What follows belongs to an exercise in optimizing a design on an open flow for small area and a short achievable clock period; a production flow would make more cautious choices. At most, simulation tests tie the RTL to the original design; equivalence was not proved. The series may have gaps, and a smaller design here may also do less where the tests do not look. For runs 2 to 7, only the layout was checked, not whether the RTL still works. Power is estimated from default activity; no workload was simulated.

<file path="flow/config.mk">
export PLATFORM = sky130hd
export DESIGN_NAME = fir
export DESIGN_NICKNAME = fir
export VERILOG_FILES = /design/flow/design.v
export SDC_FILE = /design/flow/constraint.sdc
export NUM_CORES = 4
export LEC_CHECK = 0
export CAP_MARGIN = 20
export CORE_MARGIN = 2
export CORE_UTILIZATION = 40
export SLEW_MARGIN = 20
</file>
<file path="flow/constraint.sdc">
create_clock -name core_clock -period 4.0 [get_ports {clk}]
set_input_delay 0.8000 -clock core_clock [delete_from_list [all_inputs] [get_ports {clk}]]
set_output_delay 0.8000 -clock core_clock [all_outputs]
set_load 0.01 [all_outputs]
</file>
<file path="flow/design.v">
module  fir(
	input clk,
	input rst_n,			
	input enable,
	input [2:0] tap,		 
	input [15:0] data_in,		
	output [17:0] data_out,		
	output complete
);
localparam
a0 = 16'd1,	 
a1 = 16'd2,
a2 = 16'd2,
a3 = 16'd3,
a4 = 16'd3,
a5 = 16'd3;
reg [15:0] data_reg_0;	 
reg [15:0] data_reg_1;
reg [15:0] data_reg_2;
reg [15:0] data_reg_3;
reg [15:0] data_reg_4;
reg [15:0] data_reg_5;
reg [15:0] multiplication_0;	 
reg [15:0] multiplication_1;
reg [15:0] multiplication_2;
reg [15:0] multiplication_3;
reg [15:0] multiplication_4;
reg [15:0] multiplication_5;
reg [16:0] sum_1;	 
reg [16:0] sum_2;
reg [16:0] sum_3;
reg [17:0] result;  
reg mul_stage, add_stage1, add_stage2, output_stage;	 
always @ (posedge clk or negedge rst_n)
    begin
        if(!rst_n)
        	begin
        		mul_stage <= 1'b0;
        		add_stage1 <= 1'b0;
        		add_stage2 <= 1'b0;
				output_stage <= 1'b0;
        	end
        else
        	begin
        			mul_stage <= enable;
        			add_stage1 <= mul_stage;
        			add_stage2 <= add_stage1;
        			output_stage <= add_stage2;
        	end
    end
always @ (posedge clk or negedge rst_n)
    begin
        if(!rst_n)
        	begin
        		data_reg_0 <= 0;
        		data_reg_1 <= 0;
        		data_reg_2 <= 0;
        		data_reg_3 <= 0;
			data_reg_4 <= 0;
        		data_reg_5 <= 0;
        	end
        else
        	begin
				case (tap)
					3'd2:
					begin
						if (enable) 
							begin
								data_reg_0 <= data_in;
								data_reg_1 <= data_reg_0;
							end
						else 
							begin
								data_reg_0 <= data_reg_0;
								data_reg_1 <= data_reg_1;
							end
					end
					3'd3:
					begin
						if (enable) 
							begin
								data_reg_0 <= data_in;
								data_reg_1 <= data_reg_0;
								data_reg_2 <= data_reg_1;
							end
						else 
							begin
								data_reg_0 <= data_reg_0;
								data_reg_1 <= data_reg_1;
								data_reg_2 <= data_reg_2;
							end
					end
					3'd4:
					begin
						if (enable) 
							begin
								data_reg_0 <= data_in;
								data_reg_1 <= data_reg_0;
								data_reg_2 <= data_reg_1;
								data_reg_3 <= data_reg_2;
							end
						else 
							begin
								data_reg_0 <= data_reg_0;
								data_reg_1 <= data_reg_1;
								data_reg_2 <= data_reg_2;
								data_reg_3 <= data_reg_3;
							end
					end
					3'd5:
					begin
						if (enable) 
							begin
								data_reg_0 <= data_in;
								data_reg_1 <= data_reg_0;
								data_reg_2 <= data_reg_1;
								data_reg_3 <= data_reg_2;
								data_reg_4 <= data_reg_3;
							end
						else 
							begin
								data_reg_0 <= data_reg_0;
								data_reg_1 <= data_reg_1;
								data_reg_2 <= data_reg_2;
								data_reg_3 <= data_reg_3;
								data_reg_4 <= data_reg_4;
							end
					end
					3'd6:
					begin
						if (enable) 
							begin
								data_reg_0 <= data_in;
								data_reg_1 <= data_reg_0;
								data_reg_2 <= data_reg_1;
								data_reg_3 <= data_reg_2;
								data_reg_4 <= data_reg_3;
								data_reg_5 <= data_reg_4;
							end
						else 
							begin
								data_reg_0 <= data_reg_0;
								data_reg_1 <= data_reg_1;
								data_reg_2 <= data_reg_2;
								data_reg_3 <= data_reg_3;
								data_reg_4 <= data_reg_4;
								data_reg_5 <= data_reg_5;
							end
					end
				endcase
        	end
    end
always @ (posedge clk or negedge rst_n)
    begin
        if(!rst_n)
        	begin
        		multiplication_0 <= 0;
        		multiplication_1 <= 0;
        		multiplication_2 <= 0;
        		multiplication_3 <= 0;
			multiplication_4 <= 0;
        		multiplication_5 <= 0;
        	end
        else
        	begin
				case (tap)
					3'd2:
					begin
						if(mul_stage)
							begin
								multiplication_0 <= a0 * data_reg_0;
								multiplication_1 <= a1 * data_reg_1;
							end
						else 
							begin
								multiplication_0 <= multiplication_0;
								multiplication_1 <= multiplication_1;
							end
					end
					3'd3:
					begin
						if(mul_stage)
							begin
								multiplication_0 <= a0 * data_reg_0;
								multiplication_1 <= a1 * data_reg_1;
								multiplication_2 <= a2 * data_reg_2;
							end
						else 
							begin
								multiplication_0 <= multiplication_0;
								multiplication_1 <= multiplication_1;
								multiplication_2 <= multiplication_2;
							end
					end
					3'd4:
					begin
						if(mul_stage)
							begin
								multiplication_0 <= a0 * data_reg_0;
								multiplication_1 <= a1 * data_reg_1;
								multiplication_2 <= a2 * data_reg_2;
								multiplication_3 <= a3 * data_reg_3;
							end
						else 
							begin
								multiplication_0 <= multiplication_0;
								multiplication_1 <= multiplication_1;
								multiplication_2 <= multiplication_2;
								multiplication_3 <= multiplication_3;
							end
					end
					3'd5:
					begin
						if(mul_stage)
							begin
								multiplication_0 <= a0 * data_reg_0;
								multiplication_1 <= a1 * data_reg_1;
								multiplication_2 <= a2 * data_reg_2;
								multiplication_3 <= a3 * data_reg_3;
								multiplication_4 <= a4 * data_reg_4;
							end
						else 
							begin
								multiplication_0 <= multiplication_0;
								multiplication_1 <= multiplication_1;
								multiplication_2 <= multiplication_2;
								multiplication_3 <= multiplication_3;
								multiplication_4 <= multiplication_4;
							end
					end
					3'd6:
					begin
						if(mul_stage)
							begin
								multiplication_0 <= a0 * data_reg_0;
								multiplication_1 <= a1 * data_reg_1;
								multiplication_2 <= a2 * data_reg_2;
								multiplication_3 <= a3 * data_reg_3;
								multiplication_4 <= a4 * data_reg_4;
								multiplication_5 <= a5 * data_reg_5;
							end
						else 
							begin
								multiplication_0 <= multiplication_0;
								multiplication_1 <= multiplication_1;
								multiplication_2 <= multiplication_2;
								multiplication_3 <= multiplication_3;
								multiplication_4 <= multiplication_4;
								multiplication_5 <= multiplication_5;
							end
					end
				endcase
        	end
    end
always @ (posedge clk or negedge rst_n)
    begin
        if(!rst_n)
        	begin
        		sum_1 <= 0;
        		sum_2 <= 0;
			sum_3 <= 0;
        	end
        else
        	begin
				case (tap)
					3'd2:
					begin
						if (add_stage1) 
							begin
								sum_1 <= multiplication_0 + multiplication_1;
								sum_2 <= 0;
							end
						else 
							begin
								sum_1 <= sum_1;
								sum_2 <= sum_2;
							end
					end
					3'd3:
					begin
						if (add_stage1) 
							begin
								sum_1 <= multiplication_0 + multiplication_1;
								sum_2 <= multiplication_2; 
							end
						else 
							begin
								sum_1 <= sum_1;
								sum_2 <= sum_2;
							end
					end
					3'd4:
					begin
						if (add_stage1) 
							begin
								sum_1 <= multiplication_0 + multiplication_1;
								sum_2 <= multiplication_2 + multiplication_3; 
							end
						else 
							begin
								sum_1 <= sum_1;
								sum_2 <= sum_2;
							end
					end
					3'd5:
					begin
						if (add_stage1) 
							begin
								sum_1 <= multiplication_0 + multiplication_1;
								sum_2 <= multiplication_2 + multiplication_3; 
								sum_3 <= multiplication_4;
							end
						else 
							begin
								sum_1 <= sum_1;
								sum_2 <= sum_2;
								sum_3 <= sum_3;
							end
					end
					3'd6:
					begin
						if (add_stage1) 
							begin
								sum_1 <= multiplication_0 + multiplication_1;
								sum_2 <= multiplication_2 + multiplication_3; 
								sum_3 <= multiplication_4 + multiplication_5; 
							end
						else 
							begin
								sum_1 <= sum_1;
								sum_2 <= sum_2;
								sum_3 <= sum_3;
							end
					end
				endcase
        	end
    end
always @ (posedge clk or negedge rst_n)
      begin
          if(!rst_n)
          	begin
          		result <= 0;
          	end
          else
          	begin
				case (tap)
					3'd2:
					begin
						if (add_stage2) 
							begin
								result <= sum_2 + sum_1;
							end
						else 
							begin
								result <= result;
							end
					end
					3'd3:
					begin
						if (add_stage2) 
							begin
								result <= sum_2 + sum_1;
							end
						else 
							begin
								result <= result;
							end
					end
					3'd4:
					begin
						if (add_stage2) 
							begin
								result <= sum_2 + sum_1;
							end
						else 
							begin
								result <= result;
							end
					end
					3'd5:
					begin
						if (add_stage2) 
							begin
								result <= sum_2 + sum_1 + sum_3;
							end
						else 
							begin
								result <= result;
							end
					end
					3'd6:
					begin
						if (add_stage2) 
							begin
								result <= sum_2 + sum_1 + sum_3;
							end
						else 
							begin
								result <= result;
							end
					end
				endcase
          	end
      end
assign data_out = result;	 
assign complete = output_stage;
endmodule
</file>
<file path="flow/run.sh">
#!/bin/bash
# synth_recipe.tcl (not shown) runs the flow's synth.tcl, then flattens the netlist and writes it again
# the make line also repeats each setting of config.mk as NAME=value (left out here)
make -C /OpenROAD-flow-scripts/flow DESIGN_CONFIG=/design/flow/config.mk WORK_HOME=/design/flow/orfs CLKGATE_MAP_FILE= SYNTH_SCRIPT=/design/flow/synth_recipe.tcl finish
</file>
### The metal 4 layer, run 1

Scale bar: 50 um.
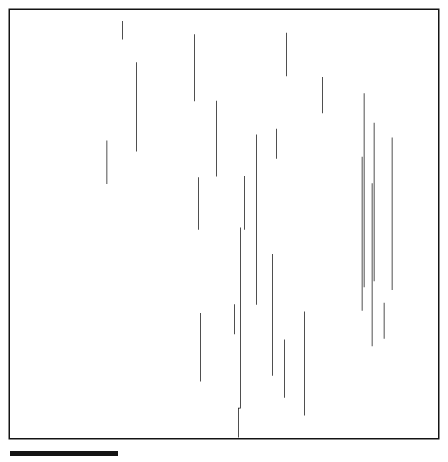
The layer carries 976 um of wire. The longest straight run is 89.1 um. 14 nets have wire on it. The wires run mostly vertical.

### Routed metal per tile, run 1

Scale bar: 50 um. The die is cut into 39 by 39 equal tiles; white is low, dark blue is high, scaled to the fullest tile. Values are wire area over tile area, all layers added.
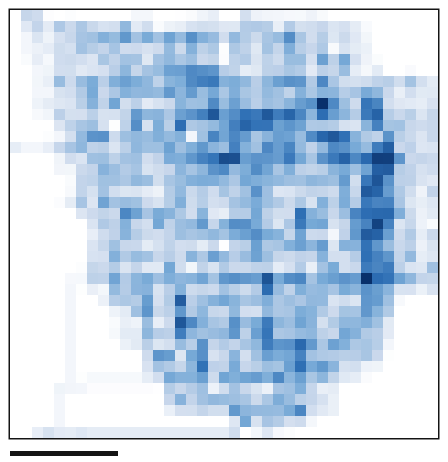
The fullest tile reaches 0.50. The mean over all tiles is 0.13. 15% of the tiles are over half the peak. 24% of the tiles are nearly empty.
detailed-route wire length per cell: 16.79 um
total global-route track usage: 17.47%
via count: 10300
wire length reported by the detailed router: 32630 um

### Routing view, run 1

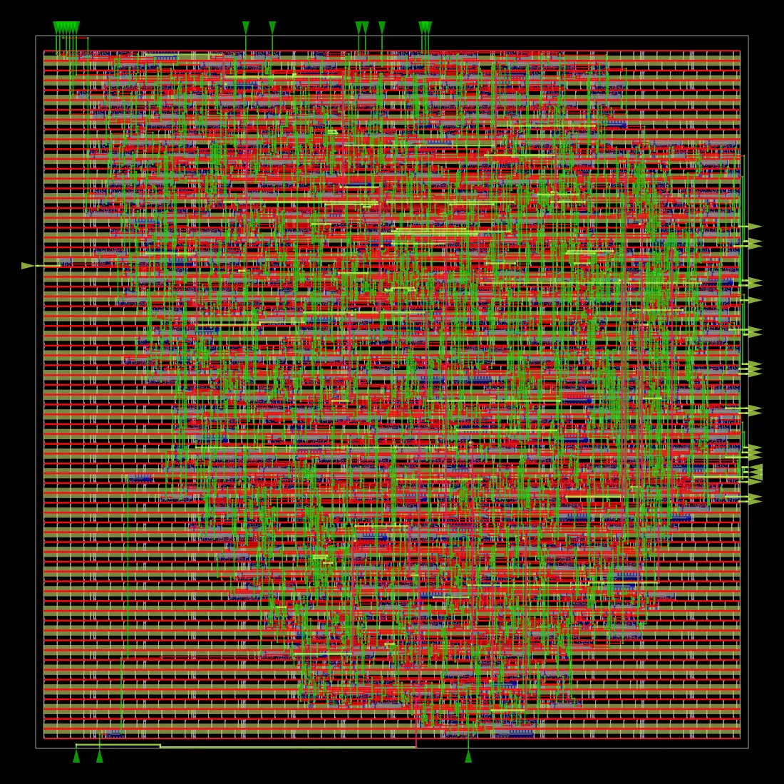
Post-Route M1 WL: 15500 um
highest signal layer in the routed design: met4
Detail Route met2 WL: 15080 um
Routed met3 length: 1079 um

==> run_summary.xml, run 1 <==
<?xml version="1.0" encoding="UTF-8"?>
<metrics>
  <group name="placement">
    <metric name="place_hpwl" unit="um">24780</metric>
    <metric name="placed_area" unit="um^2">15910</metric>
    <metric name="port_buffers" unit="">40</metric>
    <metric name="detailedPlace.worstSlack" unit="ps">-44.78</metric>
  </group>
  <group name="power">
    <metric name="report.power.total" unit="W">0.01685</metric>
    <metric name="power.share.switching" unit="%">41.16</metric>
    <metric name="power_density" unit="nW/um^2">983.7</metric>
    <metric name="peakVddDrop" unit="V">0.0004281</metric>
    <metric name="seq_power_share" unit="%">28.6</metric>
    <metric name="seq_power" unit="W">0.00481</metric>
    <metric name="combinationalPowerShare" unit="%">53.4</metric>
  </group>
  <group name="timing">
    <metric name="fmax" unit="MHz">260.5</metric>
    <metric name="setup-tns-final" unit="ps">0</metric>
    <metric name="final_report_max_slew_violation_count" unit="">0</metric>
    <metric name="final.setup_skew" unit="ps">31.80</metric>
    <metric name="slew_headroom" unit="%">49.53</metric>
    <metric name="final_critical_path_setup_slack" unit="ps">161.7</metric>
    <metric name="finalHoldViolCount" unit="">0</metric>
    <metric name="finalSetupViolCount" unit="">0</metric>
    <metric name="min_period" unit="ps">3838</metric>
    <metric name="worst_slew_pin_slew" unit="ps">755.2</metric>
    <metric name="finalCritPeriodShare" unit="%">95.96</metric>
  </group>
  <group name="cells_and_area">
    <metric name="final_core_utilization" unit="%">46.69</metric>
    <metric name="largest_register" unit="">result</metric>
    <metric name="num-clock-buffers" unit="">36</metric>
    <metric name="clock_tree_area_fraction" unit="%">6.478</metric>
    <metric name="design_area" unit="um^2">17130</metric>
    <metric name="largest_reg_flops" unit="">18</metric>
    <metric name="finalNonFillerCells" unit="">1944</metric>
    <metric name="sh_seq_area" unit="%">38.41</metric>
    <metric name="final-nonclk-buf-share" unit="%">3.432</metric>
    <metric name="num_antenna_cells" unit="">0</metric>
    <metric name="comb.multi_input.count" unit="">1059</metric>
  </group>
  <group name="global_route">
    <metric name="grt_first_pass_wirelength" unit="um">54790</metric>
    <metric name="grt_pass1_vias" unit="">10450</metric>
    <metric name="busiest_layer" unit="">met2</metric>
    <metric name="grt_util_met2" unit="%">28.66</metric>
    <metric name="grt_start_max_net_pins" unit="">91</metric>
    <metric name="gr-total-overflow" unit="">0</metric>
  </group>
  <group name="worst_setup_path">
    <metric name="timing.critical_path.arrival" unit="ps">4290</metric>
    <metric name="worst_r2r_path_depth" unit="">19</metric>
    <metric name="worstPathRequired" unit="ps">4460</metric>
    <metric name="cp_max_fo" unit="">3</metric>
    <metric name="rr_startpoint" unit="">sum_2[0]$_DFFE_PN0P_</metric>
    <metric name="critical_path.endpoint" unit="">result[16]$_DFFE_PN0P_</metric>
    <metric name="path_buf_inv" unit="">2</metric>
    <metric name="critPathLaunchType" unit="">flip-flop</metric>
    <metric name="cpLargestDelayFamily" unit="">compound AO/OA/AOI/OAI gates</metric>
    <metric name="slowest_stage" unit="">sky130_fd_sc_hd__dfrtp_1</metric>
    <metric name="r2r-end" unit="">result[16]$_DFFE_PN0P_</metric>
    <metric name="worst_setup_path_end_kind" unit="">flip-flop</metric>
    <metric name="stages_on_the_worst_setup_path" unit="">19</metric>
  </group>
  <group name="logic_synthesis">
    <metric name="synthXorXnorAreaFrac" unit="%">5.916</metric>
    <metric name="yosys-top-cells-count" unit="">sky130_fd_sc_hd__dfrtp_1, sky130_fd_sc_hd__mux2_2, sky130_fd_sc_hd__nand2_1</metric>
    <metric name="synth-main-ff-cell" unit="">sky130_fd_sc_hd__dfrtp_1</metric>
    <metric name="synth.yosys.seq_area_share" unit="%">44.02</metric>
    <metric name="yosys-top-cells-area" unit="">sky130_fd_sc_hd__dfrtp_1, sky130_fd_sc_hd__mux2_2, sky130_fd_sc_hd__ha_1</metric>
    <metric name="synth_most_common_cell" unit="">sky130_fd_sc_hd__dfrtp_1</metric>
    <metric name="synth_edf_count" unit="">0</metric>
    <metric name="syn-mean-instance-area" unit="um^2">10.63</metric>
    <metric name="multiplexer_share_of_the_synthesized_area" unit="%">11.76</metric>
    <metric name="synthDistinctLibCells" unit="">68</metric>
    <metric name="synth.top_cell.area_share" unit="%">44.02</metric>
    <metric name="synth_top_family_by_area" unit="">compound AO/OA/AOI/OAI gates</metric>
    <metric name="synth_async_sr_flop_share" unit="%">100.0</metric>
    <metric name="synth_compound_gate_area_share" unit="%">15.77</metric>
    <metric name="post_synth_and_or_nand_nor_area_fraction" unit="%">8.929</metric>
  </group>
  <group name="routing">
    <metric name="vias_per_cell" unit="">5.298</metric>
    <metric name="post-route-drc-count" unit="">0</metric>
    <metric name="drt_iter0_markers" unit="">495</metric>
    <metric name="postRouteAntennaNets" unit="">0</metric>
  </group>
  <group name="floorplan">
    <metric name="placeableCoreArea" unit="um^2">36700</metric>
    <metric name="floorplan.rows" unit="">70</metric>
    <metric name="n_tap_cell" unit="">468</metric>
    <metric name="die_x" unit="um">197.3</metric>
    <metric name="design.portCount" unit="">41</metric>
  </group>
  <group name="cts">
    <metric name="clock-sinks" unit="">263</metric>
    <metric name="holdBufCountCts" unit="">0</metric>
    <metric name="clock-root-buffer" unit="">sky130_fd_sc_hd__clkbuf_16</metric>
    <metric name="clk_path_buf_depth" unit="">3</metric>
    <metric name="cts_setup_buffers" unit="">0</metric>
  </group>
  <group name="run_status">
    <metric name="result_of_the_run" unit="">complete, no violations</metric>
  </group>
  <group name="flow_run">
    <metric name="max-cap-violations" unit="">0</metric>
  </group>
  <group name="worst_hold_path">
    <metric name="min-delay-path-class" unit="">primary input to async pin</metric>
  </group>
</metrics>
==> run 2: changes to the inputs <==
==> flow/design.v (replaced) <==
module  fir(
	input clk,
	input rst_n,
	input enable,
	input [2:0] tap,		 
	input [15:0] data_in,
	output [17:0] data_out,
	output complete
);
reg [15:0] d1, d2, d3;		 
reg v1, v2, v3, done;		 
reg [17:0] z1, z2, z3;		 
reg [16:0] z4;
reg [15:0] z5;
reg [17:0] result;
always @(posedge clk) begin
	d1 <= data_in;
	d2 <= d1;
	d3 <= d2;
end
always @(posedge clk or negedge rst_n) begin
	if (!rst_n) begin
		v1 <= 1'b0;
		v2 <= 1'b0;
		v3 <= 1'b0;
		done <= 1'b0;
	end else begin
		v1 <= enable;
		v2 <= v1;
		v3 <= v2;
		done <= v3;
	end
end
wire [15:0] x2 = {d3[14:0], 1'b0};	 
wire [15:0] x3 = d3 + x2;		 
always @(posedge clk or negedge rst_n) begin
	if (!rst_n) begin
		z1 <= 0;
		z2 <= 0;
		z3 <= 0;
		z4 <= 0;
		z5 <= 0;
		result <= 0;
	end else if (v3) begin
		result <= d3 + z1;
		z1 <= x2 + z2;
		if (tap > 3'd2) z2 <= x2 + z3;
		if (tap > 3'd3) z3 <= x3 + z4;
		if (tap > 3'd4) z4 <= x3 + z5;
		if (tap > 3'd5) z5 <= x3;
	end
end
assign data_out = result;
assign complete = done;
endmodule
--- a/flow/config.mk
+++ b/flow/config.mk
@@ -5,6 +5,7 @@
 export SDC_FILE = /design/flow/constraint.sdc
 export NUM_CORES = 4
 export LEC_CHECK = 0
+export ABC_CLOCK_PERIOD_IN_PS = 1500
 export CAP_MARGIN = 20
 export CORE_MARGIN = 2
 export CORE_UTILIZATION = 40
==> run 2 against run 1 <==
Compared with the run above:
- first-iteration DRC count fell by 59%
- largest cell class unchanged
- cell count down 35%
- largest power group unchanged
- hold slack better by 72 ps
- non-clock buffer count fell by 15
- sequential cell count down 106
- still clean
- combinational power down 55%
- global-route usage shrank 2.0 points
- highest routed layer unchanged
==> run_summary.xml, run 2 <==
<?xml version="1.0" encoding="UTF-8"?>
<metrics>
  <group name="cts">
    <metric name="clock-root-buffer" unit="">sky130_fd_sc_hd__clkbuf_16</metric>
    <metric name="cts_setup_buffers" unit="">0</metric>
    <metric name="htree_levels" unit="">4</metric>
    <metric name="clk_path_buf_depth" unit="">2</metric>
    <metric name="clock-sinks" unit="">157</metric>
    <metric name="holdBufCountCts" unit="">0</metric>
  </group>
  <group name="timing">
    <metric name="grt_setup_unrepaired" unit="">no</metric>
    <metric name="min_period" unit="ps">3750</metric>
    <metric name="finalHoldViolCount" unit="">0</metric>
    <metric name="fmax" unit="MHz">266.7</metric>
    <metric name="slew_headroom" unit="%">39.48</metric>
    <metric name="finalSetupViolCount" unit="">0</metric>
    <metric name="finalCritPeriodShare" unit="%">93.74</metric>
    <metric name="final_report_max_slew_violation_count" unit="">0</metric>
    <metric name="final_critical_path_setup_slack" unit="ps">250.3</metric>
    <metric name="final.setup_skew" unit="ps">12.82</metric>
  </group>
  <group name="routing">
    <metric name="drt_iter0_markers" unit="">201</metric>
    <metric name="post-route-drc-count" unit="">0</metric>
    <metric name="vias_per_cell" unit="">5.132</metric>
    <metric name="postRouteAntennaNets" unit="">0</metric>
    <metric name="wirelength_met1" unit="um">8666</metric>
    <metric name="top_layer" unit="">met4</metric>
  </group>
  <group name="worst_setup_path">
    <metric name="worstPathRequired" unit="ps">4290</metric>
    <metric name="path_buf_inv" unit="">0</metric>
    <metric name="cpLargestDelayFamily" unit="">compound AO/OA/AOI/OAI gates</metric>
    <metric name="worst_setup_path_end_kind" unit="">flip-flop</metric>
    <metric name="slowest_stage" unit="">sky130_fd_sc_hd__fa_1</metric>
    <metric name="cp_max_fo" unit="">7</metric>
    <metric name="r2r-end" unit="">z4[15]$_DFFE_PN0P_</metric>
    <metric name="rr_startpoint" unit="">d3[1]$_DFF_P_</metric>
    <metric name="timing.critical_path.arrival" unit="ps">4040</metric>
    <metric name="critical_path.endpoint" unit="">z4[15]$_DFFE_PN0P_</metric>
    <metric name="critPathLaunchType" unit="">flip-flop</metric>
    <metric name="stages_on_the_worst_setup_path" unit="">16</metric>
    <metric name="worst_r2r_path_depth" unit="">16</metric>
  </group>
  <group name="placement">
    <metric name="place_hpwl" unit="um">13540</metric>
    <metric name="detailedPlace.worstSlack" unit="ps">171.7</metric>
    <metric name="port_buffers" unit="">40</metric>
    <metric name="placed_area" unit="um^2">9834</metric>
  </group>
  <group name="logic_synthesis">
    <metric name="synth_edf_count" unit="">0</metric>
    <metric name="synth_async_sr_flop_share" unit="%">69.43</metric>
    <metric name="number_of_instances_in_the_synthesized_netlist" unit="">916</metric>
    <metric name="synth_most_common_cell" unit="">sky130_fd_sc_hd__dfrtp_1</metric>
    <metric name="multiplexer_share_of_the_synthesized_area" unit="%">6.076</metric>
    <metric name="yosys_register_bits" unit="">157</metric>
    <metric name="yosys-top-cells-area" unit="">sky130_fd_sc_hd__dfrtp_1, sky130_fd_sc_hd__ha_1, sky130_fd_sc_hd__dfxtp_1</metric>
    <metric name="synth_largest_area_cell" unit="">sky130_fd_sc_hd__dfrtp_1</metric>
    <metric name="synth_compound_gate_area_share" unit="%">18.82</metric>
    <metric name="synthDistinctLibCells" unit="">60</metric>
    <metric name="synth-main-ff-cell" unit="">sky130_fd_sc_hd__dfrtp_1</metric>
    <metric name="syn-mean-instance-area" unit="um^2">9.936</metric>
    <metric name="synth.yosys.seq_area_share" unit="%">40.53</metric>
    <metric name="synthXorXnorAreaFrac" unit="%">7.314</metric>
    <metric name="synth.top_cell.area_share" unit="%">29.97</metric>
    <metric name="yosys-top-cells-count" unit="">sky130_fd_sc_hd__dfrtp_1, sky130_fd_sc_hd__nand2_1, sky130_fd_sc_hd__ha_1</metric>
    <metric name="synth_top_family_by_area" unit="">compound AO/OA/AOI/OAI gates</metric>
    <metric name="post_synth_and_or_nand_nor_area_fraction" unit="%">11.33</metric>
  </group>
  <group name="floorplan">
    <metric name="floorplan.rows" unit="">55</metric>
    <metric name="die_x" unit="um">154.8</metric>
    <metric name="placeableCoreArea" unit="um^2">22500</metric>
    <metric name="design.portCount" unit="">41</metric>
    <metric name="n_tap_cell" unit="">285</metric>
  </group>
  <group name="global_route">
    <metric name="busiest_layer" unit="">met2</metric>
    <metric name="grt_pass1_vias" unit="">6276</metric>
    <metric name="grt_start_max_net_pins" unit="">59</metric>
    <metric name="grt_first_pass_wirelength" unit="um">29630</metric>
    <metric name="gr-total-overflow" unit="">0</metric>
  </group>
  <group name="cells_and_area">
    <metric name="final-nonclk-buf-share" unit="%">4.364</metric>
    <metric name="clock_tree_area_fraction" unit="%">5.659</metric>
    <metric name="design_area" unit="um^2">10440</metric>
    <metric name="numSequentialCells" unit="">157</metric>
    <metric name="comb.multi_input.count" unit="">715</metric>
    <metric name="sh_seq_area" unit="%">35.37</metric>
    <metric name="num_antenna_cells" unit="">0</metric>
    <metric name="finalNonFillerCells" unit="">1258</metric>
    <metric name="layout_common_cells" unit="">sky130_fd_sc_hd__dfrtp_1, sky130_fd_sc_hd__nand2_1, sky130_fd_sc_hd__ha_1</metric>
    <metric name="num-clock-buffers" unit="">19</metric>
  </group>
  <group name="power">
    <metric name="peakVddDrop" unit="V">0.0002719</metric>
    <metric name="seq_power" unit="W">0.00240</metric>
    <metric name="seq_power_share" unit="%">29.6</metric>
    <metric name="power_density" unit="nW/um^2">775.2</metric>
    <metric name="p_leak" unit="nW">4.575</metric>
    <metric name="clock_power" unit="W">0.00160</metric>
    <metric name="power.share.switching" unit="%">38.52</metric>
    <metric name="report.power.total" unit="W">0.008091</metric>
    <metric name="combinationalPowerShare" unit="%">50.6</metric>
  </group>
  <group name="worst_hold_path">
    <metric name="min-delay-path-class" unit="">flip-flop to flip-flop</metric>
  </group>
  <group name="run_status">
    <metric name="result_of_the_run" unit="">complete, no violations</metric>
  </group>
  <group name="flow_run">
    <metric name="max-cap-violations" unit="">0</metric>
  </group>
</metrics>
### Critical path on the layout, run 2

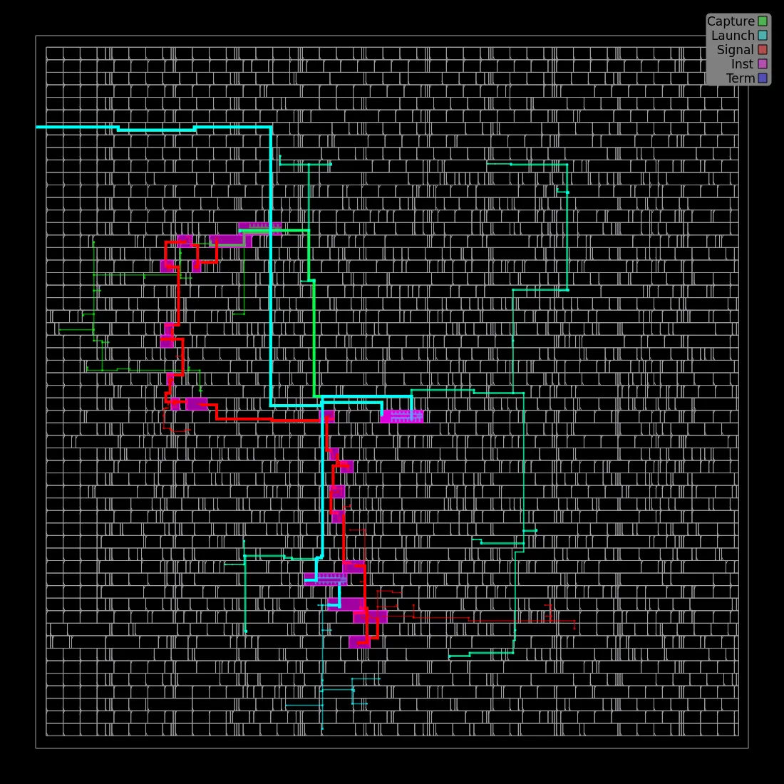
Setup Total Neg Slack: 0 ps
core utilization of the finished layout: 46.38%

### Routed metal per tile, run 2

Scale bar: 50 um. The die is cut into 31 by 31 equal tiles; white is low, dark blue is high, scaled to the fullest tile. Values are wire area over tile area, all layers added.
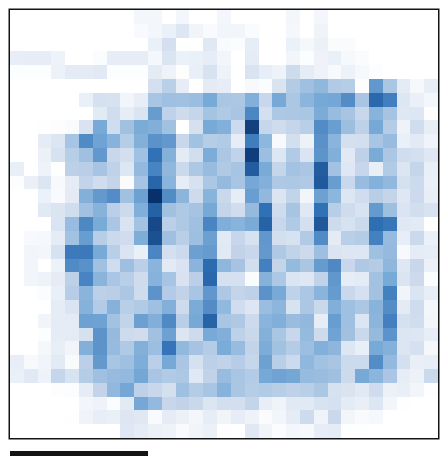
20% of the tiles are nearly empty. The fullest tile reaches 0.49. The densest ninth of the die: center.
via count: 6456
detailed-route wire length per cell: 14.01 um
wire length reported by the detailed router: 17620 um
total global-route track usage: 15.43%

### Routing view, run 2

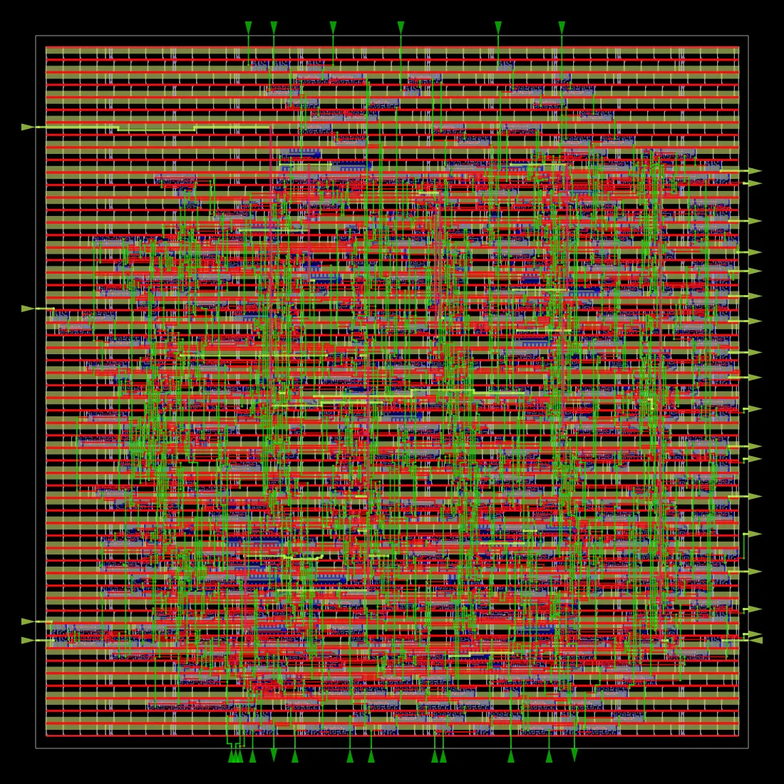
Detail Route met2 WL: 8245 um
Routed met3 length: 359 um

### The metal 2 layer, run 2

Cells faint in the background.
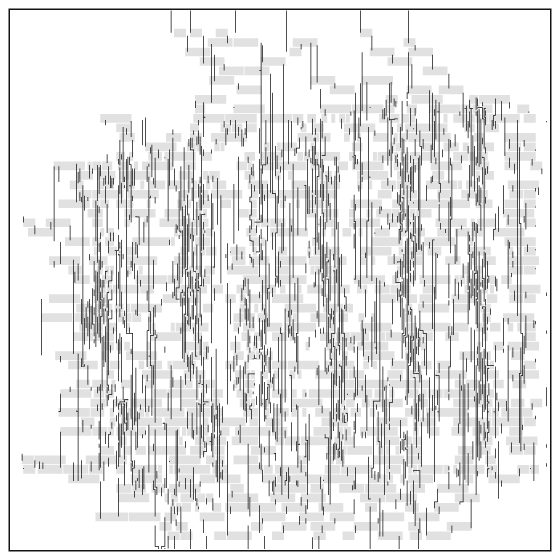
883 nets have wire on it. The layer holds 47% of the routed length.
grt met2 use: 25.81%

==> run 3: changes to the inputs <==
--- a/flow/config.mk
+++ b/flow/config.mk
@@ -5,7 +5,6 @@
 export SDC_FILE = /design/flow/constraint.sdc
 export NUM_CORES = 4
 export LEC_CHECK = 0
-export ABC_CLOCK_PERIOD_IN_PS = 1500
 export CAP_MARGIN = 20
 export CORE_MARGIN = 2
 export CORE_UTILIZATION = 40
==> run 3 against run 2 <==
Compared with the run above:
- power stayed put
- critical path depth stayed put
- highest routed layer unchanged
- critical path type unchanged
- critical endpoint unchanged
- via count stayed put
- sequential power hardly changed
- setup slack stayed put
- register-to-register slack hardly changed
- sequential cell count stayed put
- non-clock buffer count stayed put
- clock skew stayed put
==> run_summary.xml, run 3 <==
<?xml version="1.0" encoding="UTF-8"?>
<metrics>
  <group name="cts">
    <metric name="cts_setup_buffers" unit="">0</metric>
    <metric name="clk_path_buf_depth" unit="">2</metric>
    <metric name="clock-root-buffer" unit="">sky130_fd_sc_hd__clkbuf_16</metric>
    <metric name="htree_levels" unit="">4</metric>
    <metric name="clock-sinks" unit="">157</metric>
    <metric name="holdBufCountCts" unit="">0</metric>
  </group>
  <group name="floorplan">
    <metric name="n_tap_cell" unit="">285</metric>
    <metric name="design.portCount" unit="">41</metric>
    <metric name="dieHeight" unit="um">154.8</metric>
    <metric name="placeableCoreArea" unit="um^2">22500</metric>
    <metric name="die_x" unit="um">154.8</metric>
  </group>
  <group name="logic_synthesis">
    <metric name="yosys_register_bits" unit="">157</metric>
    <metric name="synth_compound_gate_area_share" unit="%">18.82</metric>
    <metric name="synth-main-ff-cell" unit="">sky130_fd_sc_hd__dfrtp_1</metric>
    <metric name="yosys-top-cells-area" unit="">sky130_fd_sc_hd__dfrtp_1, sky130_fd_sc_hd__ha_1, sky130_fd_sc_hd__dfxtp_1</metric>
    <metric name="syn-mean-instance-area" unit="um^2">9.936</metric>
    <metric name="number_of_instances_in_the_synthesized_netlist" unit="">916</metric>
    <metric name="synth_largest_area_cell" unit="">sky130_fd_sc_hd__dfrtp_1</metric>
    <metric name="synthDistinctLibCells" unit="">60</metric>
    <metric name="synth_top_family_by_area" unit="">compound AO/OA/AOI/OAI gates</metric>
    <metric name="synthXorXnorAreaFrac" unit="%">7.314</metric>
    <metric name="synth_edf_count" unit="">0</metric>
    <metric name="synth_most_common_cell" unit="">sky130_fd_sc_hd__dfrtp_1</metric>
    <metric name="multiplexer_share_of_the_synthesized_area" unit="%">6.076</metric>
    <metric name="post_synth_and_or_nand_nor_area_fraction" unit="%">11.33</metric>
    <metric name="yosys-top-cells-count" unit="">sky130_fd_sc_hd__dfrtp_1, sky130_fd_sc_hd__nand2_1, sky130_fd_sc_hd__ha_1</metric>
    <metric name="synth.top_cell.area_share" unit="%">29.97</metric>
    <metric name="synth_async_sr_flop_share" unit="%">69.43</metric>
  </group>
  <group name="cells_and_area">
    <metric name="layout_common_cells" unit="">sky130_fd_sc_hd__dfrtp_1, sky130_fd_sc_hd__nand2_1, sky130_fd_sc_hd__ha_1</metric>
    <metric name="final-nonclk-buf-share" unit="%">4.364</metric>
    <metric name="finalNonFillerCells" unit="">1258</metric>
    <metric name="numSequentialCells" unit="">157</metric>
    <metric name="design_area" unit="um^2">10440</metric>
    <metric name="comb.multi_input.count" unit="">715</metric>
    <metric name="multi_input_area_share" unit="%">50.37</metric>
    <metric name="sequential_cell_area" unit="um^2">3691</metric>
    <metric name="sh_seq_area" unit="%">35.37</metric>
    <metric name="clock_tree_area_fraction" unit="%">5.659</metric>
    <metric name="num-clock-buffers" unit="">19</metric>
    <metric name="num_antenna_cells" unit="">0</metric>
  </group>
  <group name="routing">
    <metric name="met2RoutedLength" unit="um">8245</metric>
    <metric name="route.detailed.wl_per_inst" unit="um">14.01</metric>
    <metric name="drt_iter0_markers" unit="">201</metric>
    <metric name="vias_per_cell" unit="">5.132</metric>
    <metric name="post-route-drc-count" unit="">0</metric>
    <metric name="dr_wl_met3" unit="um">359</metric>
    <metric name="postRouteAntennaNets" unit="">0</metric>
    <metric name="wirelength_met1" unit="um">8666</metric>
    <metric name="route.final.wire_length" unit="um">17620</metric>
    <metric name="top_layer" unit="">met4</metric>
    <metric name="via_count" unit="">6456</metric>
  </group>
  <group name="global_route">
    <metric name="grt_util_met2" unit="%">25.81</metric>
    <metric name="grt_first_pass_wirelength" unit="um">29630</metric>
    <metric name="busiest_layer" unit="">met2</metric>
    <metric name="groute.usage.overall" unit="%">15.43</metric>
    <metric name="grt_start_max_net_pins" unit="">59</metric>
    <metric name="grt_pass1_vias" unit="">6276</metric>
    <metric name="gr-total-overflow" unit="">0</metric>
  </group>
  <group name="placement">
    <metric name="placed_area" unit="um^2">9834</metric>
    <metric name="port_buffers" unit="">40</metric>
    <metric name="place_hpwl" unit="um">13540</metric>
    <metric name="detailedPlace.worstSlack" unit="ps">171.7</metric>
  </group>
  <group name="timing">
    <metric name="grt_setup_unrepaired" unit="">no</metric>
    <metric name="setup-tns-final" unit="ps">0</metric>
    <metric name="finalCritPeriodShare" unit="%">93.74</metric>
    <metric name="slew_headroom" unit="%">39.48</metric>
    <metric name="finalSetupViolCount" unit="">0</metric>
    <metric name="final_critical_path_setup_slack" unit="ps">250.3</metric>
    <metric name="finalHoldViolCount" unit="">0</metric>
    <metric name="final_report_max_slew_violation_count" unit="">0</metric>
    <metric name="fmax" unit="MHz">266.7</metric>
    <metric name="final.setup_skew" unit="ps">12.82</metric>
    <metric name="min_period" unit="ps">3750</metric>
    <metric name="worst_slew_pin_slew" unit="ps">905.3</metric>
  </group>
  <group name="worst_setup_path">
    <metric name="timing.critical_path.arrival" unit="ps">4040</metric>
    <metric name="stages_on_the_worst_setup_path" unit="">16</metric>
    <metric name="critical_path.endpoint" unit="">z4[15]$_DFFE_PN0P_</metric>
    <metric name="slowest_stage" unit="">sky130_fd_sc_hd__fa_1</metric>
    <metric name="path_buf_inv" unit="">0</metric>
    <metric name="critPathLaunchType" unit="">flip-flop</metric>
    <metric name="rr_startpoint" unit="">d3[1]$_DFF_P_</metric>
    <metric name="worst_r2r_path_depth" unit="">16</metric>
    <metric name="worst_setup_path_end_kind" unit="">flip-flop</metric>
    <metric name="cp_max_fo" unit="">7</metric>
    <metric name="worstPathRequired" unit="ps">4290</metric>
  </group>
  <group name="power">
    <metric name="p_leak" unit="nW">4.575</metric>
    <metric name="combinationalPowerShare" unit="%">50.6</metric>
    <metric name="power_density" unit="nW/um^2">775.2</metric>
    <metric name="peakVddDrop" unit="V">0.0002719</metric>
    <metric name="clock_power" unit="W">0.00160</metric>
    <metric name="power.share.switching" unit="%">38.52</metric>
    <metric name="seq_power_share" unit="%">29.6</metric>
    <metric name="seq_power" unit="W">0.00240</metric>
    <metric name="report.power.total" unit="W">0.008091</metric>
  </group>
  <group name="flow_run">
    <metric name="max-cap-violations" unit="">0</metric>
  </group>
  <group name="run_status">
    <metric name="result_of_the_run" unit="">complete, no violations</metric>
  </group>
  <group name="worst_hold_path">
    <metric name="min-delay-path-class" unit="">flip-flop to flip-flop</metric>
  </group>
</metrics>
### The metal 4 layer, run 3

Scale bar: 50 um.
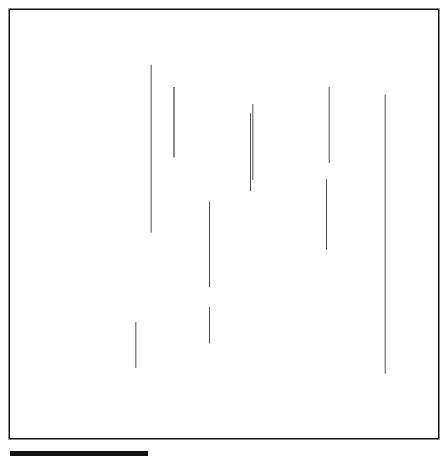

### Nets reached from selected ports, run 3

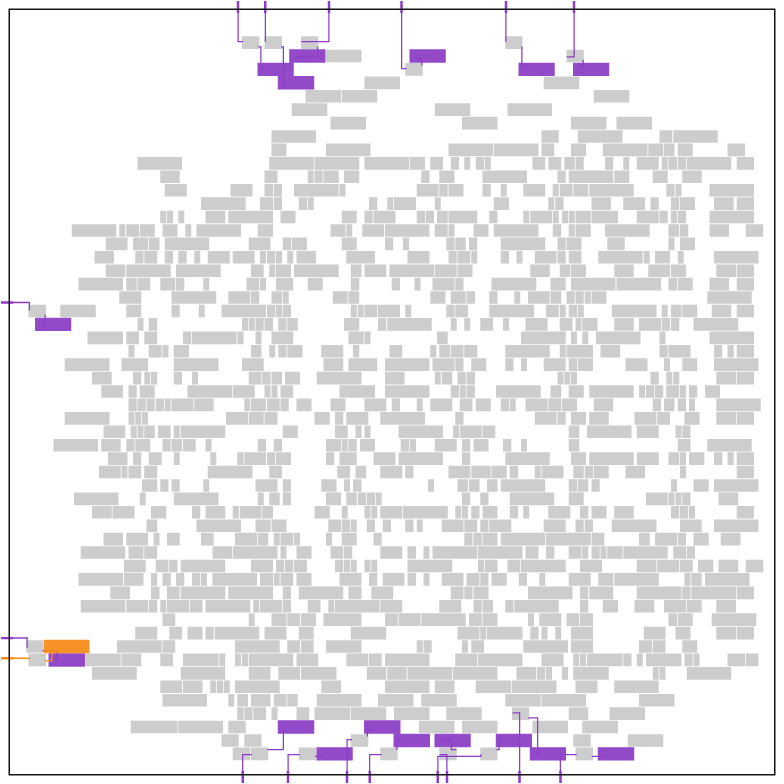
Purple shows data_in, direction input, edge 8 bottom, 6 top, 2 left, end cells 16, wire 199 um. Orange shows enable, direction input, edge left, end cells 1, wire 7.40 um.

==> run 4: changes to the inputs <==
--- a/flow/config.mk
+++ b/flow/config.mk
@@ -8,4 +8,5 @@
 export CAP_MARGIN = 20
 export CORE_MARGIN = 2
 export CORE_UTILIZATION = 40
+export SETUP_SLACK_MARGIN = 1.5
 export SLEW_MARGIN = 20
==> run 4 against run 3 <==
Compared with the run above:
- clock skew is 1.4 ps higher
- first-iteration DRC count is 13% higher
- clock power hardly changed
- global-route usage is 1.1 points higher
- sequential power is 2% higher
- die area stayed put
- non-clock buffer count is 33 higher
- cell count is 2.6% higher
- power is 9.4% higher
- sequential share of layout area is 2.5 points lower
- fmax is 8.8% higher
- critical endpoint is now z3[16]$_DFFE_PN0P_
- largest power group unchanged
- highest routed layer unchanged
==> run_summary.xml, run 4 <==
<?xml version="1.0" encoding="UTF-8"?>
<metrics>
  <group name="run_status">
    <metric name="result_of_the_run" unit="">complete, no violations</metric>
  </group>
  <group name="timing">
    <metric name="finalCritPeriodShare" unit="%">86.15</metric>
    <metric name="final.setup_skew" unit="ps">14.21</metric>
    <metric name="finalHoldViolCount" unit="">0</metric>
    <metric name="fmax" unit="MHz">290.2</metric>
  </group>
  <group name="cts">
    <metric name="clock-root-buffer" unit="">sky130_fd_sc_hd__clkbuf_16</metric>
    <metric name="cts_setup_buffers" unit="">18</metric>
  </group>
  <group name="cells_and_area">
    <metric name="final_core_utilization" unit="%">50.16</metric>
    <metric name="num-clock-buffers" unit="">19</metric>
    <metric name="sh_seq_area" unit="%">32.85</metric>
    <metric name="numSequentialCells" unit="">157</metric>
    <metric name="design_area" unit="um^2">11290</metric>
    <metric name="multi_input_area_share" unit="%">51.72</metric>
    <metric name="sequential_cell_area" unit="um^2">3709</metric>
  </group>
  <group name="logic_synthesis">
    <metric name="yosys_register_bits" unit="">157</metric>
    <metric name="synthXorXnorAreaFrac" unit="%">7.314</metric>
    <metric name="synth-main-ff-cell" unit="">sky130_fd_sc_hd__dfrtp_1</metric>
    <metric name="synth.top_cell.area_share" unit="%">29.97</metric>
    <metric name="synth_top_family_by_area" unit="">compound AO/OA/AOI/OAI gates</metric>
    <metric name="synth.yosys.seq_area_share" unit="%">40.53</metric>
    <metric name="synth_most_common_cell" unit="">sky130_fd_sc_hd__dfrtp_1</metric>
    <metric name="post_synth_and_or_nand_nor_area_fraction" unit="%">11.33</metric>
    <metric name="synth_largest_area_cell" unit="">sky130_fd_sc_hd__dfrtp_1</metric>
    <metric name="synth_edf_count" unit="">0</metric>
  </group>
  <group name="floorplan">
    <metric name="floorplan.rows" unit="">55</metric>
    <metric name="n_tap_cell" unit="">285</metric>
    <metric name="dieHeight" unit="um">154.8</metric>
  </group>
  <group name="worst_hold_path">
    <metric name="min-delay-path-class" unit="">flip-flop to flip-flop</metric>
  </group>
  <group name="routing">
    <metric name="post-route-drc-count" unit="">0</metric>
    <metric name="wirelength_met1" unit="um">9267</metric>
    <metric name="vias_per_cell" unit="">5.218</metric>
  </group>
  <group name="global_route">
    <metric name="grt_first_pass_wirelength" unit="um">31800</metric>
    <metric name="gr-total-overflow" unit="">0</metric>
  </group>
  <group name="worst_setup_path">
    <metric name="worstPathRequired" unit="ps">4310</metric>
    <metric name="r2r-end" unit="">z3[16]$_DFFE_PN0P_</metric>
    <metric name="cpLargestDelayFamily" unit="">compound AO/OA/AOI/OAI gates</metric>
    <metric name="critical_path.endpoint" unit="">z3[16]$_DFFE_PN0P_</metric>
    <metric name="stages_on_the_worst_setup_path" unit="">17</metric>
    <metric name="worst_r2r_path_depth" unit="">17</metric>
    <metric name="rr_startpoint" unit="">d3[1]$_DFF_P_</metric>
  </group>
  <group name="power">
    <metric name="power.share.switching" unit="%">38.83</metric>
    <metric name="peakVddDrop" unit="V">0.0003129</metric>
    <metric name="seq_power" unit="W">0.00245</metric>
  </group>
</metrics>
### The metal 2 layer, run 4

Cells faint in the background.
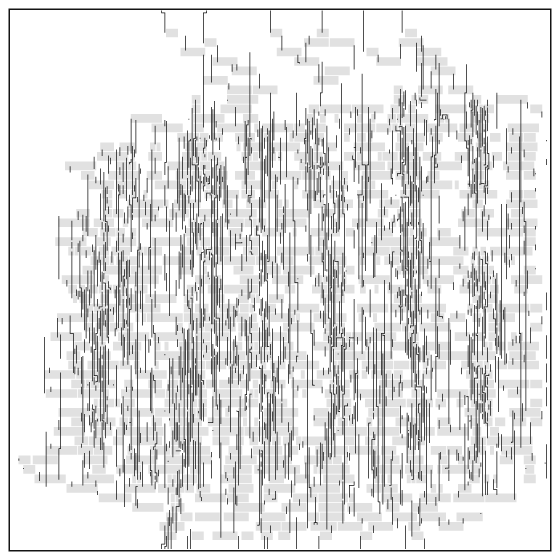
The layer carries 9400 um of wire. The layer holds 48% of the routed length. The longest straight run is 65.8 um. The wires run mostly vertical. 935 nets have wire on it.

### Critical path on the layout, run 4

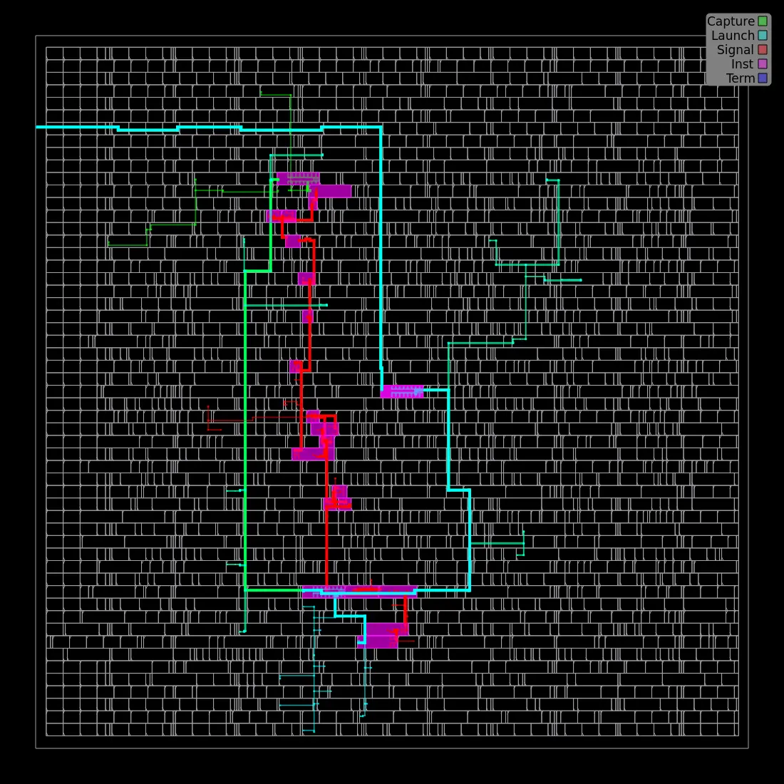
post-layout min period: 3446 ps
Layout Cells excl Fill: 1291

### Nets reached from selected ports, run 4

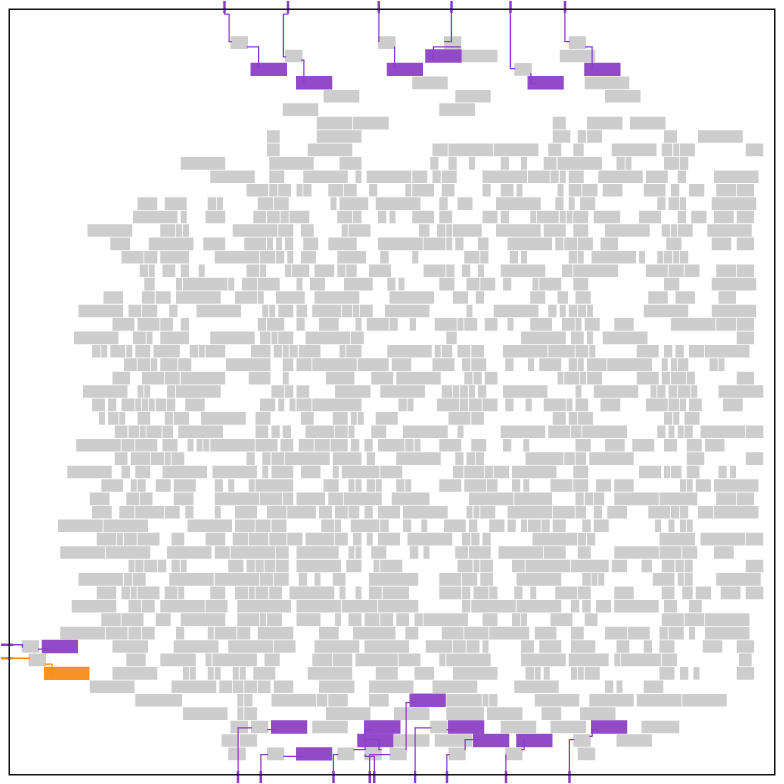
count of buffers from port buffering: 40
IO Pins: 41

### Routed metal per tile, run 4

Scale bar: 50 um. The die is cut into 31 by 31 equal tiles; white is low, dark blue is high, scaled to the fullest tile. Values are wire area over tile area, all layers added.
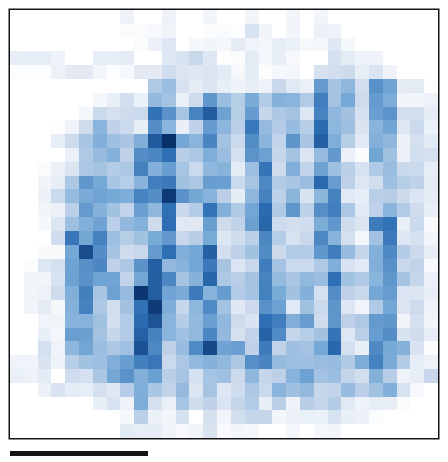
The mean over all tiles is 0.13. The emptiest ninth of the die: upper left. 20% of the tiles are nearly empty. 18% of the tiles are over half the peak.
detailed-route wire length per cell: 15.12 um
via count: 6736
total global-route track usage: 16.56%
wire length reported by the detailed router: 19520 um

==> run 5: changes to the inputs <==
--- a/flow/config.mk
+++ b/flow/config.mk
@@ -8,5 +8,5 @@
 export CAP_MARGIN = 20
 export CORE_MARGIN = 2
 export CORE_UTILIZATION = 40
-export SETUP_SLACK_MARGIN = 1.5
+export SETUP_SLACK_MARGIN = 2.2
 export SLEW_MARGIN = 20
==> run 5 against run 4 <==
Compared with the run above:
- via count increased by 4.9%
- sequential share of layout area shrank 2.2 points
- still clean on timing, DRC and antenna
- sequential cell count did not move
- utilization rose by 3.9 points
- sequential power is essentially flat
- cell area is 7.7% higher
- area after synthesis stayed put
- hold slack lost 3.3 ps
- largest cell class unchanged
- cell count rose by 2.9%
- combinational power increased by 14%
==> run_summary.xml, run 5 <==
<?xml version="1.0" encoding="UTF-8"?>
<metrics>
  <group name="routing">
    <metric name="route.detailed.wl_per_inst" unit="um">15.73</metric>
    <metric name="vias_per_cell" unit="">5.320</metric>
    <metric name="drt_iter0_markers" unit="">239</metric>
    <metric name="top_layer" unit="">met4</metric>
    <metric name="route.final.wire_length" unit="um">20900</metric>
    <metric name="post-route-drc-count" unit="">0</metric>
  </group>
  <group name="cells_and_area">
    <metric name="final-nonclk-buf-share" unit="%">8.307</metric>
    <metric name="layout_common_cells" unit="">sky130_fd_sc_hd__dfrtp_1, sky130_fd_sc_hd__nand2_1, sky130_fd_sc_hd__ha_1</metric>
    <metric name="design_area" unit="um^2">12160</metric>
    <metric name="num-clock-buffers" unit="">20</metric>
    <metric name="sh_seq_area" unit="%">30.63</metric>
    <metric name="multi_input_area_share" unit="%">52.69</metric>
    <metric name="clock_tree_area_fraction" unit="%">4.673</metric>
  </group>
  <group name="global_route">
    <metric name="grt_util_met2" unit="%">31.29</metric>
    <metric name="gr-total-overflow" unit="">0</metric>
    <metric name="grt_start_max_net_pins" unit="">110</metric>
    <metric name="grt_first_pass_wirelength" unit="um">33750</metric>
    <metric name="grt_pass1_vias" unit="">7068</metric>
  </group>
  <group name="worst_setup_path">
    <metric name="worstPathRequired" unit="ps">4320</metric>
    <metric name="cpLargestDelayFamily" unit="">compound AO/OA/AOI/OAI gates</metric>
    <metric name="critical_path.endpoint" unit="">z4[16]$_DFFE_PN0P_</metric>
    <metric name="timing.critical_path.arrival" unit="ps">3760</metric>
    <metric name="path_buf_inv" unit="">1</metric>
  </group>
  <group name="timing">
    <metric name="setup-tns-final" unit="ps">0</metric>
    <metric name="slew_headroom" unit="%">58.64</metric>
    <metric name="final.setup_skew" unit="ps">10.53</metric>
    <metric name="final_report_max_slew_violation_count" unit="">0</metric>
    <metric name="fmax" unit="MHz">290.7</metric>
    <metric name="grt_setup_unrepaired" unit="">yes</metric>
    <metric name="finalCritPeriodShare" unit="%">86.00</metric>
  </group>
  <group name="logic_synthesis">
    <metric name="synth_most_common_cell" unit="">sky130_fd_sc_hd__dfrtp_1</metric>
    <metric name="yosys_register_bits" unit="">157</metric>
    <metric name="synth-main-ff-cell" unit="">sky130_fd_sc_hd__dfrtp_1</metric>
    <metric name="multiplexer_share_of_the_synthesized_area" unit="%">6.076</metric>
    <metric name="synth_largest_area_cell" unit="">sky130_fd_sc_hd__dfrtp_1</metric>
    <metric name="syn-mean-instance-area" unit="um^2">9.936</metric>
    <metric name="synth.yosys.seq_area_share" unit="%">40.53</metric>
    <metric name="synth_compound_gate_area_share" unit="%">18.82</metric>
  </group>
  <group name="placement">
    <metric name="detailedPlace.worstSlack" unit="ps">433.0</metric>
    <metric name="port_buffers" unit="">40</metric>
  </group>
  <group name="power">
    <metric name="seq_power_share" unit="%">25.9</metric>
    <metric name="clock_power" unit="W">0.00157</metric>
    <metric name="peakVddDrop" unit="V">0.0003081</metric>
    <metric name="report.power.total" unit="W">0.009520</metric>
    <metric name="combinationalPowerShare" unit="%">57.6</metric>
    <metric name="power_density" unit="nW/um^2">783.2</metric>
  </group>
  <group name="floorplan">
    <metric name="dieHeight" unit="um">154.8</metric>
    <metric name="n_tap_cell" unit="">285</metric>
    <metric name="die_x" unit="um">154.8</metric>
  </group>
  <group name="flow_run">
    <metric name="max-cap-violations" unit="">0</metric>
  </group>
  <group name="cts">
    <metric name="clock-root-buffer" unit="">sky130_fd_sc_hd__clkbuf_16</metric>
  </group>
  <group name="run_status">
    <metric name="result_of_the_run" unit="">complete, no violations</metric>
  </group>
</metrics>
### Critical path on the layout, run 5

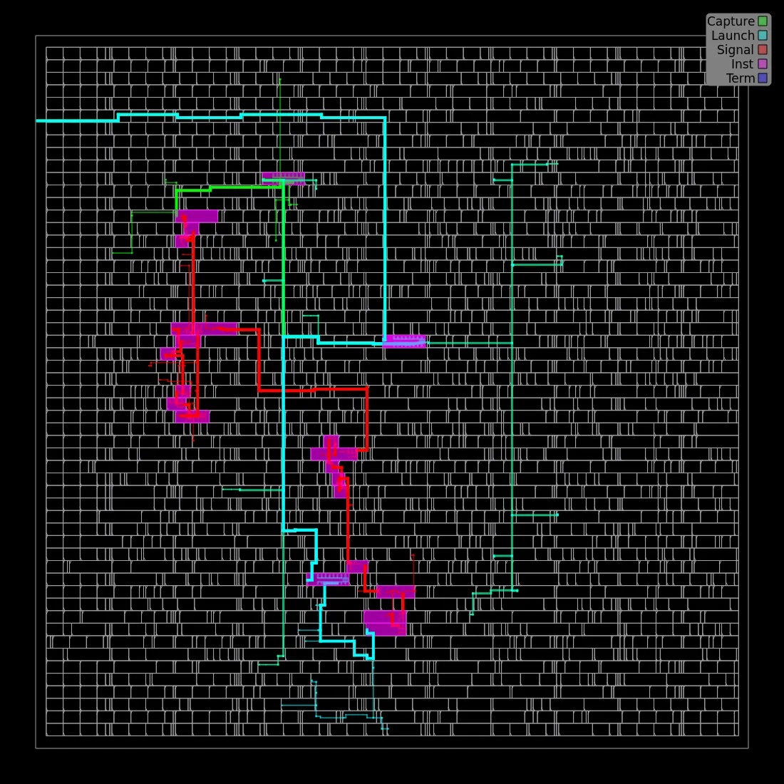
core utilization of the finished layout: 54.02%
post-layout min period: 3440 ps
Layout Cells excl Fill: 1328

### Nets reached from selected ports, run 5

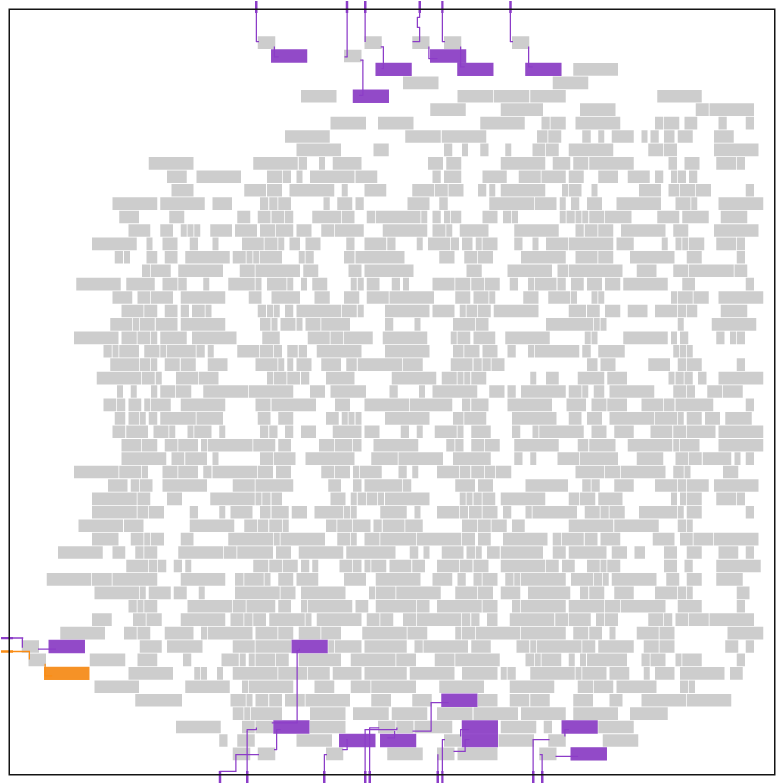
Purple shows data_in, direction input, edge 9 bottom, 6 top, 1 left, end cells 16, wire 218 um. Orange shows enable, direction input, edge left, end cells 1, wire 8.70 um.

### Routing view, run 5

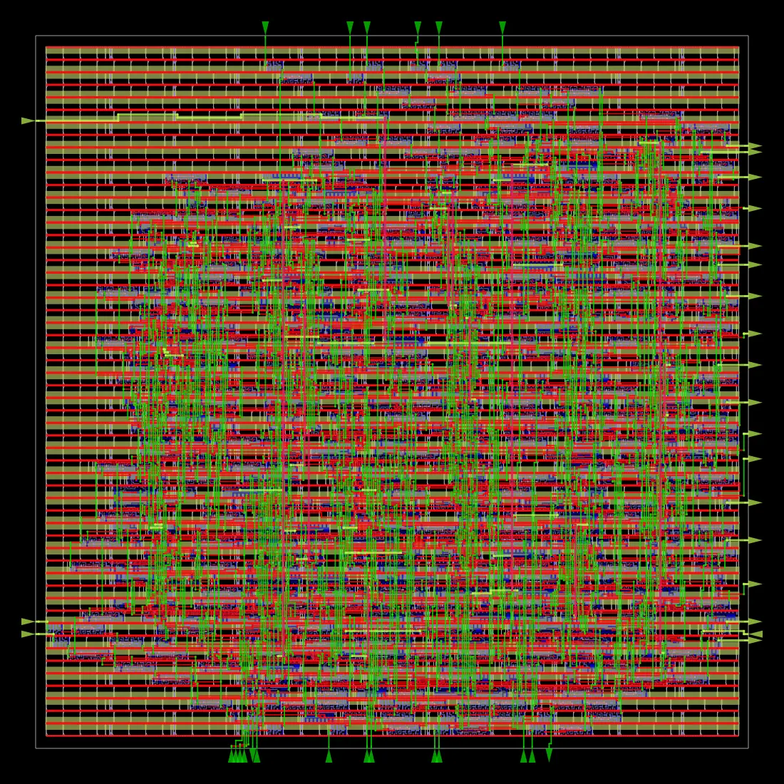
Post-Route M1 WL: 9596 um
total global-route track usage: 17.65%

### The metal 4 layer, run 5

Scale bar: 50 um.
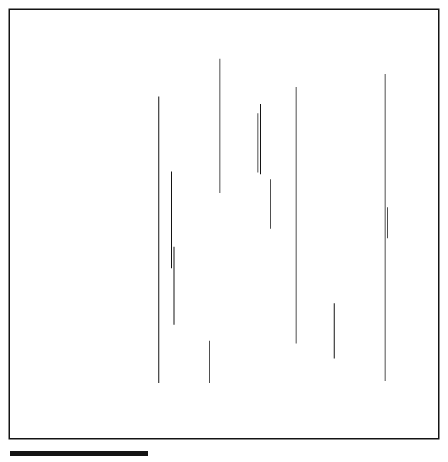
The layer holds 2.5% of the routed length. The wires run mostly vertical.

==> run 6: changes to the inputs <==
==> flow/design.v (replaced) <==
module  fir(
	input clk,
	input rst_n,
	input enable,
	input [2:0] tap,		 
	input [15:0] data_in,
	output [17:0] data_out,
	output complete
);
reg [15:0] d1, d2;		 
reg v1, v2, v3, done;		 
reg [15:0] h1, h2;		 
reg [15:0] h3, h4, h5;		 
reg [17:0] s3, c3;		 
reg [17:0] result;
always @(posedge clk) begin
	d1 <= data_in;
	d2 <= d1;
end
always @(posedge clk or negedge rst_n) begin
	if (!rst_n) begin
		v1 <= 1'b0;
		v2 <= 1'b0;
		v3 <= 1'b0;
		done <= 1'b0;
	end else begin
		v1 <= enable;
		v2 <= v1;
		v3 <= v2;
		done <= v3;
	end
end
wire [15:0] h2x3 = h2 + {h2[14:0], 1'b0};	 
always @(posedge clk or negedge rst_n) begin
	if (!rst_n) begin
		h1 <= 0;
		h2 <= 0;
		h3 <= 0;
		h4 <= 0;
		h5 <= 0;
	end else if (v2) begin
		h1 <= d2;
		if (tap > 3'd2) h2 <= h1;
		if (tap > 3'd3) h3 <= h2x3;
		if (tap > 3'd4) h4 <= h3;
		if (tap > 3'd5) h5 <= h4;
	end
end
wire [17:0] o0 = {2'b0, d2};
wire [17:0] o1 = {2'b0, h1[14:0], 1'b0};
wire [17:0] o2 = {2'b0, h2[14:0], 1'b0};
wire [17:0] o3 = {2'b0, h3};
wire [17:0] o4 = {2'b0, h4};
wire [17:0] o5 = {2'b0, h5};
wire [17:0] a_s = o0 ^ o1 ^ o2;
wire [17:0] a_c = ((o0 & o1) | (o0 & o2) | (o1 & o2)) << 1;
wire [17:0] b_s = o3 ^ o4 ^ o5;
wire [17:0] b_c = ((o3 & o4) | (o3 & o5) | (o4 & o5)) << 1;
wire [17:0] e_s = a_s ^ a_c ^ b_s;
wire [17:0] e_c = ((a_s & a_c) | (a_s & b_s) | (a_c & b_s)) << 1;
wire [17:0] f_s = e_s ^ e_c ^ b_c;
wire [17:0] f_c = ((e_s & e_c) | (e_s & b_c) | (e_c & b_c)) << 1;
always @(posedge clk) begin
	s3 <= f_s;
	c3 <= f_c;
end
always @(posedge clk or negedge rst_n) begin
	if (!rst_n)
		result <= 0;
	else if (v3)
		result <= s3 + c3;
end
assign data_out = result;
assign complete = done;
endmodule
--- a/flow/config.mk
+++ b/flow/config.mk
@@ -8,5 +8,4 @@
 export CAP_MARGIN = 20
 export CORE_MARGIN = 2
 export CORE_UTILIZATION = 40
-export SETUP_SLACK_MARGIN = 2.2
 export SLEW_MARGIN = 20
==> run 6 against run 5 <==
Compared with the run above:
- still clean
- clock power rose by 9%
- synthesized cell count fell by 39%
- count of clock-buffer cells in the layout fell by 3
- via count fell by 37%
- register-to-register slack improved by 950 ps
- critical endpoint is now h3[9]$_DFFE_PN0P_
==> run_summary.xml, run 6 <==
<?xml version="1.0" encoding="UTF-8"?>
<metrics>
  <group name="run_status">
    <metric name="result_of_the_run" unit="">complete, no violations</metric>
  </group>
  <group name="timing">
    <metric name="final.setup_skew" unit="ps">7.074</metric>
    <metric name="slew_headroom" unit="%">39.58</metric>
    <metric name="finalHoldViolCount" unit="">0</metric>
    <metric name="setup-tns-final" unit="ps">0</metric>
    <metric name="worst_slew_pin_slew" unit="ps">904.0</metric>
    <metric name="final_report_max_slew_violation_count" unit="">0</metric>
    <metric name="grt_setup_unrepaired" unit="">no</metric>
    <metric name="fmax" unit="MHz">401.7</metric>
    <metric name="final_critical_path_setup_slack" unit="ps">1511</metric>
    <metric name="finalSetupViolCount" unit="">0</metric>
    <metric name="finalCritPeriodShare" unit="%">62.24</metric>
  </group>
  <group name="power">
    <metric name="total_switching_power" unit="W">0.003083</metric>
    <metric name="power_density" unit="nW/um^2">923.3</metric>
    <metric name="peakVddDrop" unit="V">0.0004134</metric>
    <metric name="combinationalPowerShare" unit="%">46.6</metric>
    <metric name="seq_power" unit="W">0.00274</metric>
    <metric name="power.share.switching" unit="%">37.04</metric>
    <metric name="p_leak" unit="nW">3.866</metric>
    <metric name="powerComb" unit="W">0.00388</metric>
    <metric name="seq_power_share" unit="%">32.9</metric>
    <metric name="clock_power" unit="W">0.00171</metric>
    <metric name="report.power.total" unit="W">0.008322</metric>
  </group>
  <group name="routing">
    <metric name="route.final.wire_length" unit="um">14180</metric>
    <metric name="vias_per_cell" unit="">5.020</metric>
    <metric name="drt_iter0_markers" unit="">238</metric>
    <metric name="post-route-drc-count" unit="">0</metric>
    <metric name="postRouteAntennaNets" unit="">0</metric>
    <metric name="via_count" unit="">4443</metric>
    <metric name="dr_wl_met3" unit="um">446</metric>
    <metric name="top_layer" unit="">met4</metric>
  </group>
  <group name="worst_hold_path">
    <metric name="min-delay-path-class" unit="">flip-flop to flip-flop</metric>
    <metric name="worstHoldStart" unit="">d1[0]$_DFF_P_</metric>
  </group>
  <group name="cells_and_area">
    <metric name="final-nonclk-buf-share" unit="%">4.789</metric>
    <metric name="multi_input_area_share" unit="%">41.49</metric>
    <metric name="num_antenna_cells" unit="">0</metric>
    <metric name="clock_tree_area_fraction" unit="%">6.816</metric>
    <metric name="numSequentialCells" unit="">167</metric>
    <metric name="comb.multi_input.count" unit="">369</metric>
    <metric name="design_area" unit="um^2">9014</metric>
    <metric name="layout_common_cells" unit="">sky130_fd_sc_hd__dfrtp_1, sky130_fd_sc_hd__mux2_2, sky130_fd_sc_hd__dfxtp_1</metric>
    <metric name="nNetsFinal" unit="">728</metric>
    <metric name="largest_register" unit="">result</metric>
    <metric name="final.signal_buffer_count" unit="">44</metric>
    <metric name="sh_seq_area" unit="%">42.75</metric>
    <metric name="largest_reg_flops" unit="">18</metric>
    <metric name="drive_gt1_share" unit="%">18.88</metric>
    <metric name="sequential_cell_area" unit="um^2">3854</metric>
    <metric name="num-clock-buffers" unit="">17</metric>
  </group>
  <group name="global_route">
    <metric name="groute.usage.overall" unit="%">15.39</metric>
    <metric name="grt_start_max_net_pins" unit="">88</metric>
    <metric name="grt_first_pass_wirelength" unit="um">24010</metric>
    <metric name="grt_util_met2" unit="%">23.53</metric>
    <metric name="gr-total-overflow" unit="">0</metric>
    <metric name="grt_pass1_vias" unit="">4649</metric>
    <metric name="busiest_layer" unit="">met2</metric>
  </group>
  <group name="logic_synthesis">
    <metric name="number_of_instances_in_the_synthesized_netlist" unit="">563</metric>
    <metric name="synthXorXnorAreaFrac" unit="%">2.158</metric>
    <metric name="synth-main-ff-cell" unit="">sky130_fd_sc_hd__dfrtp_1</metric>
    <metric name="synth_edf_count" unit="">0</metric>
    <metric name="synth.yosys.seq_area_share" unit="%">49.98</metric>
    <metric name="post_synth_and_or_nand_nor_area_fraction" unit="%">5.761</metric>
    <metric name="synth_largest_area_cell" unit="">sky130_fd_sc_hd__dfrtp_1</metric>
    <metric name="yosys-top-cells-count" unit="">sky130_fd_sc_hd__dfrtp_1, sky130_fd_sc_hd__mux2_2, sky130_fd_sc_hd__dfxtp_1</metric>
    <metric name="syn-mean-instance-area" unit="um^2">13.69</metric>
    <metric name="synth_top_family_by_area" unit="">adder cells</metric>
    <metric name="synth_async_sr_flop_share" unit="%">61.08</metric>
    <metric name="synth_compound_gate_area_share" unit="%">7.984</metric>
    <metric name="synth.top_cell.area_share" unit="%">33.11</metric>
    <metric name="yosys_register_bits" unit="">167</metric>
    <metric name="yosys-top-cells-area" unit="">sky130_fd_sc_hd__dfrtp_1, sky130_fd_sc_hd__dfxtp_1, sky130_fd_sc_hd__fa_1</metric>
    <metric name="synthDistinctLibCells" unit="">55</metric>
    <metric name="multiplexer_share_of_the_synthesized_area" unit="%">11.21</metric>
  </group>
  <group name="worst_setup_path">
    <metric name="path_buf_inv" unit="">0</metric>
    <metric name="cpLargestDelayFamily" unit="">compound AO/OA/AOI/OAI gates</metric>
    <metric name="cpPeakStageDelay" unit="ps">460</metric>
    <metric name="stages_on_the_worst_setup_path" unit="">7</metric>
    <metric name="r2r-end" unit="">h3[9]$_DFFE_PN0P_</metric>
    <metric name="critical_path.endpoint" unit="">h3[9]$_DFFE_PN0P_</metric>
    <metric name="worst_r2r_path_depth" unit="">7</metric>
    <metric name="critPathLaunchType" unit="">flip-flop</metric>
    <metric name="slowest_stage" unit="">sky130_fd_sc_hd__dfrtp_1</metric>
    <metric name="worstPathRequired" unit="ps">4260</metric>
    <metric name="worst_setup_path_end_kind" unit="">flip-flop</metric>
    <metric name="reg2reg_setup_slack" unit="ps">1510</metric>
    <metric name="rr_startpoint" unit="">h2[1]$_DFFE_PN0P_</metric>
    <metric name="cp_max_fo" unit="">5</metric>
    <metric name="timing.critical_path.arrival" unit="ps">2750</metric>
  </group>
  <group name="cts">
    <metric name="holdBufCountCts" unit="">0</metric>
    <metric name="htree_levels" unit="">4</metric>
    <metric name="clock-sinks" unit="">167</metric>
    <metric name="cts_setup_buffers" unit="">0</metric>
    <metric name="clock-root-buffer" unit="">sky130_fd_sc_hd__clkbuf_16</metric>
    <metric name="clk_path_buf_depth" unit="">2</metric>
    <metric name="clk_pin_slew" unit="ps">60</metric>
  </group>
  <group name="flow_run">
    <metric name="max-cap-violations" unit="">0</metric>
  </group>
  <group name="placement">
    <metric name="detailedPlace.worstSlack" unit="ps">1240</metric>
    <metric name="port_buffers" unit="">40</metric>
    <metric name="placed_area" unit="um^2">8396</metric>
    <metric name="place_hpwl" unit="um">10440</metric>
  </group>
  <group name="floorplan">
    <metric name="placeableCoreArea" unit="um^2">18830</metric>
    <metric name="floorplan.rows" unit="">50</metric>
    <metric name="design.portCount" unit="">41</metric>
    <metric name="n_tap_cell" unit="">260</metric>
    <metric name="dieHeight" unit="um">142.8</metric>
    <metric name="die_x" unit="um">142.8</metric>
  </group>
</metrics>
### Routing view, run 6

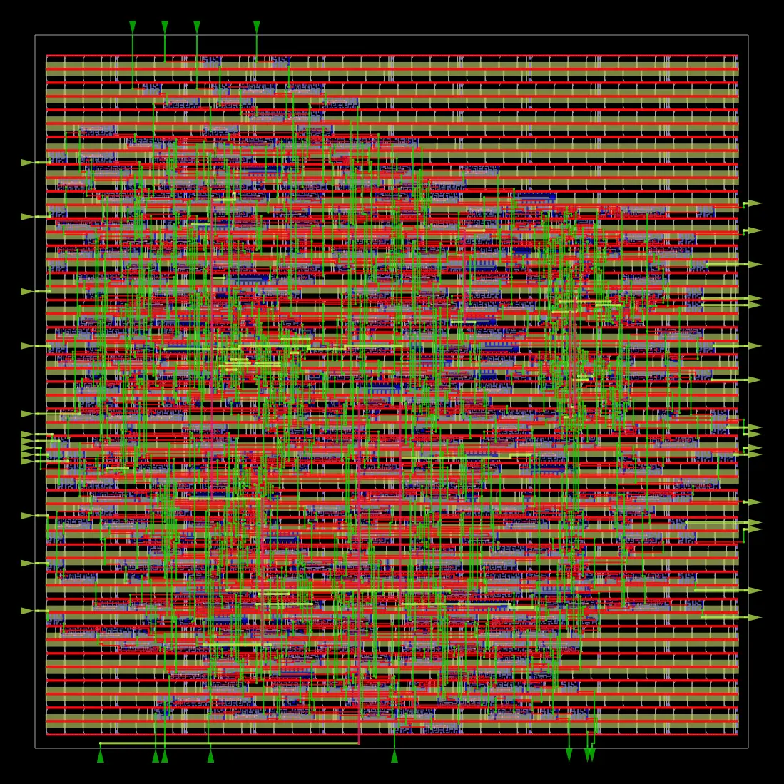
detailed-route wire length per cell: 16.03 um
Detail Route met2 WL: 6492 um
Post-Route M1 WL: 6988 um

### Nets reached from selected ports, run 6

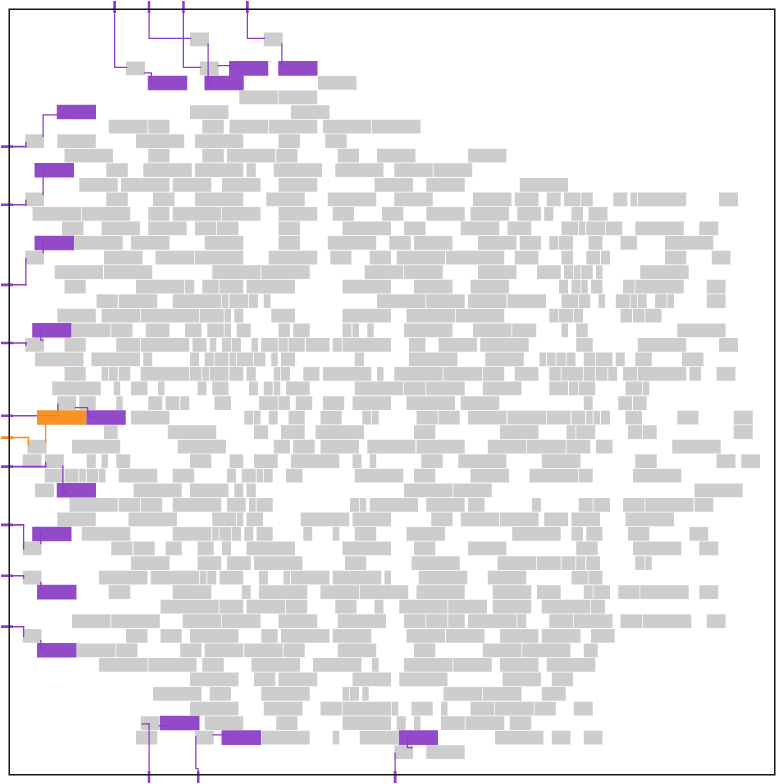
Purple shows data_in, direction input, edge 9 left, 4 top, 3 bottom, end cells 16, wire 180 um. Orange shows enable, direction input, edge left, end cells 1, wire 8.90 um.

### Routed metal per tile, run 6

Scale bar: 50 um. The die is cut into 29 by 29 equal tiles; white is low, dark blue is high, scaled to the fullest tile. Values are wire area over tile area, all layers added.
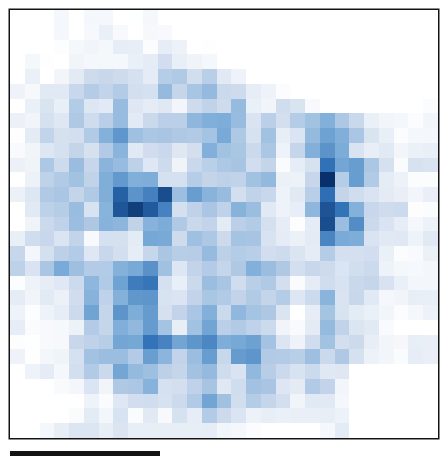
The emptiest ninth of the die: upper right. 6.1% of the tiles are over half the peak. The mean over all tiles is 0.11. The fullest tile reaches 0.56. 23% of the tiles are nearly empty.

### Critical path on the layout, run 6

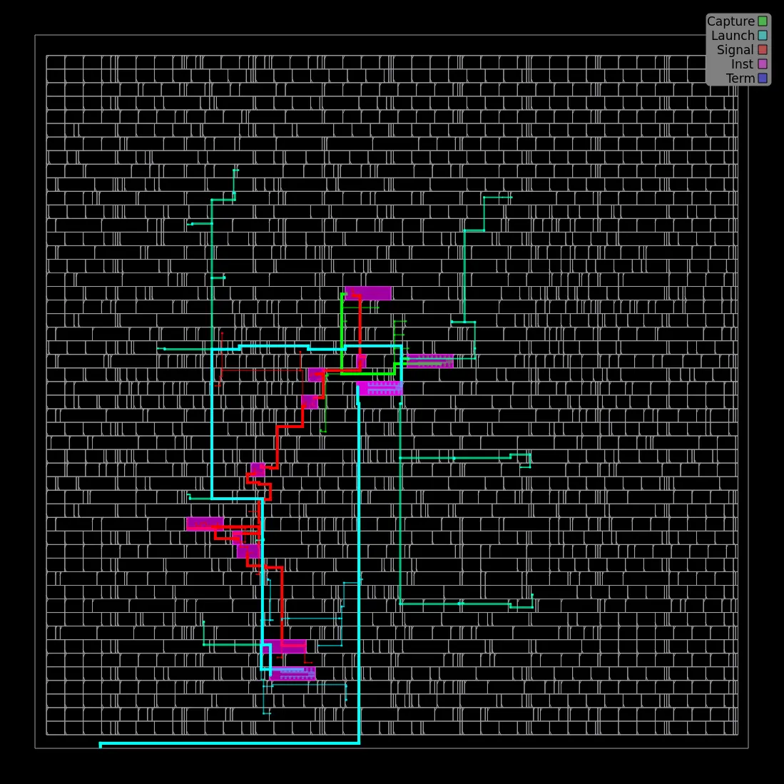
core utilization of the finished layout: 47.87%
Layout Cells excl Fill: 885
post-layout min period: 2489 ps

==> run 7: changes to the inputs <==
--- a/flow/config.mk
+++ b/flow/config.mk
@@ -8,4 +8,5 @@
 export CAP_MARGIN = 20
 export CORE_MARGIN = 2
 export CORE_UTILIZATION = 40
+export SETUP_SLACK_MARGIN = 2.2
 export SLEW_MARGIN = 20
==> run 7 against run 6 <==
Compared with the run above:
- global-route usage is 1.5 points higher
- via count is 5.8% higher
- utilization is 5.8 points higher
- hold slack worse by 5.7 ps
- critical path type unchanged
- first-iteration DRC count is 20% lower
- sequential power is 3% higher
- still clean on timing, DRC and antenna
- die area stayed put
- highest routed layer unchanged
- cell count is 7.1% higher
- non-clock buffer count is 62 higher
- synthesized cell count stayed put
- wire length is 16% higher
- cell area is 12% higher
==> run_summary.xml, run 7 <==
<?xml version="1.0" encoding="UTF-8"?>
<metrics>
  <group name="run_status">
    <metric name="result_of_the_run" unit="">complete, no violations</metric>
  </group>
  <group name="routing">
    <metric name="route.detailed.wl_per_inst" unit="um">17.36</metric>
    <metric name="vias_per_cell" unit="">4.959</metric>
    <metric name="top_layer" unit="">met4</metric>
    <metric name="drt_iter0_markers" unit="">191</metric>
    <metric name="post-route-drc-count" unit="">0</metric>
  </group>
  <group name="worst_setup_path">
    <metric name="cpPeakStageDelay" unit="ps">440</metric>
    <metric name="worstPathRequired" unit="ps">4290</metric>
    <metric name="path_buf_inv" unit="">2</metric>
    <metric name="rr_startpoint" unit="">h2[1]$_DFFE_PN0P_</metric>
    <metric name="worst_setup_path_end_kind" unit="">flip-flop</metric>
    <metric name="slowest_stage" unit="">sky130_fd_sc_hd__dfrtp_2</metric>
    <metric name="r2r-end" unit="">h3[9]$_DFFE_PN0P_</metric>
    <metric name="stages_on_the_worst_setup_path" unit="">8</metric>
    <metric name="cpLargestDelayFamily" unit="">compound AO/OA/AOI/OAI gates</metric>
    <metric name="timing.critical_path.arrival" unit="ps">2580</metric>
    <metric name="cp_max_fo" unit="">4</metric>
  </group>
  <group name="timing">
    <metric name="fmax" unit="MHz">436.1</metric>
    <metric name="final.setup_skew" unit="ps">5.520</metric>
    <metric name="grt_setup_unrepaired" unit="">yes</metric>
    <metric name="finalHoldViolCount" unit="">0</metric>
    <metric name="setup-tns-final" unit="ps">0</metric>
    <metric name="slew_headroom" unit="%">45.15</metric>
    <metric name="finalSetupViolCount" unit="">0</metric>
    <metric name="worst_slew_pin_slew" unit="ps">822.8</metric>
  </group>
  <group name="logic_synthesis">
    <metric name="synthDistinctLibCells" unit="">55</metric>
    <metric name="synth_async_sr_flop_share" unit="%">61.08</metric>
    <metric name="yosys-top-cells-count" unit="">sky130_fd_sc_hd__dfrtp_1, sky130_fd_sc_hd__mux2_2, sky130_fd_sc_hd__dfxtp_1</metric>
    <metric name="synth_largest_area_cell" unit="">sky130_fd_sc_hd__dfrtp_1</metric>
    <metric name="synth-main-ff-cell" unit="">sky130_fd_sc_hd__dfrtp_1</metric>
    <metric name="synth.top_cell.area_share" unit="%">33.11</metric>
    <metric name="yosys-top-cells-area" unit="">sky130_fd_sc_hd__dfrtp_1, sky130_fd_sc_hd__dfxtp_1, sky130_fd_sc_hd__fa_1</metric>
    <metric name="synthXorXnorAreaFrac" unit="%">2.158</metric>
    <metric name="synth_top_family_by_area" unit="">adder cells</metric>
    <metric name="synth.yosys.seq_area_share" unit="%">49.98</metric>
    <metric name="synth_edf_count" unit="">0</metric>
    <metric name="yosys_register_bits" unit="">167</metric>
    <metric name="post_synth_and_or_nand_nor_area_fraction" unit="%">5.761</metric>
  </group>
  <group name="cts">
    <metric name="cts_setup_buffers" unit="">42</metric>
    <metric name="clk_path_buf_depth" unit="">2</metric>
    <metric name="clock-sinks" unit="">167</metric>
    <metric name="holdBufCountCts" unit="">0</metric>
    <metric name="clk_pin_slew" unit="ps">60</metric>
    <metric name="clock-root-buffer" unit="">sky130_fd_sc_hd__clkbuf_16</metric>
  </group>
  <group name="floorplan">
    <metric name="dieHeight" unit="um">142.8</metric>
    <metric name="floorplan.rows" unit="">50</metric>
    <metric name="die_x" unit="um">142.8</metric>
    <metric name="placeableCoreArea" unit="um^2">18830</metric>
    <metric name="n_tap_cell" unit="">260</metric>
    <metric name="design.portCount" unit="">41</metric>
  </group>
  <group name="placement">
    <metric name="place_hpwl" unit="um">11140</metric>
    <metric name="placed_area" unit="um^2">8483</metric>
  </group>
  <group name="cells_and_area">
    <metric name="multi_input_area_share" unit="%">43.27</metric>
    <metric name="largest_register" unit="">result</metric>
    <metric name="sequential_cell_area" unit="um^2">3887</metric>
    <metric name="final.signal_buffer_count" unit="">106</metric>
    <metric name="comb.multi_input.count" unit="">370</metric>
    <metric name="num_antenna_cells" unit="">0</metric>
    <metric name="clock_tree_area_fraction" unit="%">6.180</metric>
  </group>
  <group name="power">
    <metric name="seq_power_share" unit="%">29.8</metric>
    <metric name="p_leak" unit="nW">4.207</metric>
    <metric name="clock_power" unit="W">0.00172</metric>
    <metric name="powerComb" unit="W">0.00492</metric>
    <metric name="power.share.switching" unit="%">36.18</metric>
  </group>
  <group name="flow_run">
    <metric name="max-cap-violations" unit="">0</metric>
  </group>
  <group name="global_route">
    <metric name="gr-total-overflow" unit="">0</metric>
    <metric name="grt_start_max_net_pins" unit="">64</metric>
    <metric name="grt_util_met2" unit="%">26.49</metric>
    <metric name="grt_first_pass_wirelength" unit="um">26180</metric>
  </group>
  <group name="worst_hold_path">
    <metric name="min-delay-path-class" unit="">flip-flop to flip-flop</metric>
  </group>
</metrics>
### The metal 2 layer, run 7

Cells faint in the background.
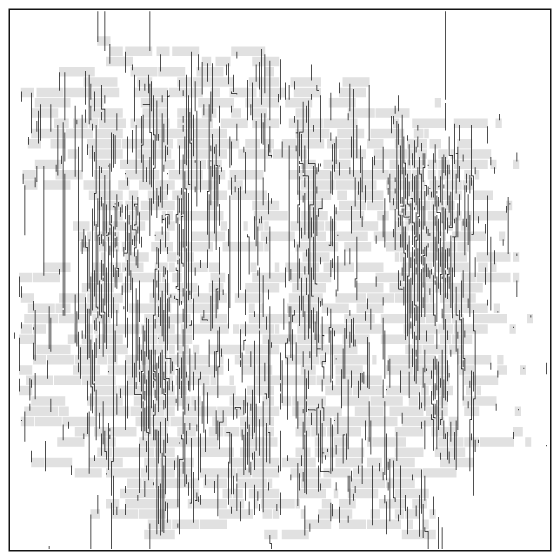
The wires run mostly vertical. 689 nets have wire on it. The layer holds 47% of the routed length.

### Nets reached from selected ports, run 7

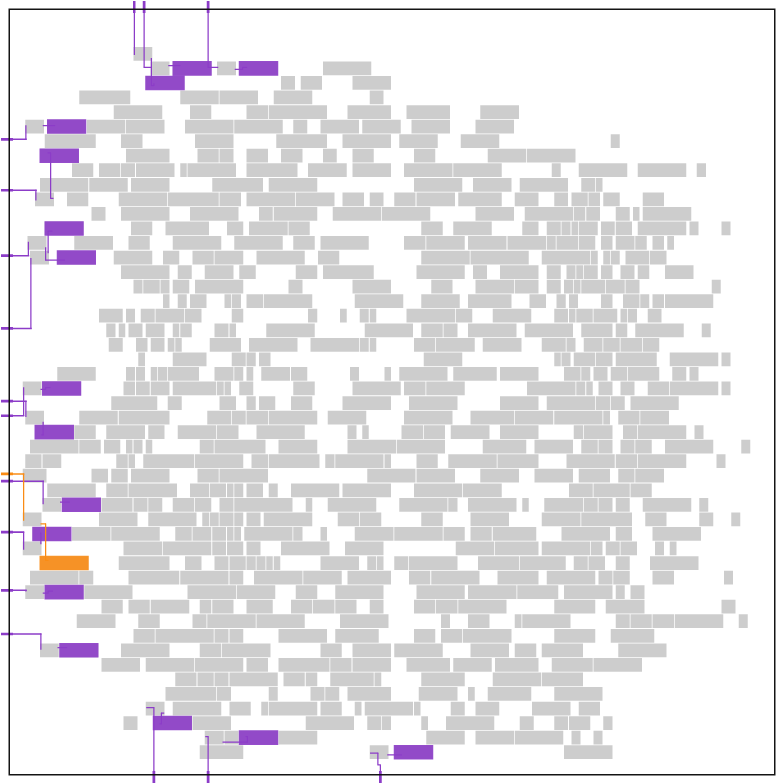
Orange shows enable, direction input, edge left, end cells 1, wire 18.9 um. Purple shows data_in, direction input, edge 10 left, 3 bottom, 3 top, end cells 16, wire 186 um.

### Routing view, run 7

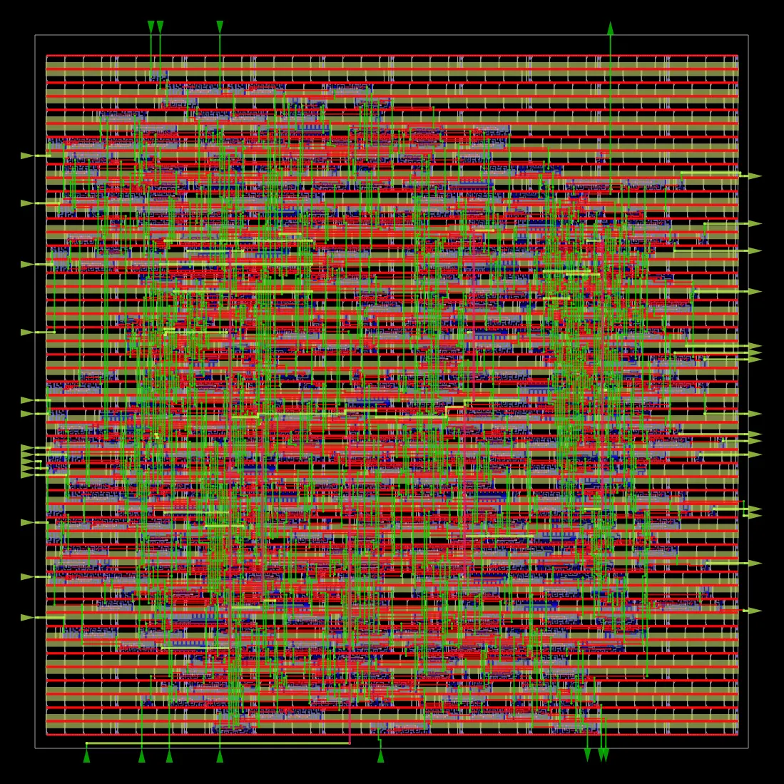
via count: 4701
Detail Route met2 WL: 7720 um
Post-Route M1 WL: 7940 um
Routed met3 length: 496 um

### Critical path on the layout, run 7

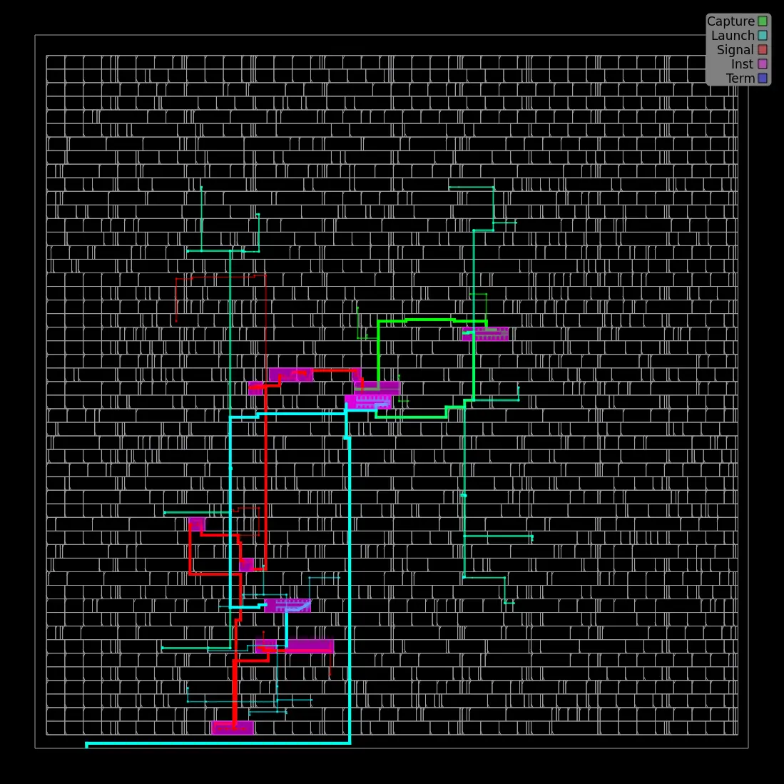
post-layout min period: 2293 ps
Worst Slack Setup Final: 1707 ps
Layout Cells excl Fill: 948
core utilization of the finished layout: 53.65%

==> run 8: changes to the inputs <==
--- a/flow/design.v
+++ b/flow/design.v
@@ -9,7 +9,9 @@
 );
 reg [15:0] d1, d2;		 
 reg v1, v2, v3, done;		 
+reg [5:2] ld;			 
 reg [15:0] h1, h2;		 
+reg [2:0] h2c;			 
 reg [15:0] h3, h4, h5;		 
 reg [17:0] s3, c3;		 
 reg [17:0] result;
@@ -23,27 +25,44 @@
 		v2 <= 1'b0;
 		v3 <= 1'b0;
 		done <= 1'b0;
+		ld <= 4'b0;
 	end else begin
 		v1 <= enable;
 		v2 <= v1;
 		v3 <= v2;
 		done <= v3;
+		ld[2] <= v1 & (tap > 3'd2);
+		ld[3] <= v1 & (tap > 3'd3);
+		ld[4] <= v1 & (tap > 3'd4);
+		ld[5] <= v1 & (tap > 3'd5);
 	end
 end
-wire [15:0] h2x3 = h2 + {h2[14:0], 1'b0};	 
+wire [12:0] h1x3_lo = {1'b0, h1[11:0]} + {h1[10:0], 1'b0};
+wire [4:0] h1x3_c4 = {1'b0, h1[3:0]} + {h1[2:0], 1'b0};
+wire [8:0] h1x3_c8 = {1'b0, h1[7:0]} + {h1[6:0], 1'b0};
+wire [2:0] h1c = {h1x3_lo[12], h1x3_c8[8], h1x3_c4[4]};
+wire [3:0] t0 = h2[3:0] + {h2[2:0], 1'b0};
+wire [3:0] t1 = h2[7:4] + h2[6:3] + h2c[0];
+wire [3:0] t2 = h2[11:8] + h2[10:7] + h2c[1];
+wire [3:0] t3 = h2[15:12] + h2[14:11] + h2c[2];
+wire [15:0] h2x3 = {t3, t2, t1, t0};
 always @(posedge clk or negedge rst_n) begin
 	if (!rst_n) begin
 		h1 <= 0;
 		h2 <= 0;
+		h2c <= 0;
 		h3 <= 0;
 		h4 <= 0;
 		h5 <= 0;
-	end else if (v2) begin
-		h1 <= d2;
-		if (tap > 3'd2) h2 <= h1;
-		if (tap > 3'd3) h3 <= h2x3;
-		if (tap > 3'd4) h4 <= h3;
-		if (tap > 3'd5) h5 <= h4;
+	end else begin
+		if (v2) h1 <= d2;
+		if (ld[2]) begin
+			h2 <= h1;
+			h2c <= h1c;
+		end
+		if (ld[3]) h3 <= h2x3;
+		if (ld[4]) h4 <= h3;
+		if (ld[5]) h5 <= h4;
 	end
 end
 wire [17:0] o0 = {2'b0, d2};
--- a/flow/config.mk
+++ b/flow/config.mk
@@ -8,5 +8,4 @@
 export CAP_MARGIN = 20
 export CORE_MARGIN = 2
 export CORE_UTILIZATION = 40
-export SETUP_SLACK_MARGIN = 2.2
 export SLEW_MARGIN = 20
==> run 8 against run 7 <==
Compared with the run above:
- still clean
- global-route usage shrank 2.0 points
- count of clock-buffer cells in the layout decreased by 4
- area after synthesis increased by 3.0%
- clock skew is 2.8 ps higher
- first-iteration DRC count increased by 13%
- sequential cell count is 7 higher
- clock power fell by 2%
- die area rose by 2.9%
- sequential power barely moved
- power shrank 14%
- critical endpoint is now data_out[14]
- largest cell class is now registers
- largest power group unchanged
==> run_summary.xml, run 8 <==
<?xml version="1.0" encoding="UTF-8"?>
<metrics>
  <group name="floorplan">
    <metric name="n_tap_cell" unit="">265</metric>
    <metric name="dieHeight" unit="um">144.9</metric>
    <metric name="die_x" unit="um">144.9</metric>
    <metric name="design.portCount" unit="">41</metric>
    <metric name="floorplan.rows" unit="">51</metric>
    <metric name="placeableCoreArea" unit="um^2">19460</metric>
  </group>
  <group name="worst_setup_path">
    <metric name="rr_startpoint" unit="">s3[3]$_DFF_P_</metric>
    <metric name="cpPeakStageDelay" unit="ps">560</metric>
    <metric name="reg2reg_setup_slack" unit="ps">1850</metric>
    <metric name="critical_path.endpoint" unit="">data_out[14]</metric>
    <metric name="worst_r2r_path_depth" unit="">6</metric>
    <metric name="timing.critical_path.arrival" unit="ps">1370</metric>
    <metric name="critPathLaunchType" unit="">flip-flop</metric>
    <metric name="slowest_stage" unit="">sky130_fd_sc_hd__clkdlybuf4s50_1</metric>
    <metric name="worstPathRequired" unit="ps">3200</metric>
    <metric name="r2r-end" unit="">result[15]$_DFFE_PN0P_</metric>
    <metric name="worst_setup_path_end_kind" unit="">output port</metric>
    <metric name="stages_on_the_worst_setup_path" unit="">1</metric>
  </group>
  <group name="cts">
    <metric name="clock-sinks" unit="">174</metric>
    <metric name="holdBufCountCts" unit="">0</metric>
    <metric name="htree_levels" unit="">4</metric>
    <metric name="clk_path_buf_depth" unit="">2</metric>
    <metric name="cts_setup_buffers" unit="">0</metric>
    <metric name="clock-root-buffer" unit="">sky130_fd_sc_hd__clkbuf_16</metric>
  </group>
  <group name="logic_synthesis">
    <metric name="synth.yosys.seq_area_share" unit="%">50.76</metric>
    <metric name="synth_largest_area_cell" unit="">sky130_fd_sc_hd__dfrtp_1</metric>
    <metric name="synthDistinctLibCells" unit="">49</metric>
    <metric name="synth_top_family_by_area" unit="">adder cells</metric>
    <metric name="post_synth_and_or_nand_nor_area_fraction" unit="%">4.051</metric>
    <metric name="synth.top_cell.area_share" unit="%">34.36</metric>
    <metric name="yosys-top-cells-count" unit="">sky130_fd_sc_hd__dfrtp_1, sky130_fd_sc_hd__fa_1, sky130_fd_sc_hd__mux2_2</metric>
    <metric name="yosys_register_bits" unit="">174</metric>
    <metric name="multiplexer_share_of_the_synthesized_area" unit="%">10.78</metric>
    <metric name="number_of_instances_in_the_synthesized_netlist" unit="">574</metric>
    <metric name="synth_compound_gate_area_share" unit="%">6.715</metric>
    <metric name="synth_edf_count" unit="">0</metric>
    <metric name="synth_async_sr_flop_share" unit="%">62.64</metric>
    <metric name="synthXorXnorAreaFrac" unit="%">2.317</metric>
    <metric name="synth_most_common_cell" unit="">sky130_fd_sc_hd__dfrtp_1</metric>
    <metric name="syn-mean-instance-area" unit="um^2">13.83</metric>
  </group>
  <group name="global_route">
    <metric name="grt_first_pass_wirelength" unit="um">23590</metric>
    <metric name="grt_pass1_vias" unit="">4695</metric>
    <metric name="busiest_layer" unit="">met2</metric>
    <metric name="grt_start_max_net_pins" unit="">64</metric>
    <metric name="groute.usage.overall" unit="%">14.94</metric>
    <metric name="gr-total-overflow" unit="">0</metric>
  </group>
  <group name="cells_and_area">
    <metric name="largest_register" unit="">result</metric>
    <metric name="num_antenna_cells" unit="">0</metric>
    <metric name="numSequentialCells" unit="">174</metric>
    <metric name="final.signal_buffer_count" unit="">42</metric>
    <metric name="finalNonFillerCells" unit="">895</metric>
    <metric name="nNetsFinal" unit="">742</metric>
    <metric name="clock_tree_area_fraction" unit="%">6.488</metric>
    <metric name="multi_input_area_share" unit="%">40.15</metric>
    <metric name="sequential_cell_area" unit="um^2">4030</metric>
    <metric name="dominant_class_by_area" unit="">registers</metric>
    <metric name="drive_gt1_share" unit="%">17.14</metric>
    <metric name="sh_seq_area" unit="%">43.72</metric>
    <metric name="comb.multi_input.count" unit="">347</metric>
    <metric name="design_area" unit="um^2">9218</metric>
    <metric name="layout_common_cells" unit="">sky130_fd_sc_hd__dfrtp_1, sky130_fd_sc_hd__fa_1, sky130_fd_sc_hd__mux2_2</metric>
    <metric name="largest_reg_flops" unit="">18</metric>
    <metric name="final_core_utilization" unit="%">47.36</metric>
    <metric name="final-nonclk-buf-share" unit="%">4.615</metric>
  </group>
  <group name="power">
    <metric name="peakVddDrop" unit="V">0.0004119</metric>
    <metric name="p_leak" unit="nW">3.937</metric>
    <metric name="total_switching_power" unit="W">0.002931</metric>
    <metric name="powerComb" unit="W">0.00359</metric>
    <metric name="clock_power" unit="W">0.00168</metric>
    <metric name="seq_power_share" unit="%">35.0</metric>
    <metric name="maxPowerGroup" unit="">combinational logic</metric>
    <metric name="power.share.switching" unit="%">36.16</metric>
    <metric name="report.power.total" unit="W">0.008107</metric>
    <metric name="combinationalPowerShare" unit="%">44.2</metric>
  </group>
  <group name="placement">
    <metric name="placed_area" unit="um^2">8618</metric>
    <metric name="dp.cells" unit="">863</metric>
    <metric name="port_buffers" unit="">40</metric>
    <metric name="detailedPlace.worstSlack" unit="ps">1874</metric>
    <metric name="place_hpwl" unit="um">10210</metric>
  </group>
  <group name="timing">
    <metric name="final_critical_path_setup_slack" unit="ps">1833</metric>
    <metric name="slew_headroom" unit="%">33.61</metric>
    <metric name="grt_setup_unrepaired" unit="">no</metric>
    <metric name="fmax" unit="MHz">461.5</metric>
    <metric name="min_period" unit="ps">2167</metric>
    <metric name="setup-tns-final" unit="ps">0</metric>
    <metric name="worst_slew_pin_slew" unit="ps">995.8</metric>
    <metric name="finalHoldViolCount" unit="">0</metric>
    <metric name="finalCritPeriodShare" unit="%">54.17</metric>
    <metric name="final_report_max_slew_violation_count" unit="">0</metric>
    <metric name="finalSetupViolCount" unit="">0</metric>
  </group>
  <group name="routing">
    <metric name="top_layer" unit="">met4</metric>
    <metric name="route.detailed.wl_per_inst" unit="um">15.71</metric>
    <metric name="postRouteAntennaNets" unit="">0</metric>
    <metric name="detailedRoute.firstPassIterationCount" unit="">5</metric>
    <metric name="met2RoutedLength" unit="um">6517</metric>
    <metric name="vias_per_cell" unit="">4.818</metric>
    <metric name="post-route-drc-count" unit="">0</metric>
    <metric name="drt_iter0_markers" unit="">215</metric>
  </group>
  <group name="run_status">
    <metric name="result_of_the_run" unit="">complete, no violations</metric>
  </group>
  <group name="worst_hold_path">
    <metric name="worstHoldStart" unit="">d1[5]$_DFF_P_</metric>
    <metric name="min-delay-path-class" unit="">flip-flop to flip-flop</metric>
  </group>
</metrics>
### The metal 2 layer, run 8

Cells faint in the background.
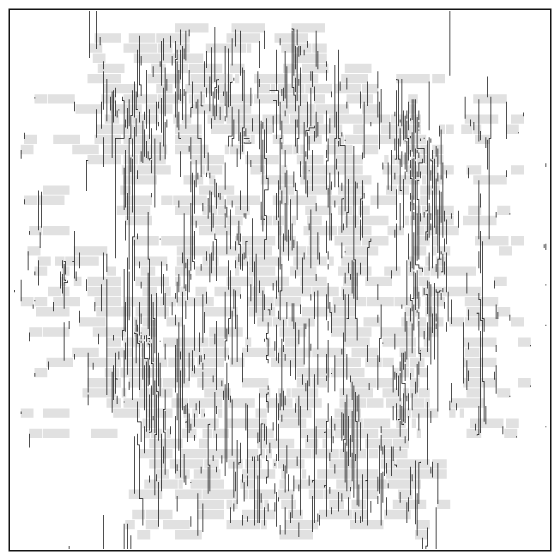
via count: 4312
wire length reported by the detailed router: 14060 um
grt met2 use: 23.63%

### The metal 4 layer, run 8

Scale bar: 50 um.
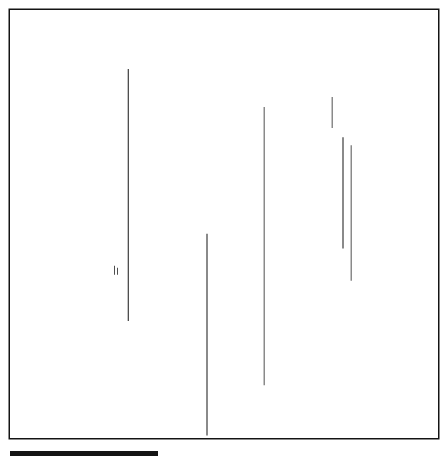
The longest straight run is 93.8 um. The wires run mostly vertical. The layer carries 345 um of wire.

### Routing view, run 8

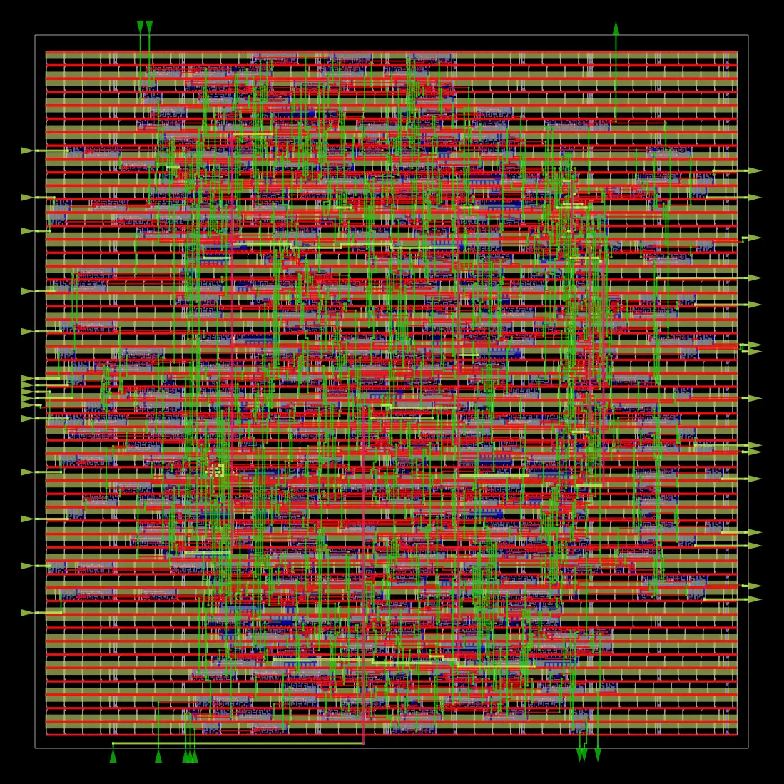
Post-Route M1 WL: 6777 um
Routed met3 length: 424 um

### Nets reached from selected ports, run 8

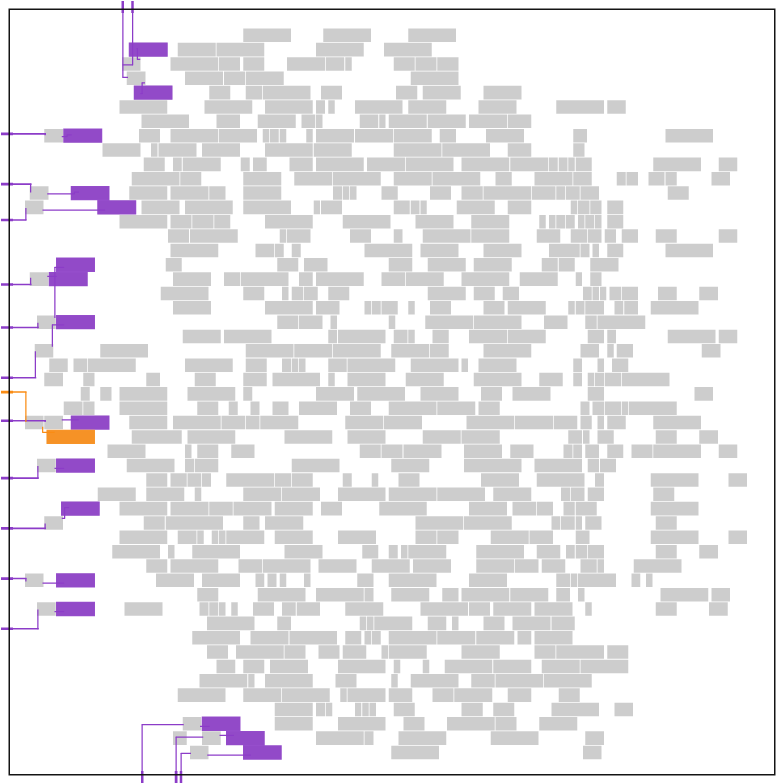

==> run 9: changes to the inputs <==
--- a/flow/config.mk
+++ b/flow/config.mk
@@ -8,4 +8,5 @@
 export CAP_MARGIN = 20
 export CORE_MARGIN = 2
 export CORE_UTILIZATION = 40
+export SETUP_SLACK_MARGIN = 1.9
 export SLEW_MARGIN = 20
==> run 9 against run 8 <==
Compared with the run above:
- synthesized cell count unchanged
- cell area grew 1.0%
- register-to-register slack better by 70 ps
- die area stayed put
- setup slack gained 89 ps
- critical path type is now flip-flop to flip-flop
- critical endpoint is now s3[7]$_DFF_P_
- largest cell class unchanged
- highest routed layer unchanged
==> run_summary.xml, run 9 <==
<?xml version="1.0" encoding="UTF-8"?>
<metrics>
  <group name="cts">
    <metric name="holdBufCountCts" unit="">0</metric>
    <metric name="clk_path_buf_depth" unit="">2</metric>
    <metric name="clock-root-buffer" unit="">sky130_fd_sc_hd__clkbuf_16</metric>
    <metric name="cts_setup_buffers" unit="">3</metric>
    <metric name="clk_pin_slew" unit="ps">70</metric>
  </group>
  <group name="power">
    <metric name="power.share.switching" unit="%">36.47</metric>
    <metric name="p_leak" unit="nW">3.996</metric>
    <metric name="powerComb" unit="W">0.00363</metric>
    <metric name="power_density" unit="nW/um^2">876.1</metric>
    <metric name="combinationalPowerShare" unit="%">44.5</metric>
    <metric name="clock_power" unit="W">0.00168</metric>
    <metric name="total_switching_power" unit="W">0.002975</metric>
  </group>
  <group name="cells_and_area">
    <metric name="multi_input_area_share" unit="%">40.16</metric>
    <metric name="final_core_utilization" unit="%">47.84</metric>
    <metric name="finalNonFillerCells" unit="">903</metric>
    <metric name="drive_gt1_share" unit="%">21.63</metric>
    <metric name="nNetsFinal" unit="">750</metric>
    <metric name="design_area" unit="um^2">9310</metric>
    <metric name="comb.multi_input.count" unit="">347</metric>
    <metric name="sequential_cell_area" unit="um^2">4045</metric>
  </group>
  <group name="worst_setup_path">
    <metric name="worst_setup_path_end_kind" unit="">flip-flop</metric>
    <metric name="critPathLaunchType" unit="">flip-flop</metric>
    <metric name="worstPathRequired" unit="ps">4310</metric>
    <metric name="stages_on_the_worst_setup_path" unit="">3</metric>
    <metric name="timing.critical_path.arrival" unit="ps">2380</metric>
    <metric name="reg2reg_setup_slack" unit="ps">1920</metric>
    <metric name="worst_r2r_path_depth" unit="">3</metric>
    <metric name="critical_path.endpoint" unit="">s3[7]$_DFF_P_</metric>
    <metric name="cpPeakStageDelay" unit="ps">590</metric>
  </group>
  <group name="routing">
    <metric name="route.detailed.wl_per_inst" unit="um">15.88</metric>
    <metric name="detailedRoute.firstPassIterationCount" unit="">4</metric>
    <metric name="postRouteAntennaNets" unit="">0</metric>
    <metric name="post-route-drc-count" unit="">0</metric>
    <metric name="top_layer" unit="">met4</metric>
    <metric name="drt_iter0_markers" unit="">206</metric>
  </group>
  <group name="global_route">
    <metric name="grt_start_max_net_pins" unit="">64</metric>
    <metric name="grt_first_pass_wirelength" unit="um">23730</metric>
    <metric name="grt_pass1_vias" unit="">4703</metric>
  </group>
  <group name="timing">
    <metric name="final_critical_path_setup_slack" unit="ps">1922</metric>
    <metric name="min_period" unit="ps">2078</metric>
    <metric name="final_report_max_slew_violation_count" unit="">0</metric>
    <metric name="finalSetupViolCount" unit="">0</metric>
    <metric name="finalCritPeriodShare" unit="%">51.94</metric>
  </group>
  <group name="logic_synthesis">
    <metric name="synth.top_cell.area_share" unit="%">34.36</metric>
    <metric name="synthXorXnorAreaFrac" unit="%">2.317</metric>
    <metric name="synth_edf_count" unit="">0</metric>
    <metric name="synth_compound_gate_area_share" unit="%">6.715</metric>
    <metric name="synth.yosys.seq_area_share" unit="%">50.76</metric>
    <metric name="post_synth_and_or_nand_nor_area_fraction" unit="%">4.051</metric>
    <metric name="synth_top_family_by_area" unit="">adder cells</metric>
  </group>
  <group name="floorplan">
    <metric name="die_x" unit="um">144.9</metric>
    <metric name="floorplan.rows" unit="">51</metric>
    <metric name="design.portCount" unit="">41</metric>
  </group>
  <group name="flow_run">
    <metric name="max-cap-violations" unit="">0</metric>
  </group>
  <group name="run_status">
    <metric name="result_of_the_run" unit="">complete, no violations</metric>
  </group>
  <group name="placement">
    <metric name="detailedPlace.worstSlack" unit="ps">1874</metric>
    <metric name="port_buffers" unit="">40</metric>
  </group>
  <group name="worst_hold_path">
    <metric name="min-delay-path-class" unit="">flip-flop to flip-flop</metric>
  </group>
</metrics>
### The metal 4 layer, run 9

Scale bar: 50 um.
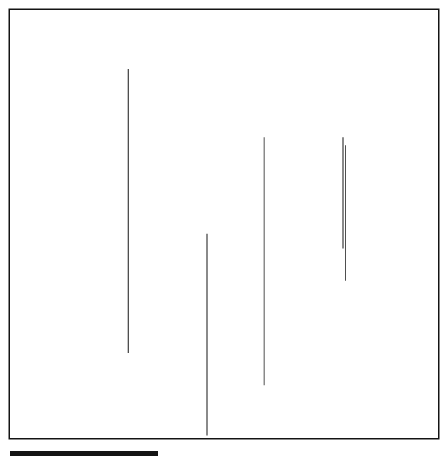
4 nets have wire on it. The wires run mostly vertical.

### Routing view, run 9

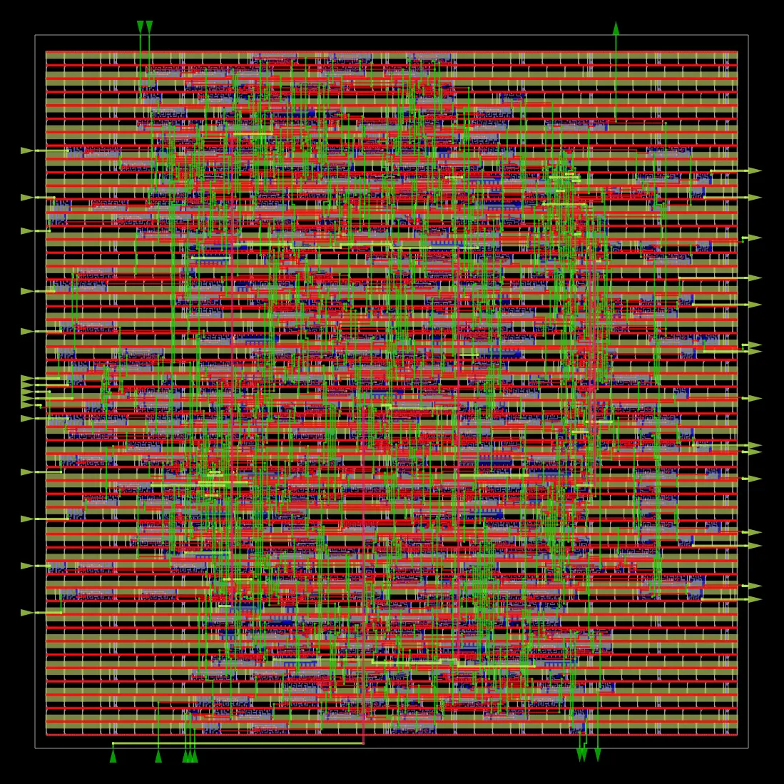
Post-Route M1 WL: 6926 um
Detail Route met2 WL: 6634 um
Routed met3 length: 444 um
via count: 4346

### Nets reached from selected ports, run 9

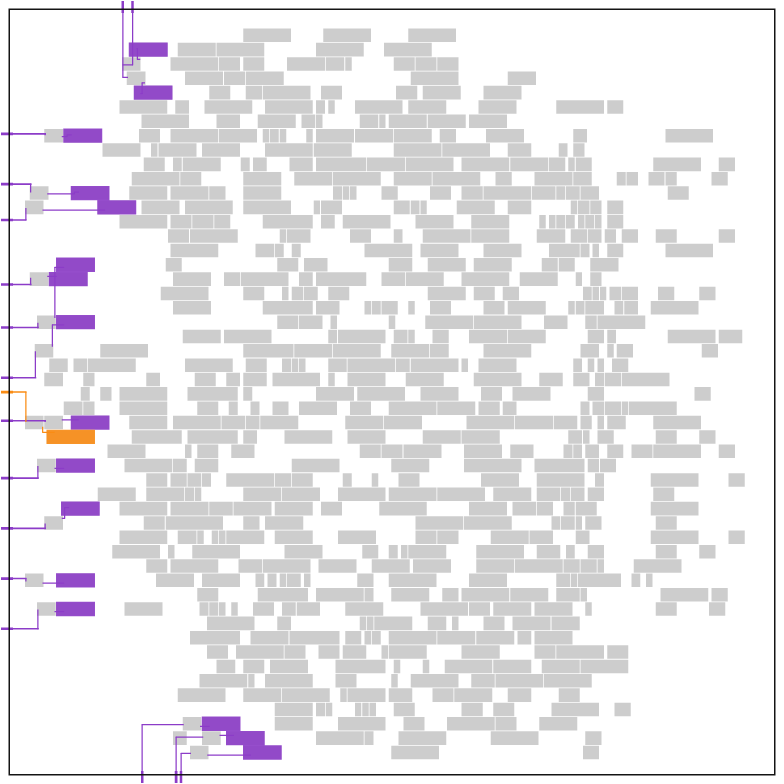
Orange shows enable, direction input, edge left, end cells 1, wire 11.4 um. Purple shows data_in, direction input, edge 11 left, 3 bottom, 2 top, end cells 16, wire 197 um.

### The metal 2 layer, run 9

Cells faint in the background.
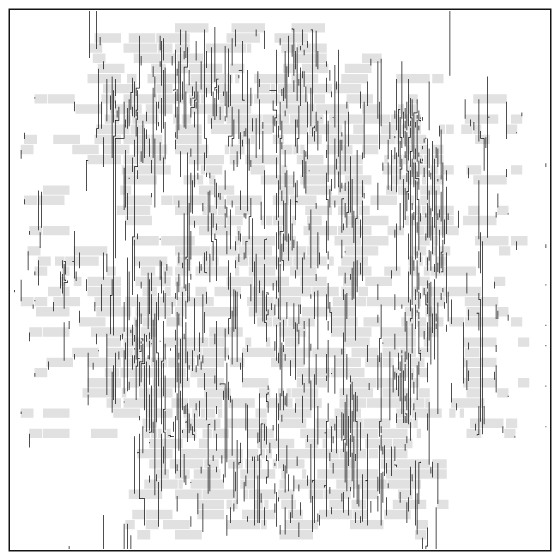
The wires run mostly vertical. 628 nets have wire on it. The layer holds 46% of the routed length. The layer carries 6630 um of wire. The longest straight run is 53.4 um.
wire length reported by the detailed router: 14340 um
grt met2 use: 23.73%

==> run 10: changes to the inputs <==
--- a/flow/config.mk
+++ b/flow/config.mk
@@ -8,5 +8,8 @@
 export CAP_MARGIN = 20
 export CORE_MARGIN = 2
 export CORE_UTILIZATION = 40
+export CTS_BUF_LIST = sky130_fd_sc_hd__clkbuf_8
+export CTS_CLUSTER_DIAMETER = 100
+export CTS_CLUSTER_SIZE = 40
 export SETUP_SLACK_MARGIN = 1.9
 export SLEW_MARGIN = 20
==> run 10 against run 9 <==
Compared with the run above:
- combinational power about the same
- sequential cell count unchanged
- synthesized cell count stayed put
- die area did not move
- cell count up 0.66%
- critical endpoint is now s3[6]$_DFF_P_
- largest cell class unchanged
- largest power group unchanged
==> run_summary.xml, run 10 <==
<?xml version="1.0" encoding="UTF-8"?>
<metrics>
  <group name="worst_setup_path">
    <metric name="stages_on_the_worst_setup_path" unit="">3</metric>
    <metric name="worstPathRequired" unit="ps">4340</metric>
    <metric name="path_buf_inv" unit="">0</metric>
    <metric name="cp_max_fo" unit="">2</metric>
    <metric name="r2r-end" unit="">s3[6]$_DFF_P_</metric>
  </group>
  <group name="cts">
    <metric name="clk_pin_slew" unit="ps">90</metric>
    <metric name="htree_levels" unit="">4</metric>
    <metric name="cts_setup_buffers" unit="">3</metric>
  </group>
  <group name="global_route">
    <metric name="grt_util_met2" unit="%">23.56</metric>
    <metric name="grt_first_pass_wirelength" unit="um">23540</metric>
    <metric name="groute.usage.overall" unit="%">14.95</metric>
  </group>
  <group name="logic_synthesis">
    <metric name="synth_top_family_by_area" unit="">adder cells</metric>
    <metric name="synth_async_sr_flop_share" unit="%">62.64</metric>
    <metric name="synth.top_cell.area_share" unit="%">34.36</metric>
    <metric name="syn-mean-instance-area" unit="um^2">13.83</metric>
    <metric name="yosys_register_bits" unit="">174</metric>
    <metric name="yosys-top-cells-area" unit="">sky130_fd_sc_hd__dfrtp_1, sky130_fd_sc_hd__fa_1, sky130_fd_sc_hd__dfxtp_1</metric>
    <metric name="synth_compound_gate_area_share" unit="%">6.715</metric>
    <metric name="yosys-top-cells-count" unit="">sky130_fd_sc_hd__dfrtp_1, sky130_fd_sc_hd__fa_1, sky130_fd_sc_hd__mux2_2</metric>
  </group>
  <group name="routing">
    <metric name="dr_wl_met3" unit="um">427</metric>
    <metric name="via_count" unit="">4348</metric>
    <metric name="wirelength_met1" unit="um">6884</metric>
    <metric name="drt_iter0_markers" unit="">222</metric>
    <metric name="vias_per_cell" unit="">4.783</metric>
    <metric name="met2RoutedLength" unit="um">6640</metric>
    <metric name="top_layer" unit="">met4</metric>
  </group>
  <group name="cells_and_area">
    <metric name="sequential_cell_area" unit="um^2">4048</metric>
    <metric name="multi_input_area_share" unit="%">40.80</metric>
    <metric name="sh_seq_area" unit="%">44.18</metric>
    <metric name="num_antenna_cells" unit="">0</metric>
    <metric name="largest_register" unit="">result</metric>
    <metric name="layout_common_cells" unit="">sky130_fd_sc_hd__dfrtp_1, sky130_fd_sc_hd__mux2_2, sky130_fd_sc_hd__fa_1</metric>
    <metric name="final-nonclk-buf-share" unit="%">5.531</metric>
  </group>
  <group name="timing">
    <metric name="finalSetupViolCount" unit="">0</metric>
    <metric name="final.setup_skew" unit="ps">8.856</metric>
    <metric name="grt_setup_unrepaired" unit="">yes</metric>
  </group>
  <group name="floorplan">
    <metric name="die_x" unit="um">144.9</metric>
    <metric name="n_tap_cell" unit="">265</metric>
  </group>
  <group name="run_status">
    <metric name="result_of_the_run" unit="">complete, no violations</metric>
  </group>
  <group name="power">
    <metric name="powerComb" unit="W">0.00365</metric>
    <metric name="seq_power_share" unit="%">36.6</metric>
    <metric name="combinationalPowerShare" unit="%">47.1</metric>
    <metric name="power.share.switching" unit="%">37.77</metric>
    <metric name="maxPowerGroup" unit="">combinational logic</metric>
  </group>
  <group name="placement">
    <metric name="dp.cells" unit="">863</metric>
    <metric name="place_hpwl" unit="um">10210</metric>
    <metric name="placed_area" unit="um^2">8618</metric>
    <metric name="port_buffers" unit="">40</metric>
  </group>
</metrics>
### Nets reached from selected ports, run 10

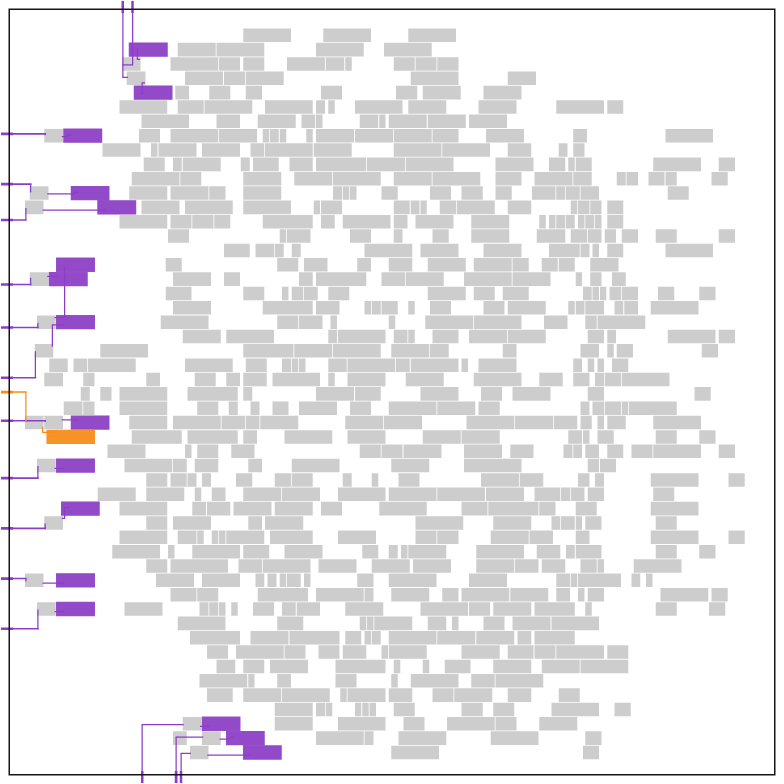
Orange shows enable, direction input, edge left, end cells 1, wire 11.4 um. Purple shows data_in, direction input, edge 11 left, 3 bottom, 2 top, end cells 16, wire 198 um.

### The metal 4 layer, run 10

Scale bar: 50 um.
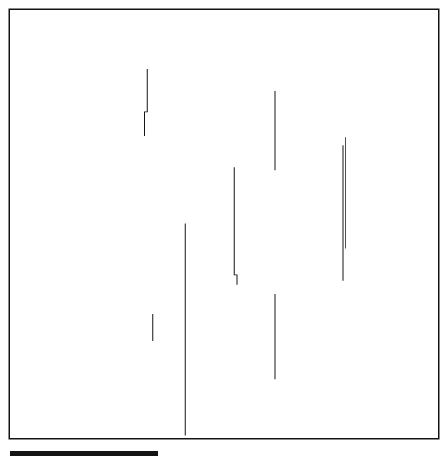
4 nets have wire on it. The layer carries 282 um of wire. The wires run mostly vertical.

### Routed metal per tile, run 10

Scale bar: 50 um. The die is cut into 29 by 29 equal tiles; white is low, dark blue is high, scaled to the fullest tile. Values are wire area over tile area, all layers added.
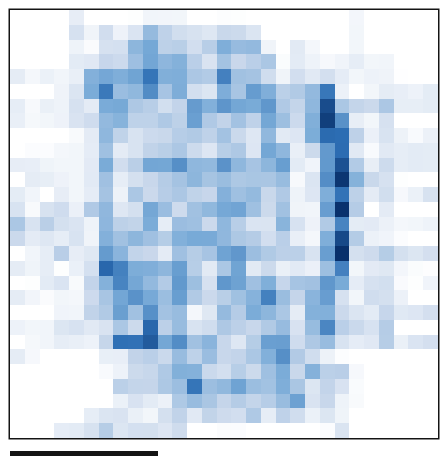
wire length reported by the detailed router: 14230 um
detailed-route wire length per cell: 15.66 um

### Critical path on the layout, run 10

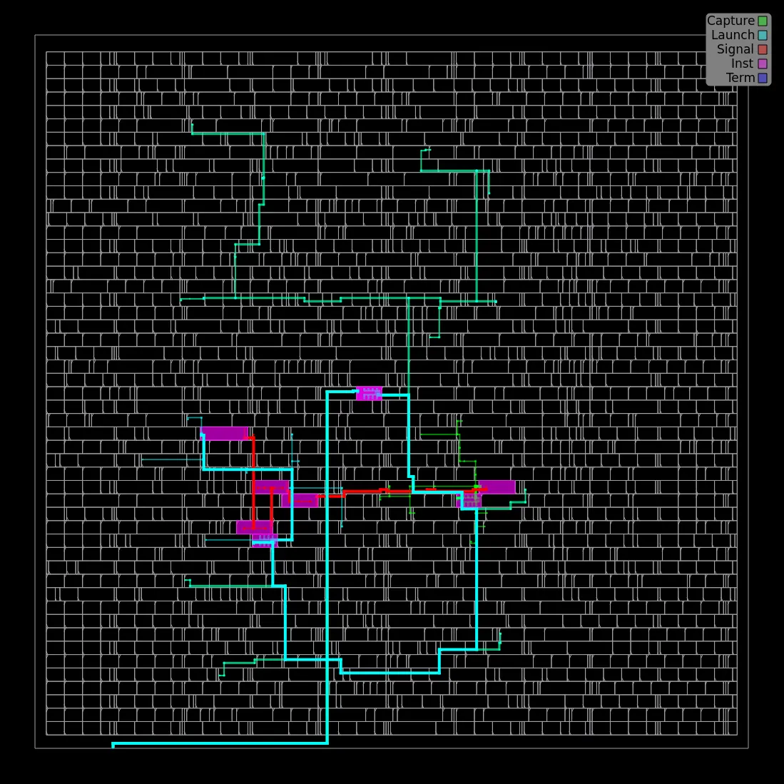
post-layout min period: 2086 ps
core utilization of the finished layout: 47.08%


==> screenshots <==
The metal 2 layer.
Cells faint in the background.
shot_01.png
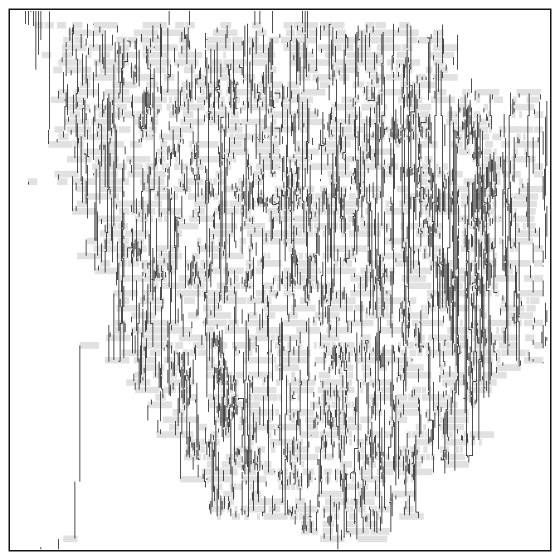
shot_02.png
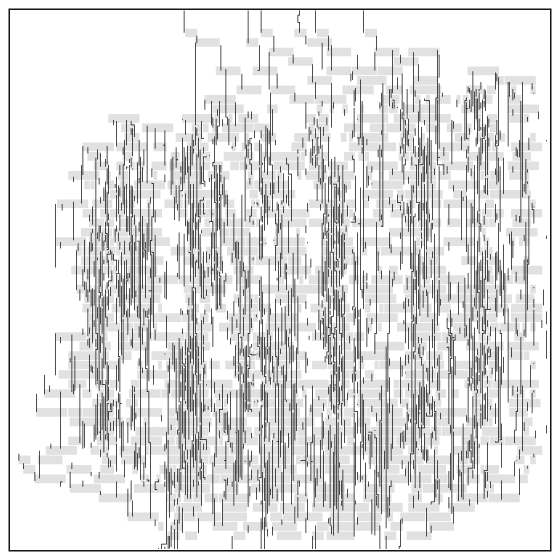
shot_03.png
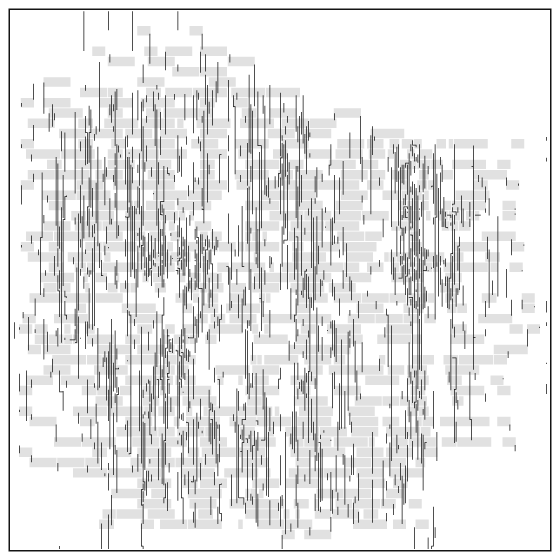
run 1: shot_01.png
run 5: shot_02.png
run 6: shot_03.png

Key to shot_03.png:
617 nets have wire on it. The longest straight run is 59.2 um.

[afterwards: timing with drivers on the ports]
How much do the figures lean on ideal ports? The routed layouts below were timed once more, with nothing changed but the port constraints. Step 1 sets driving cells, clkbuf_16 on the clock port and buf_2 on the other inputs (assumed; they add their load-dependent delay and slew). Step 2 adds t to the input delays and takes it off the output delays; t is the mean of the earliest and latest rising clock arrival at the registers after step 1. Input paths then give back, and output paths get back, about the clock's delay inside the block. a / b / c = ideal / step 1 / step 2; a / b = the first two.
run	t (ns)	setup slack, ns	worst data-port slew with drivers (ns)	cell pins on the clock port's net
run 1	0.616	0.162 / 0.162 / 0.162	0.05	1
run 2	0.470	0.250 / 0.250 / 0.250	0.03	1
run 3	0.470	0.250 / 0.250 / 0.250	0.03	1
run 4	0.473	0.554 / 0.554 / 0.554	0.03	1
run 5	0.465	0.560 / 0.560 / 0.560	0.04	1
run 6	0.466	1.511 / 1.511 / 1.258	0.04	1
run 7	0.459	1.707 / 1.707 / 1.707	0.03	1
run 8	0.471	1.833 / 1.794 / 1.855	0.03	1
run 9	0.471	1.922 / 1.922 / 1.922	0.03	1
run 10	0.508	1.914 / 1.914 / 1.914	0.03	1
After both steps every run listed still meets setup and hold. The setup slack of run 6, which loses most, moves by 0.000 ns with the drivers and by -0.253 ns with both steps.
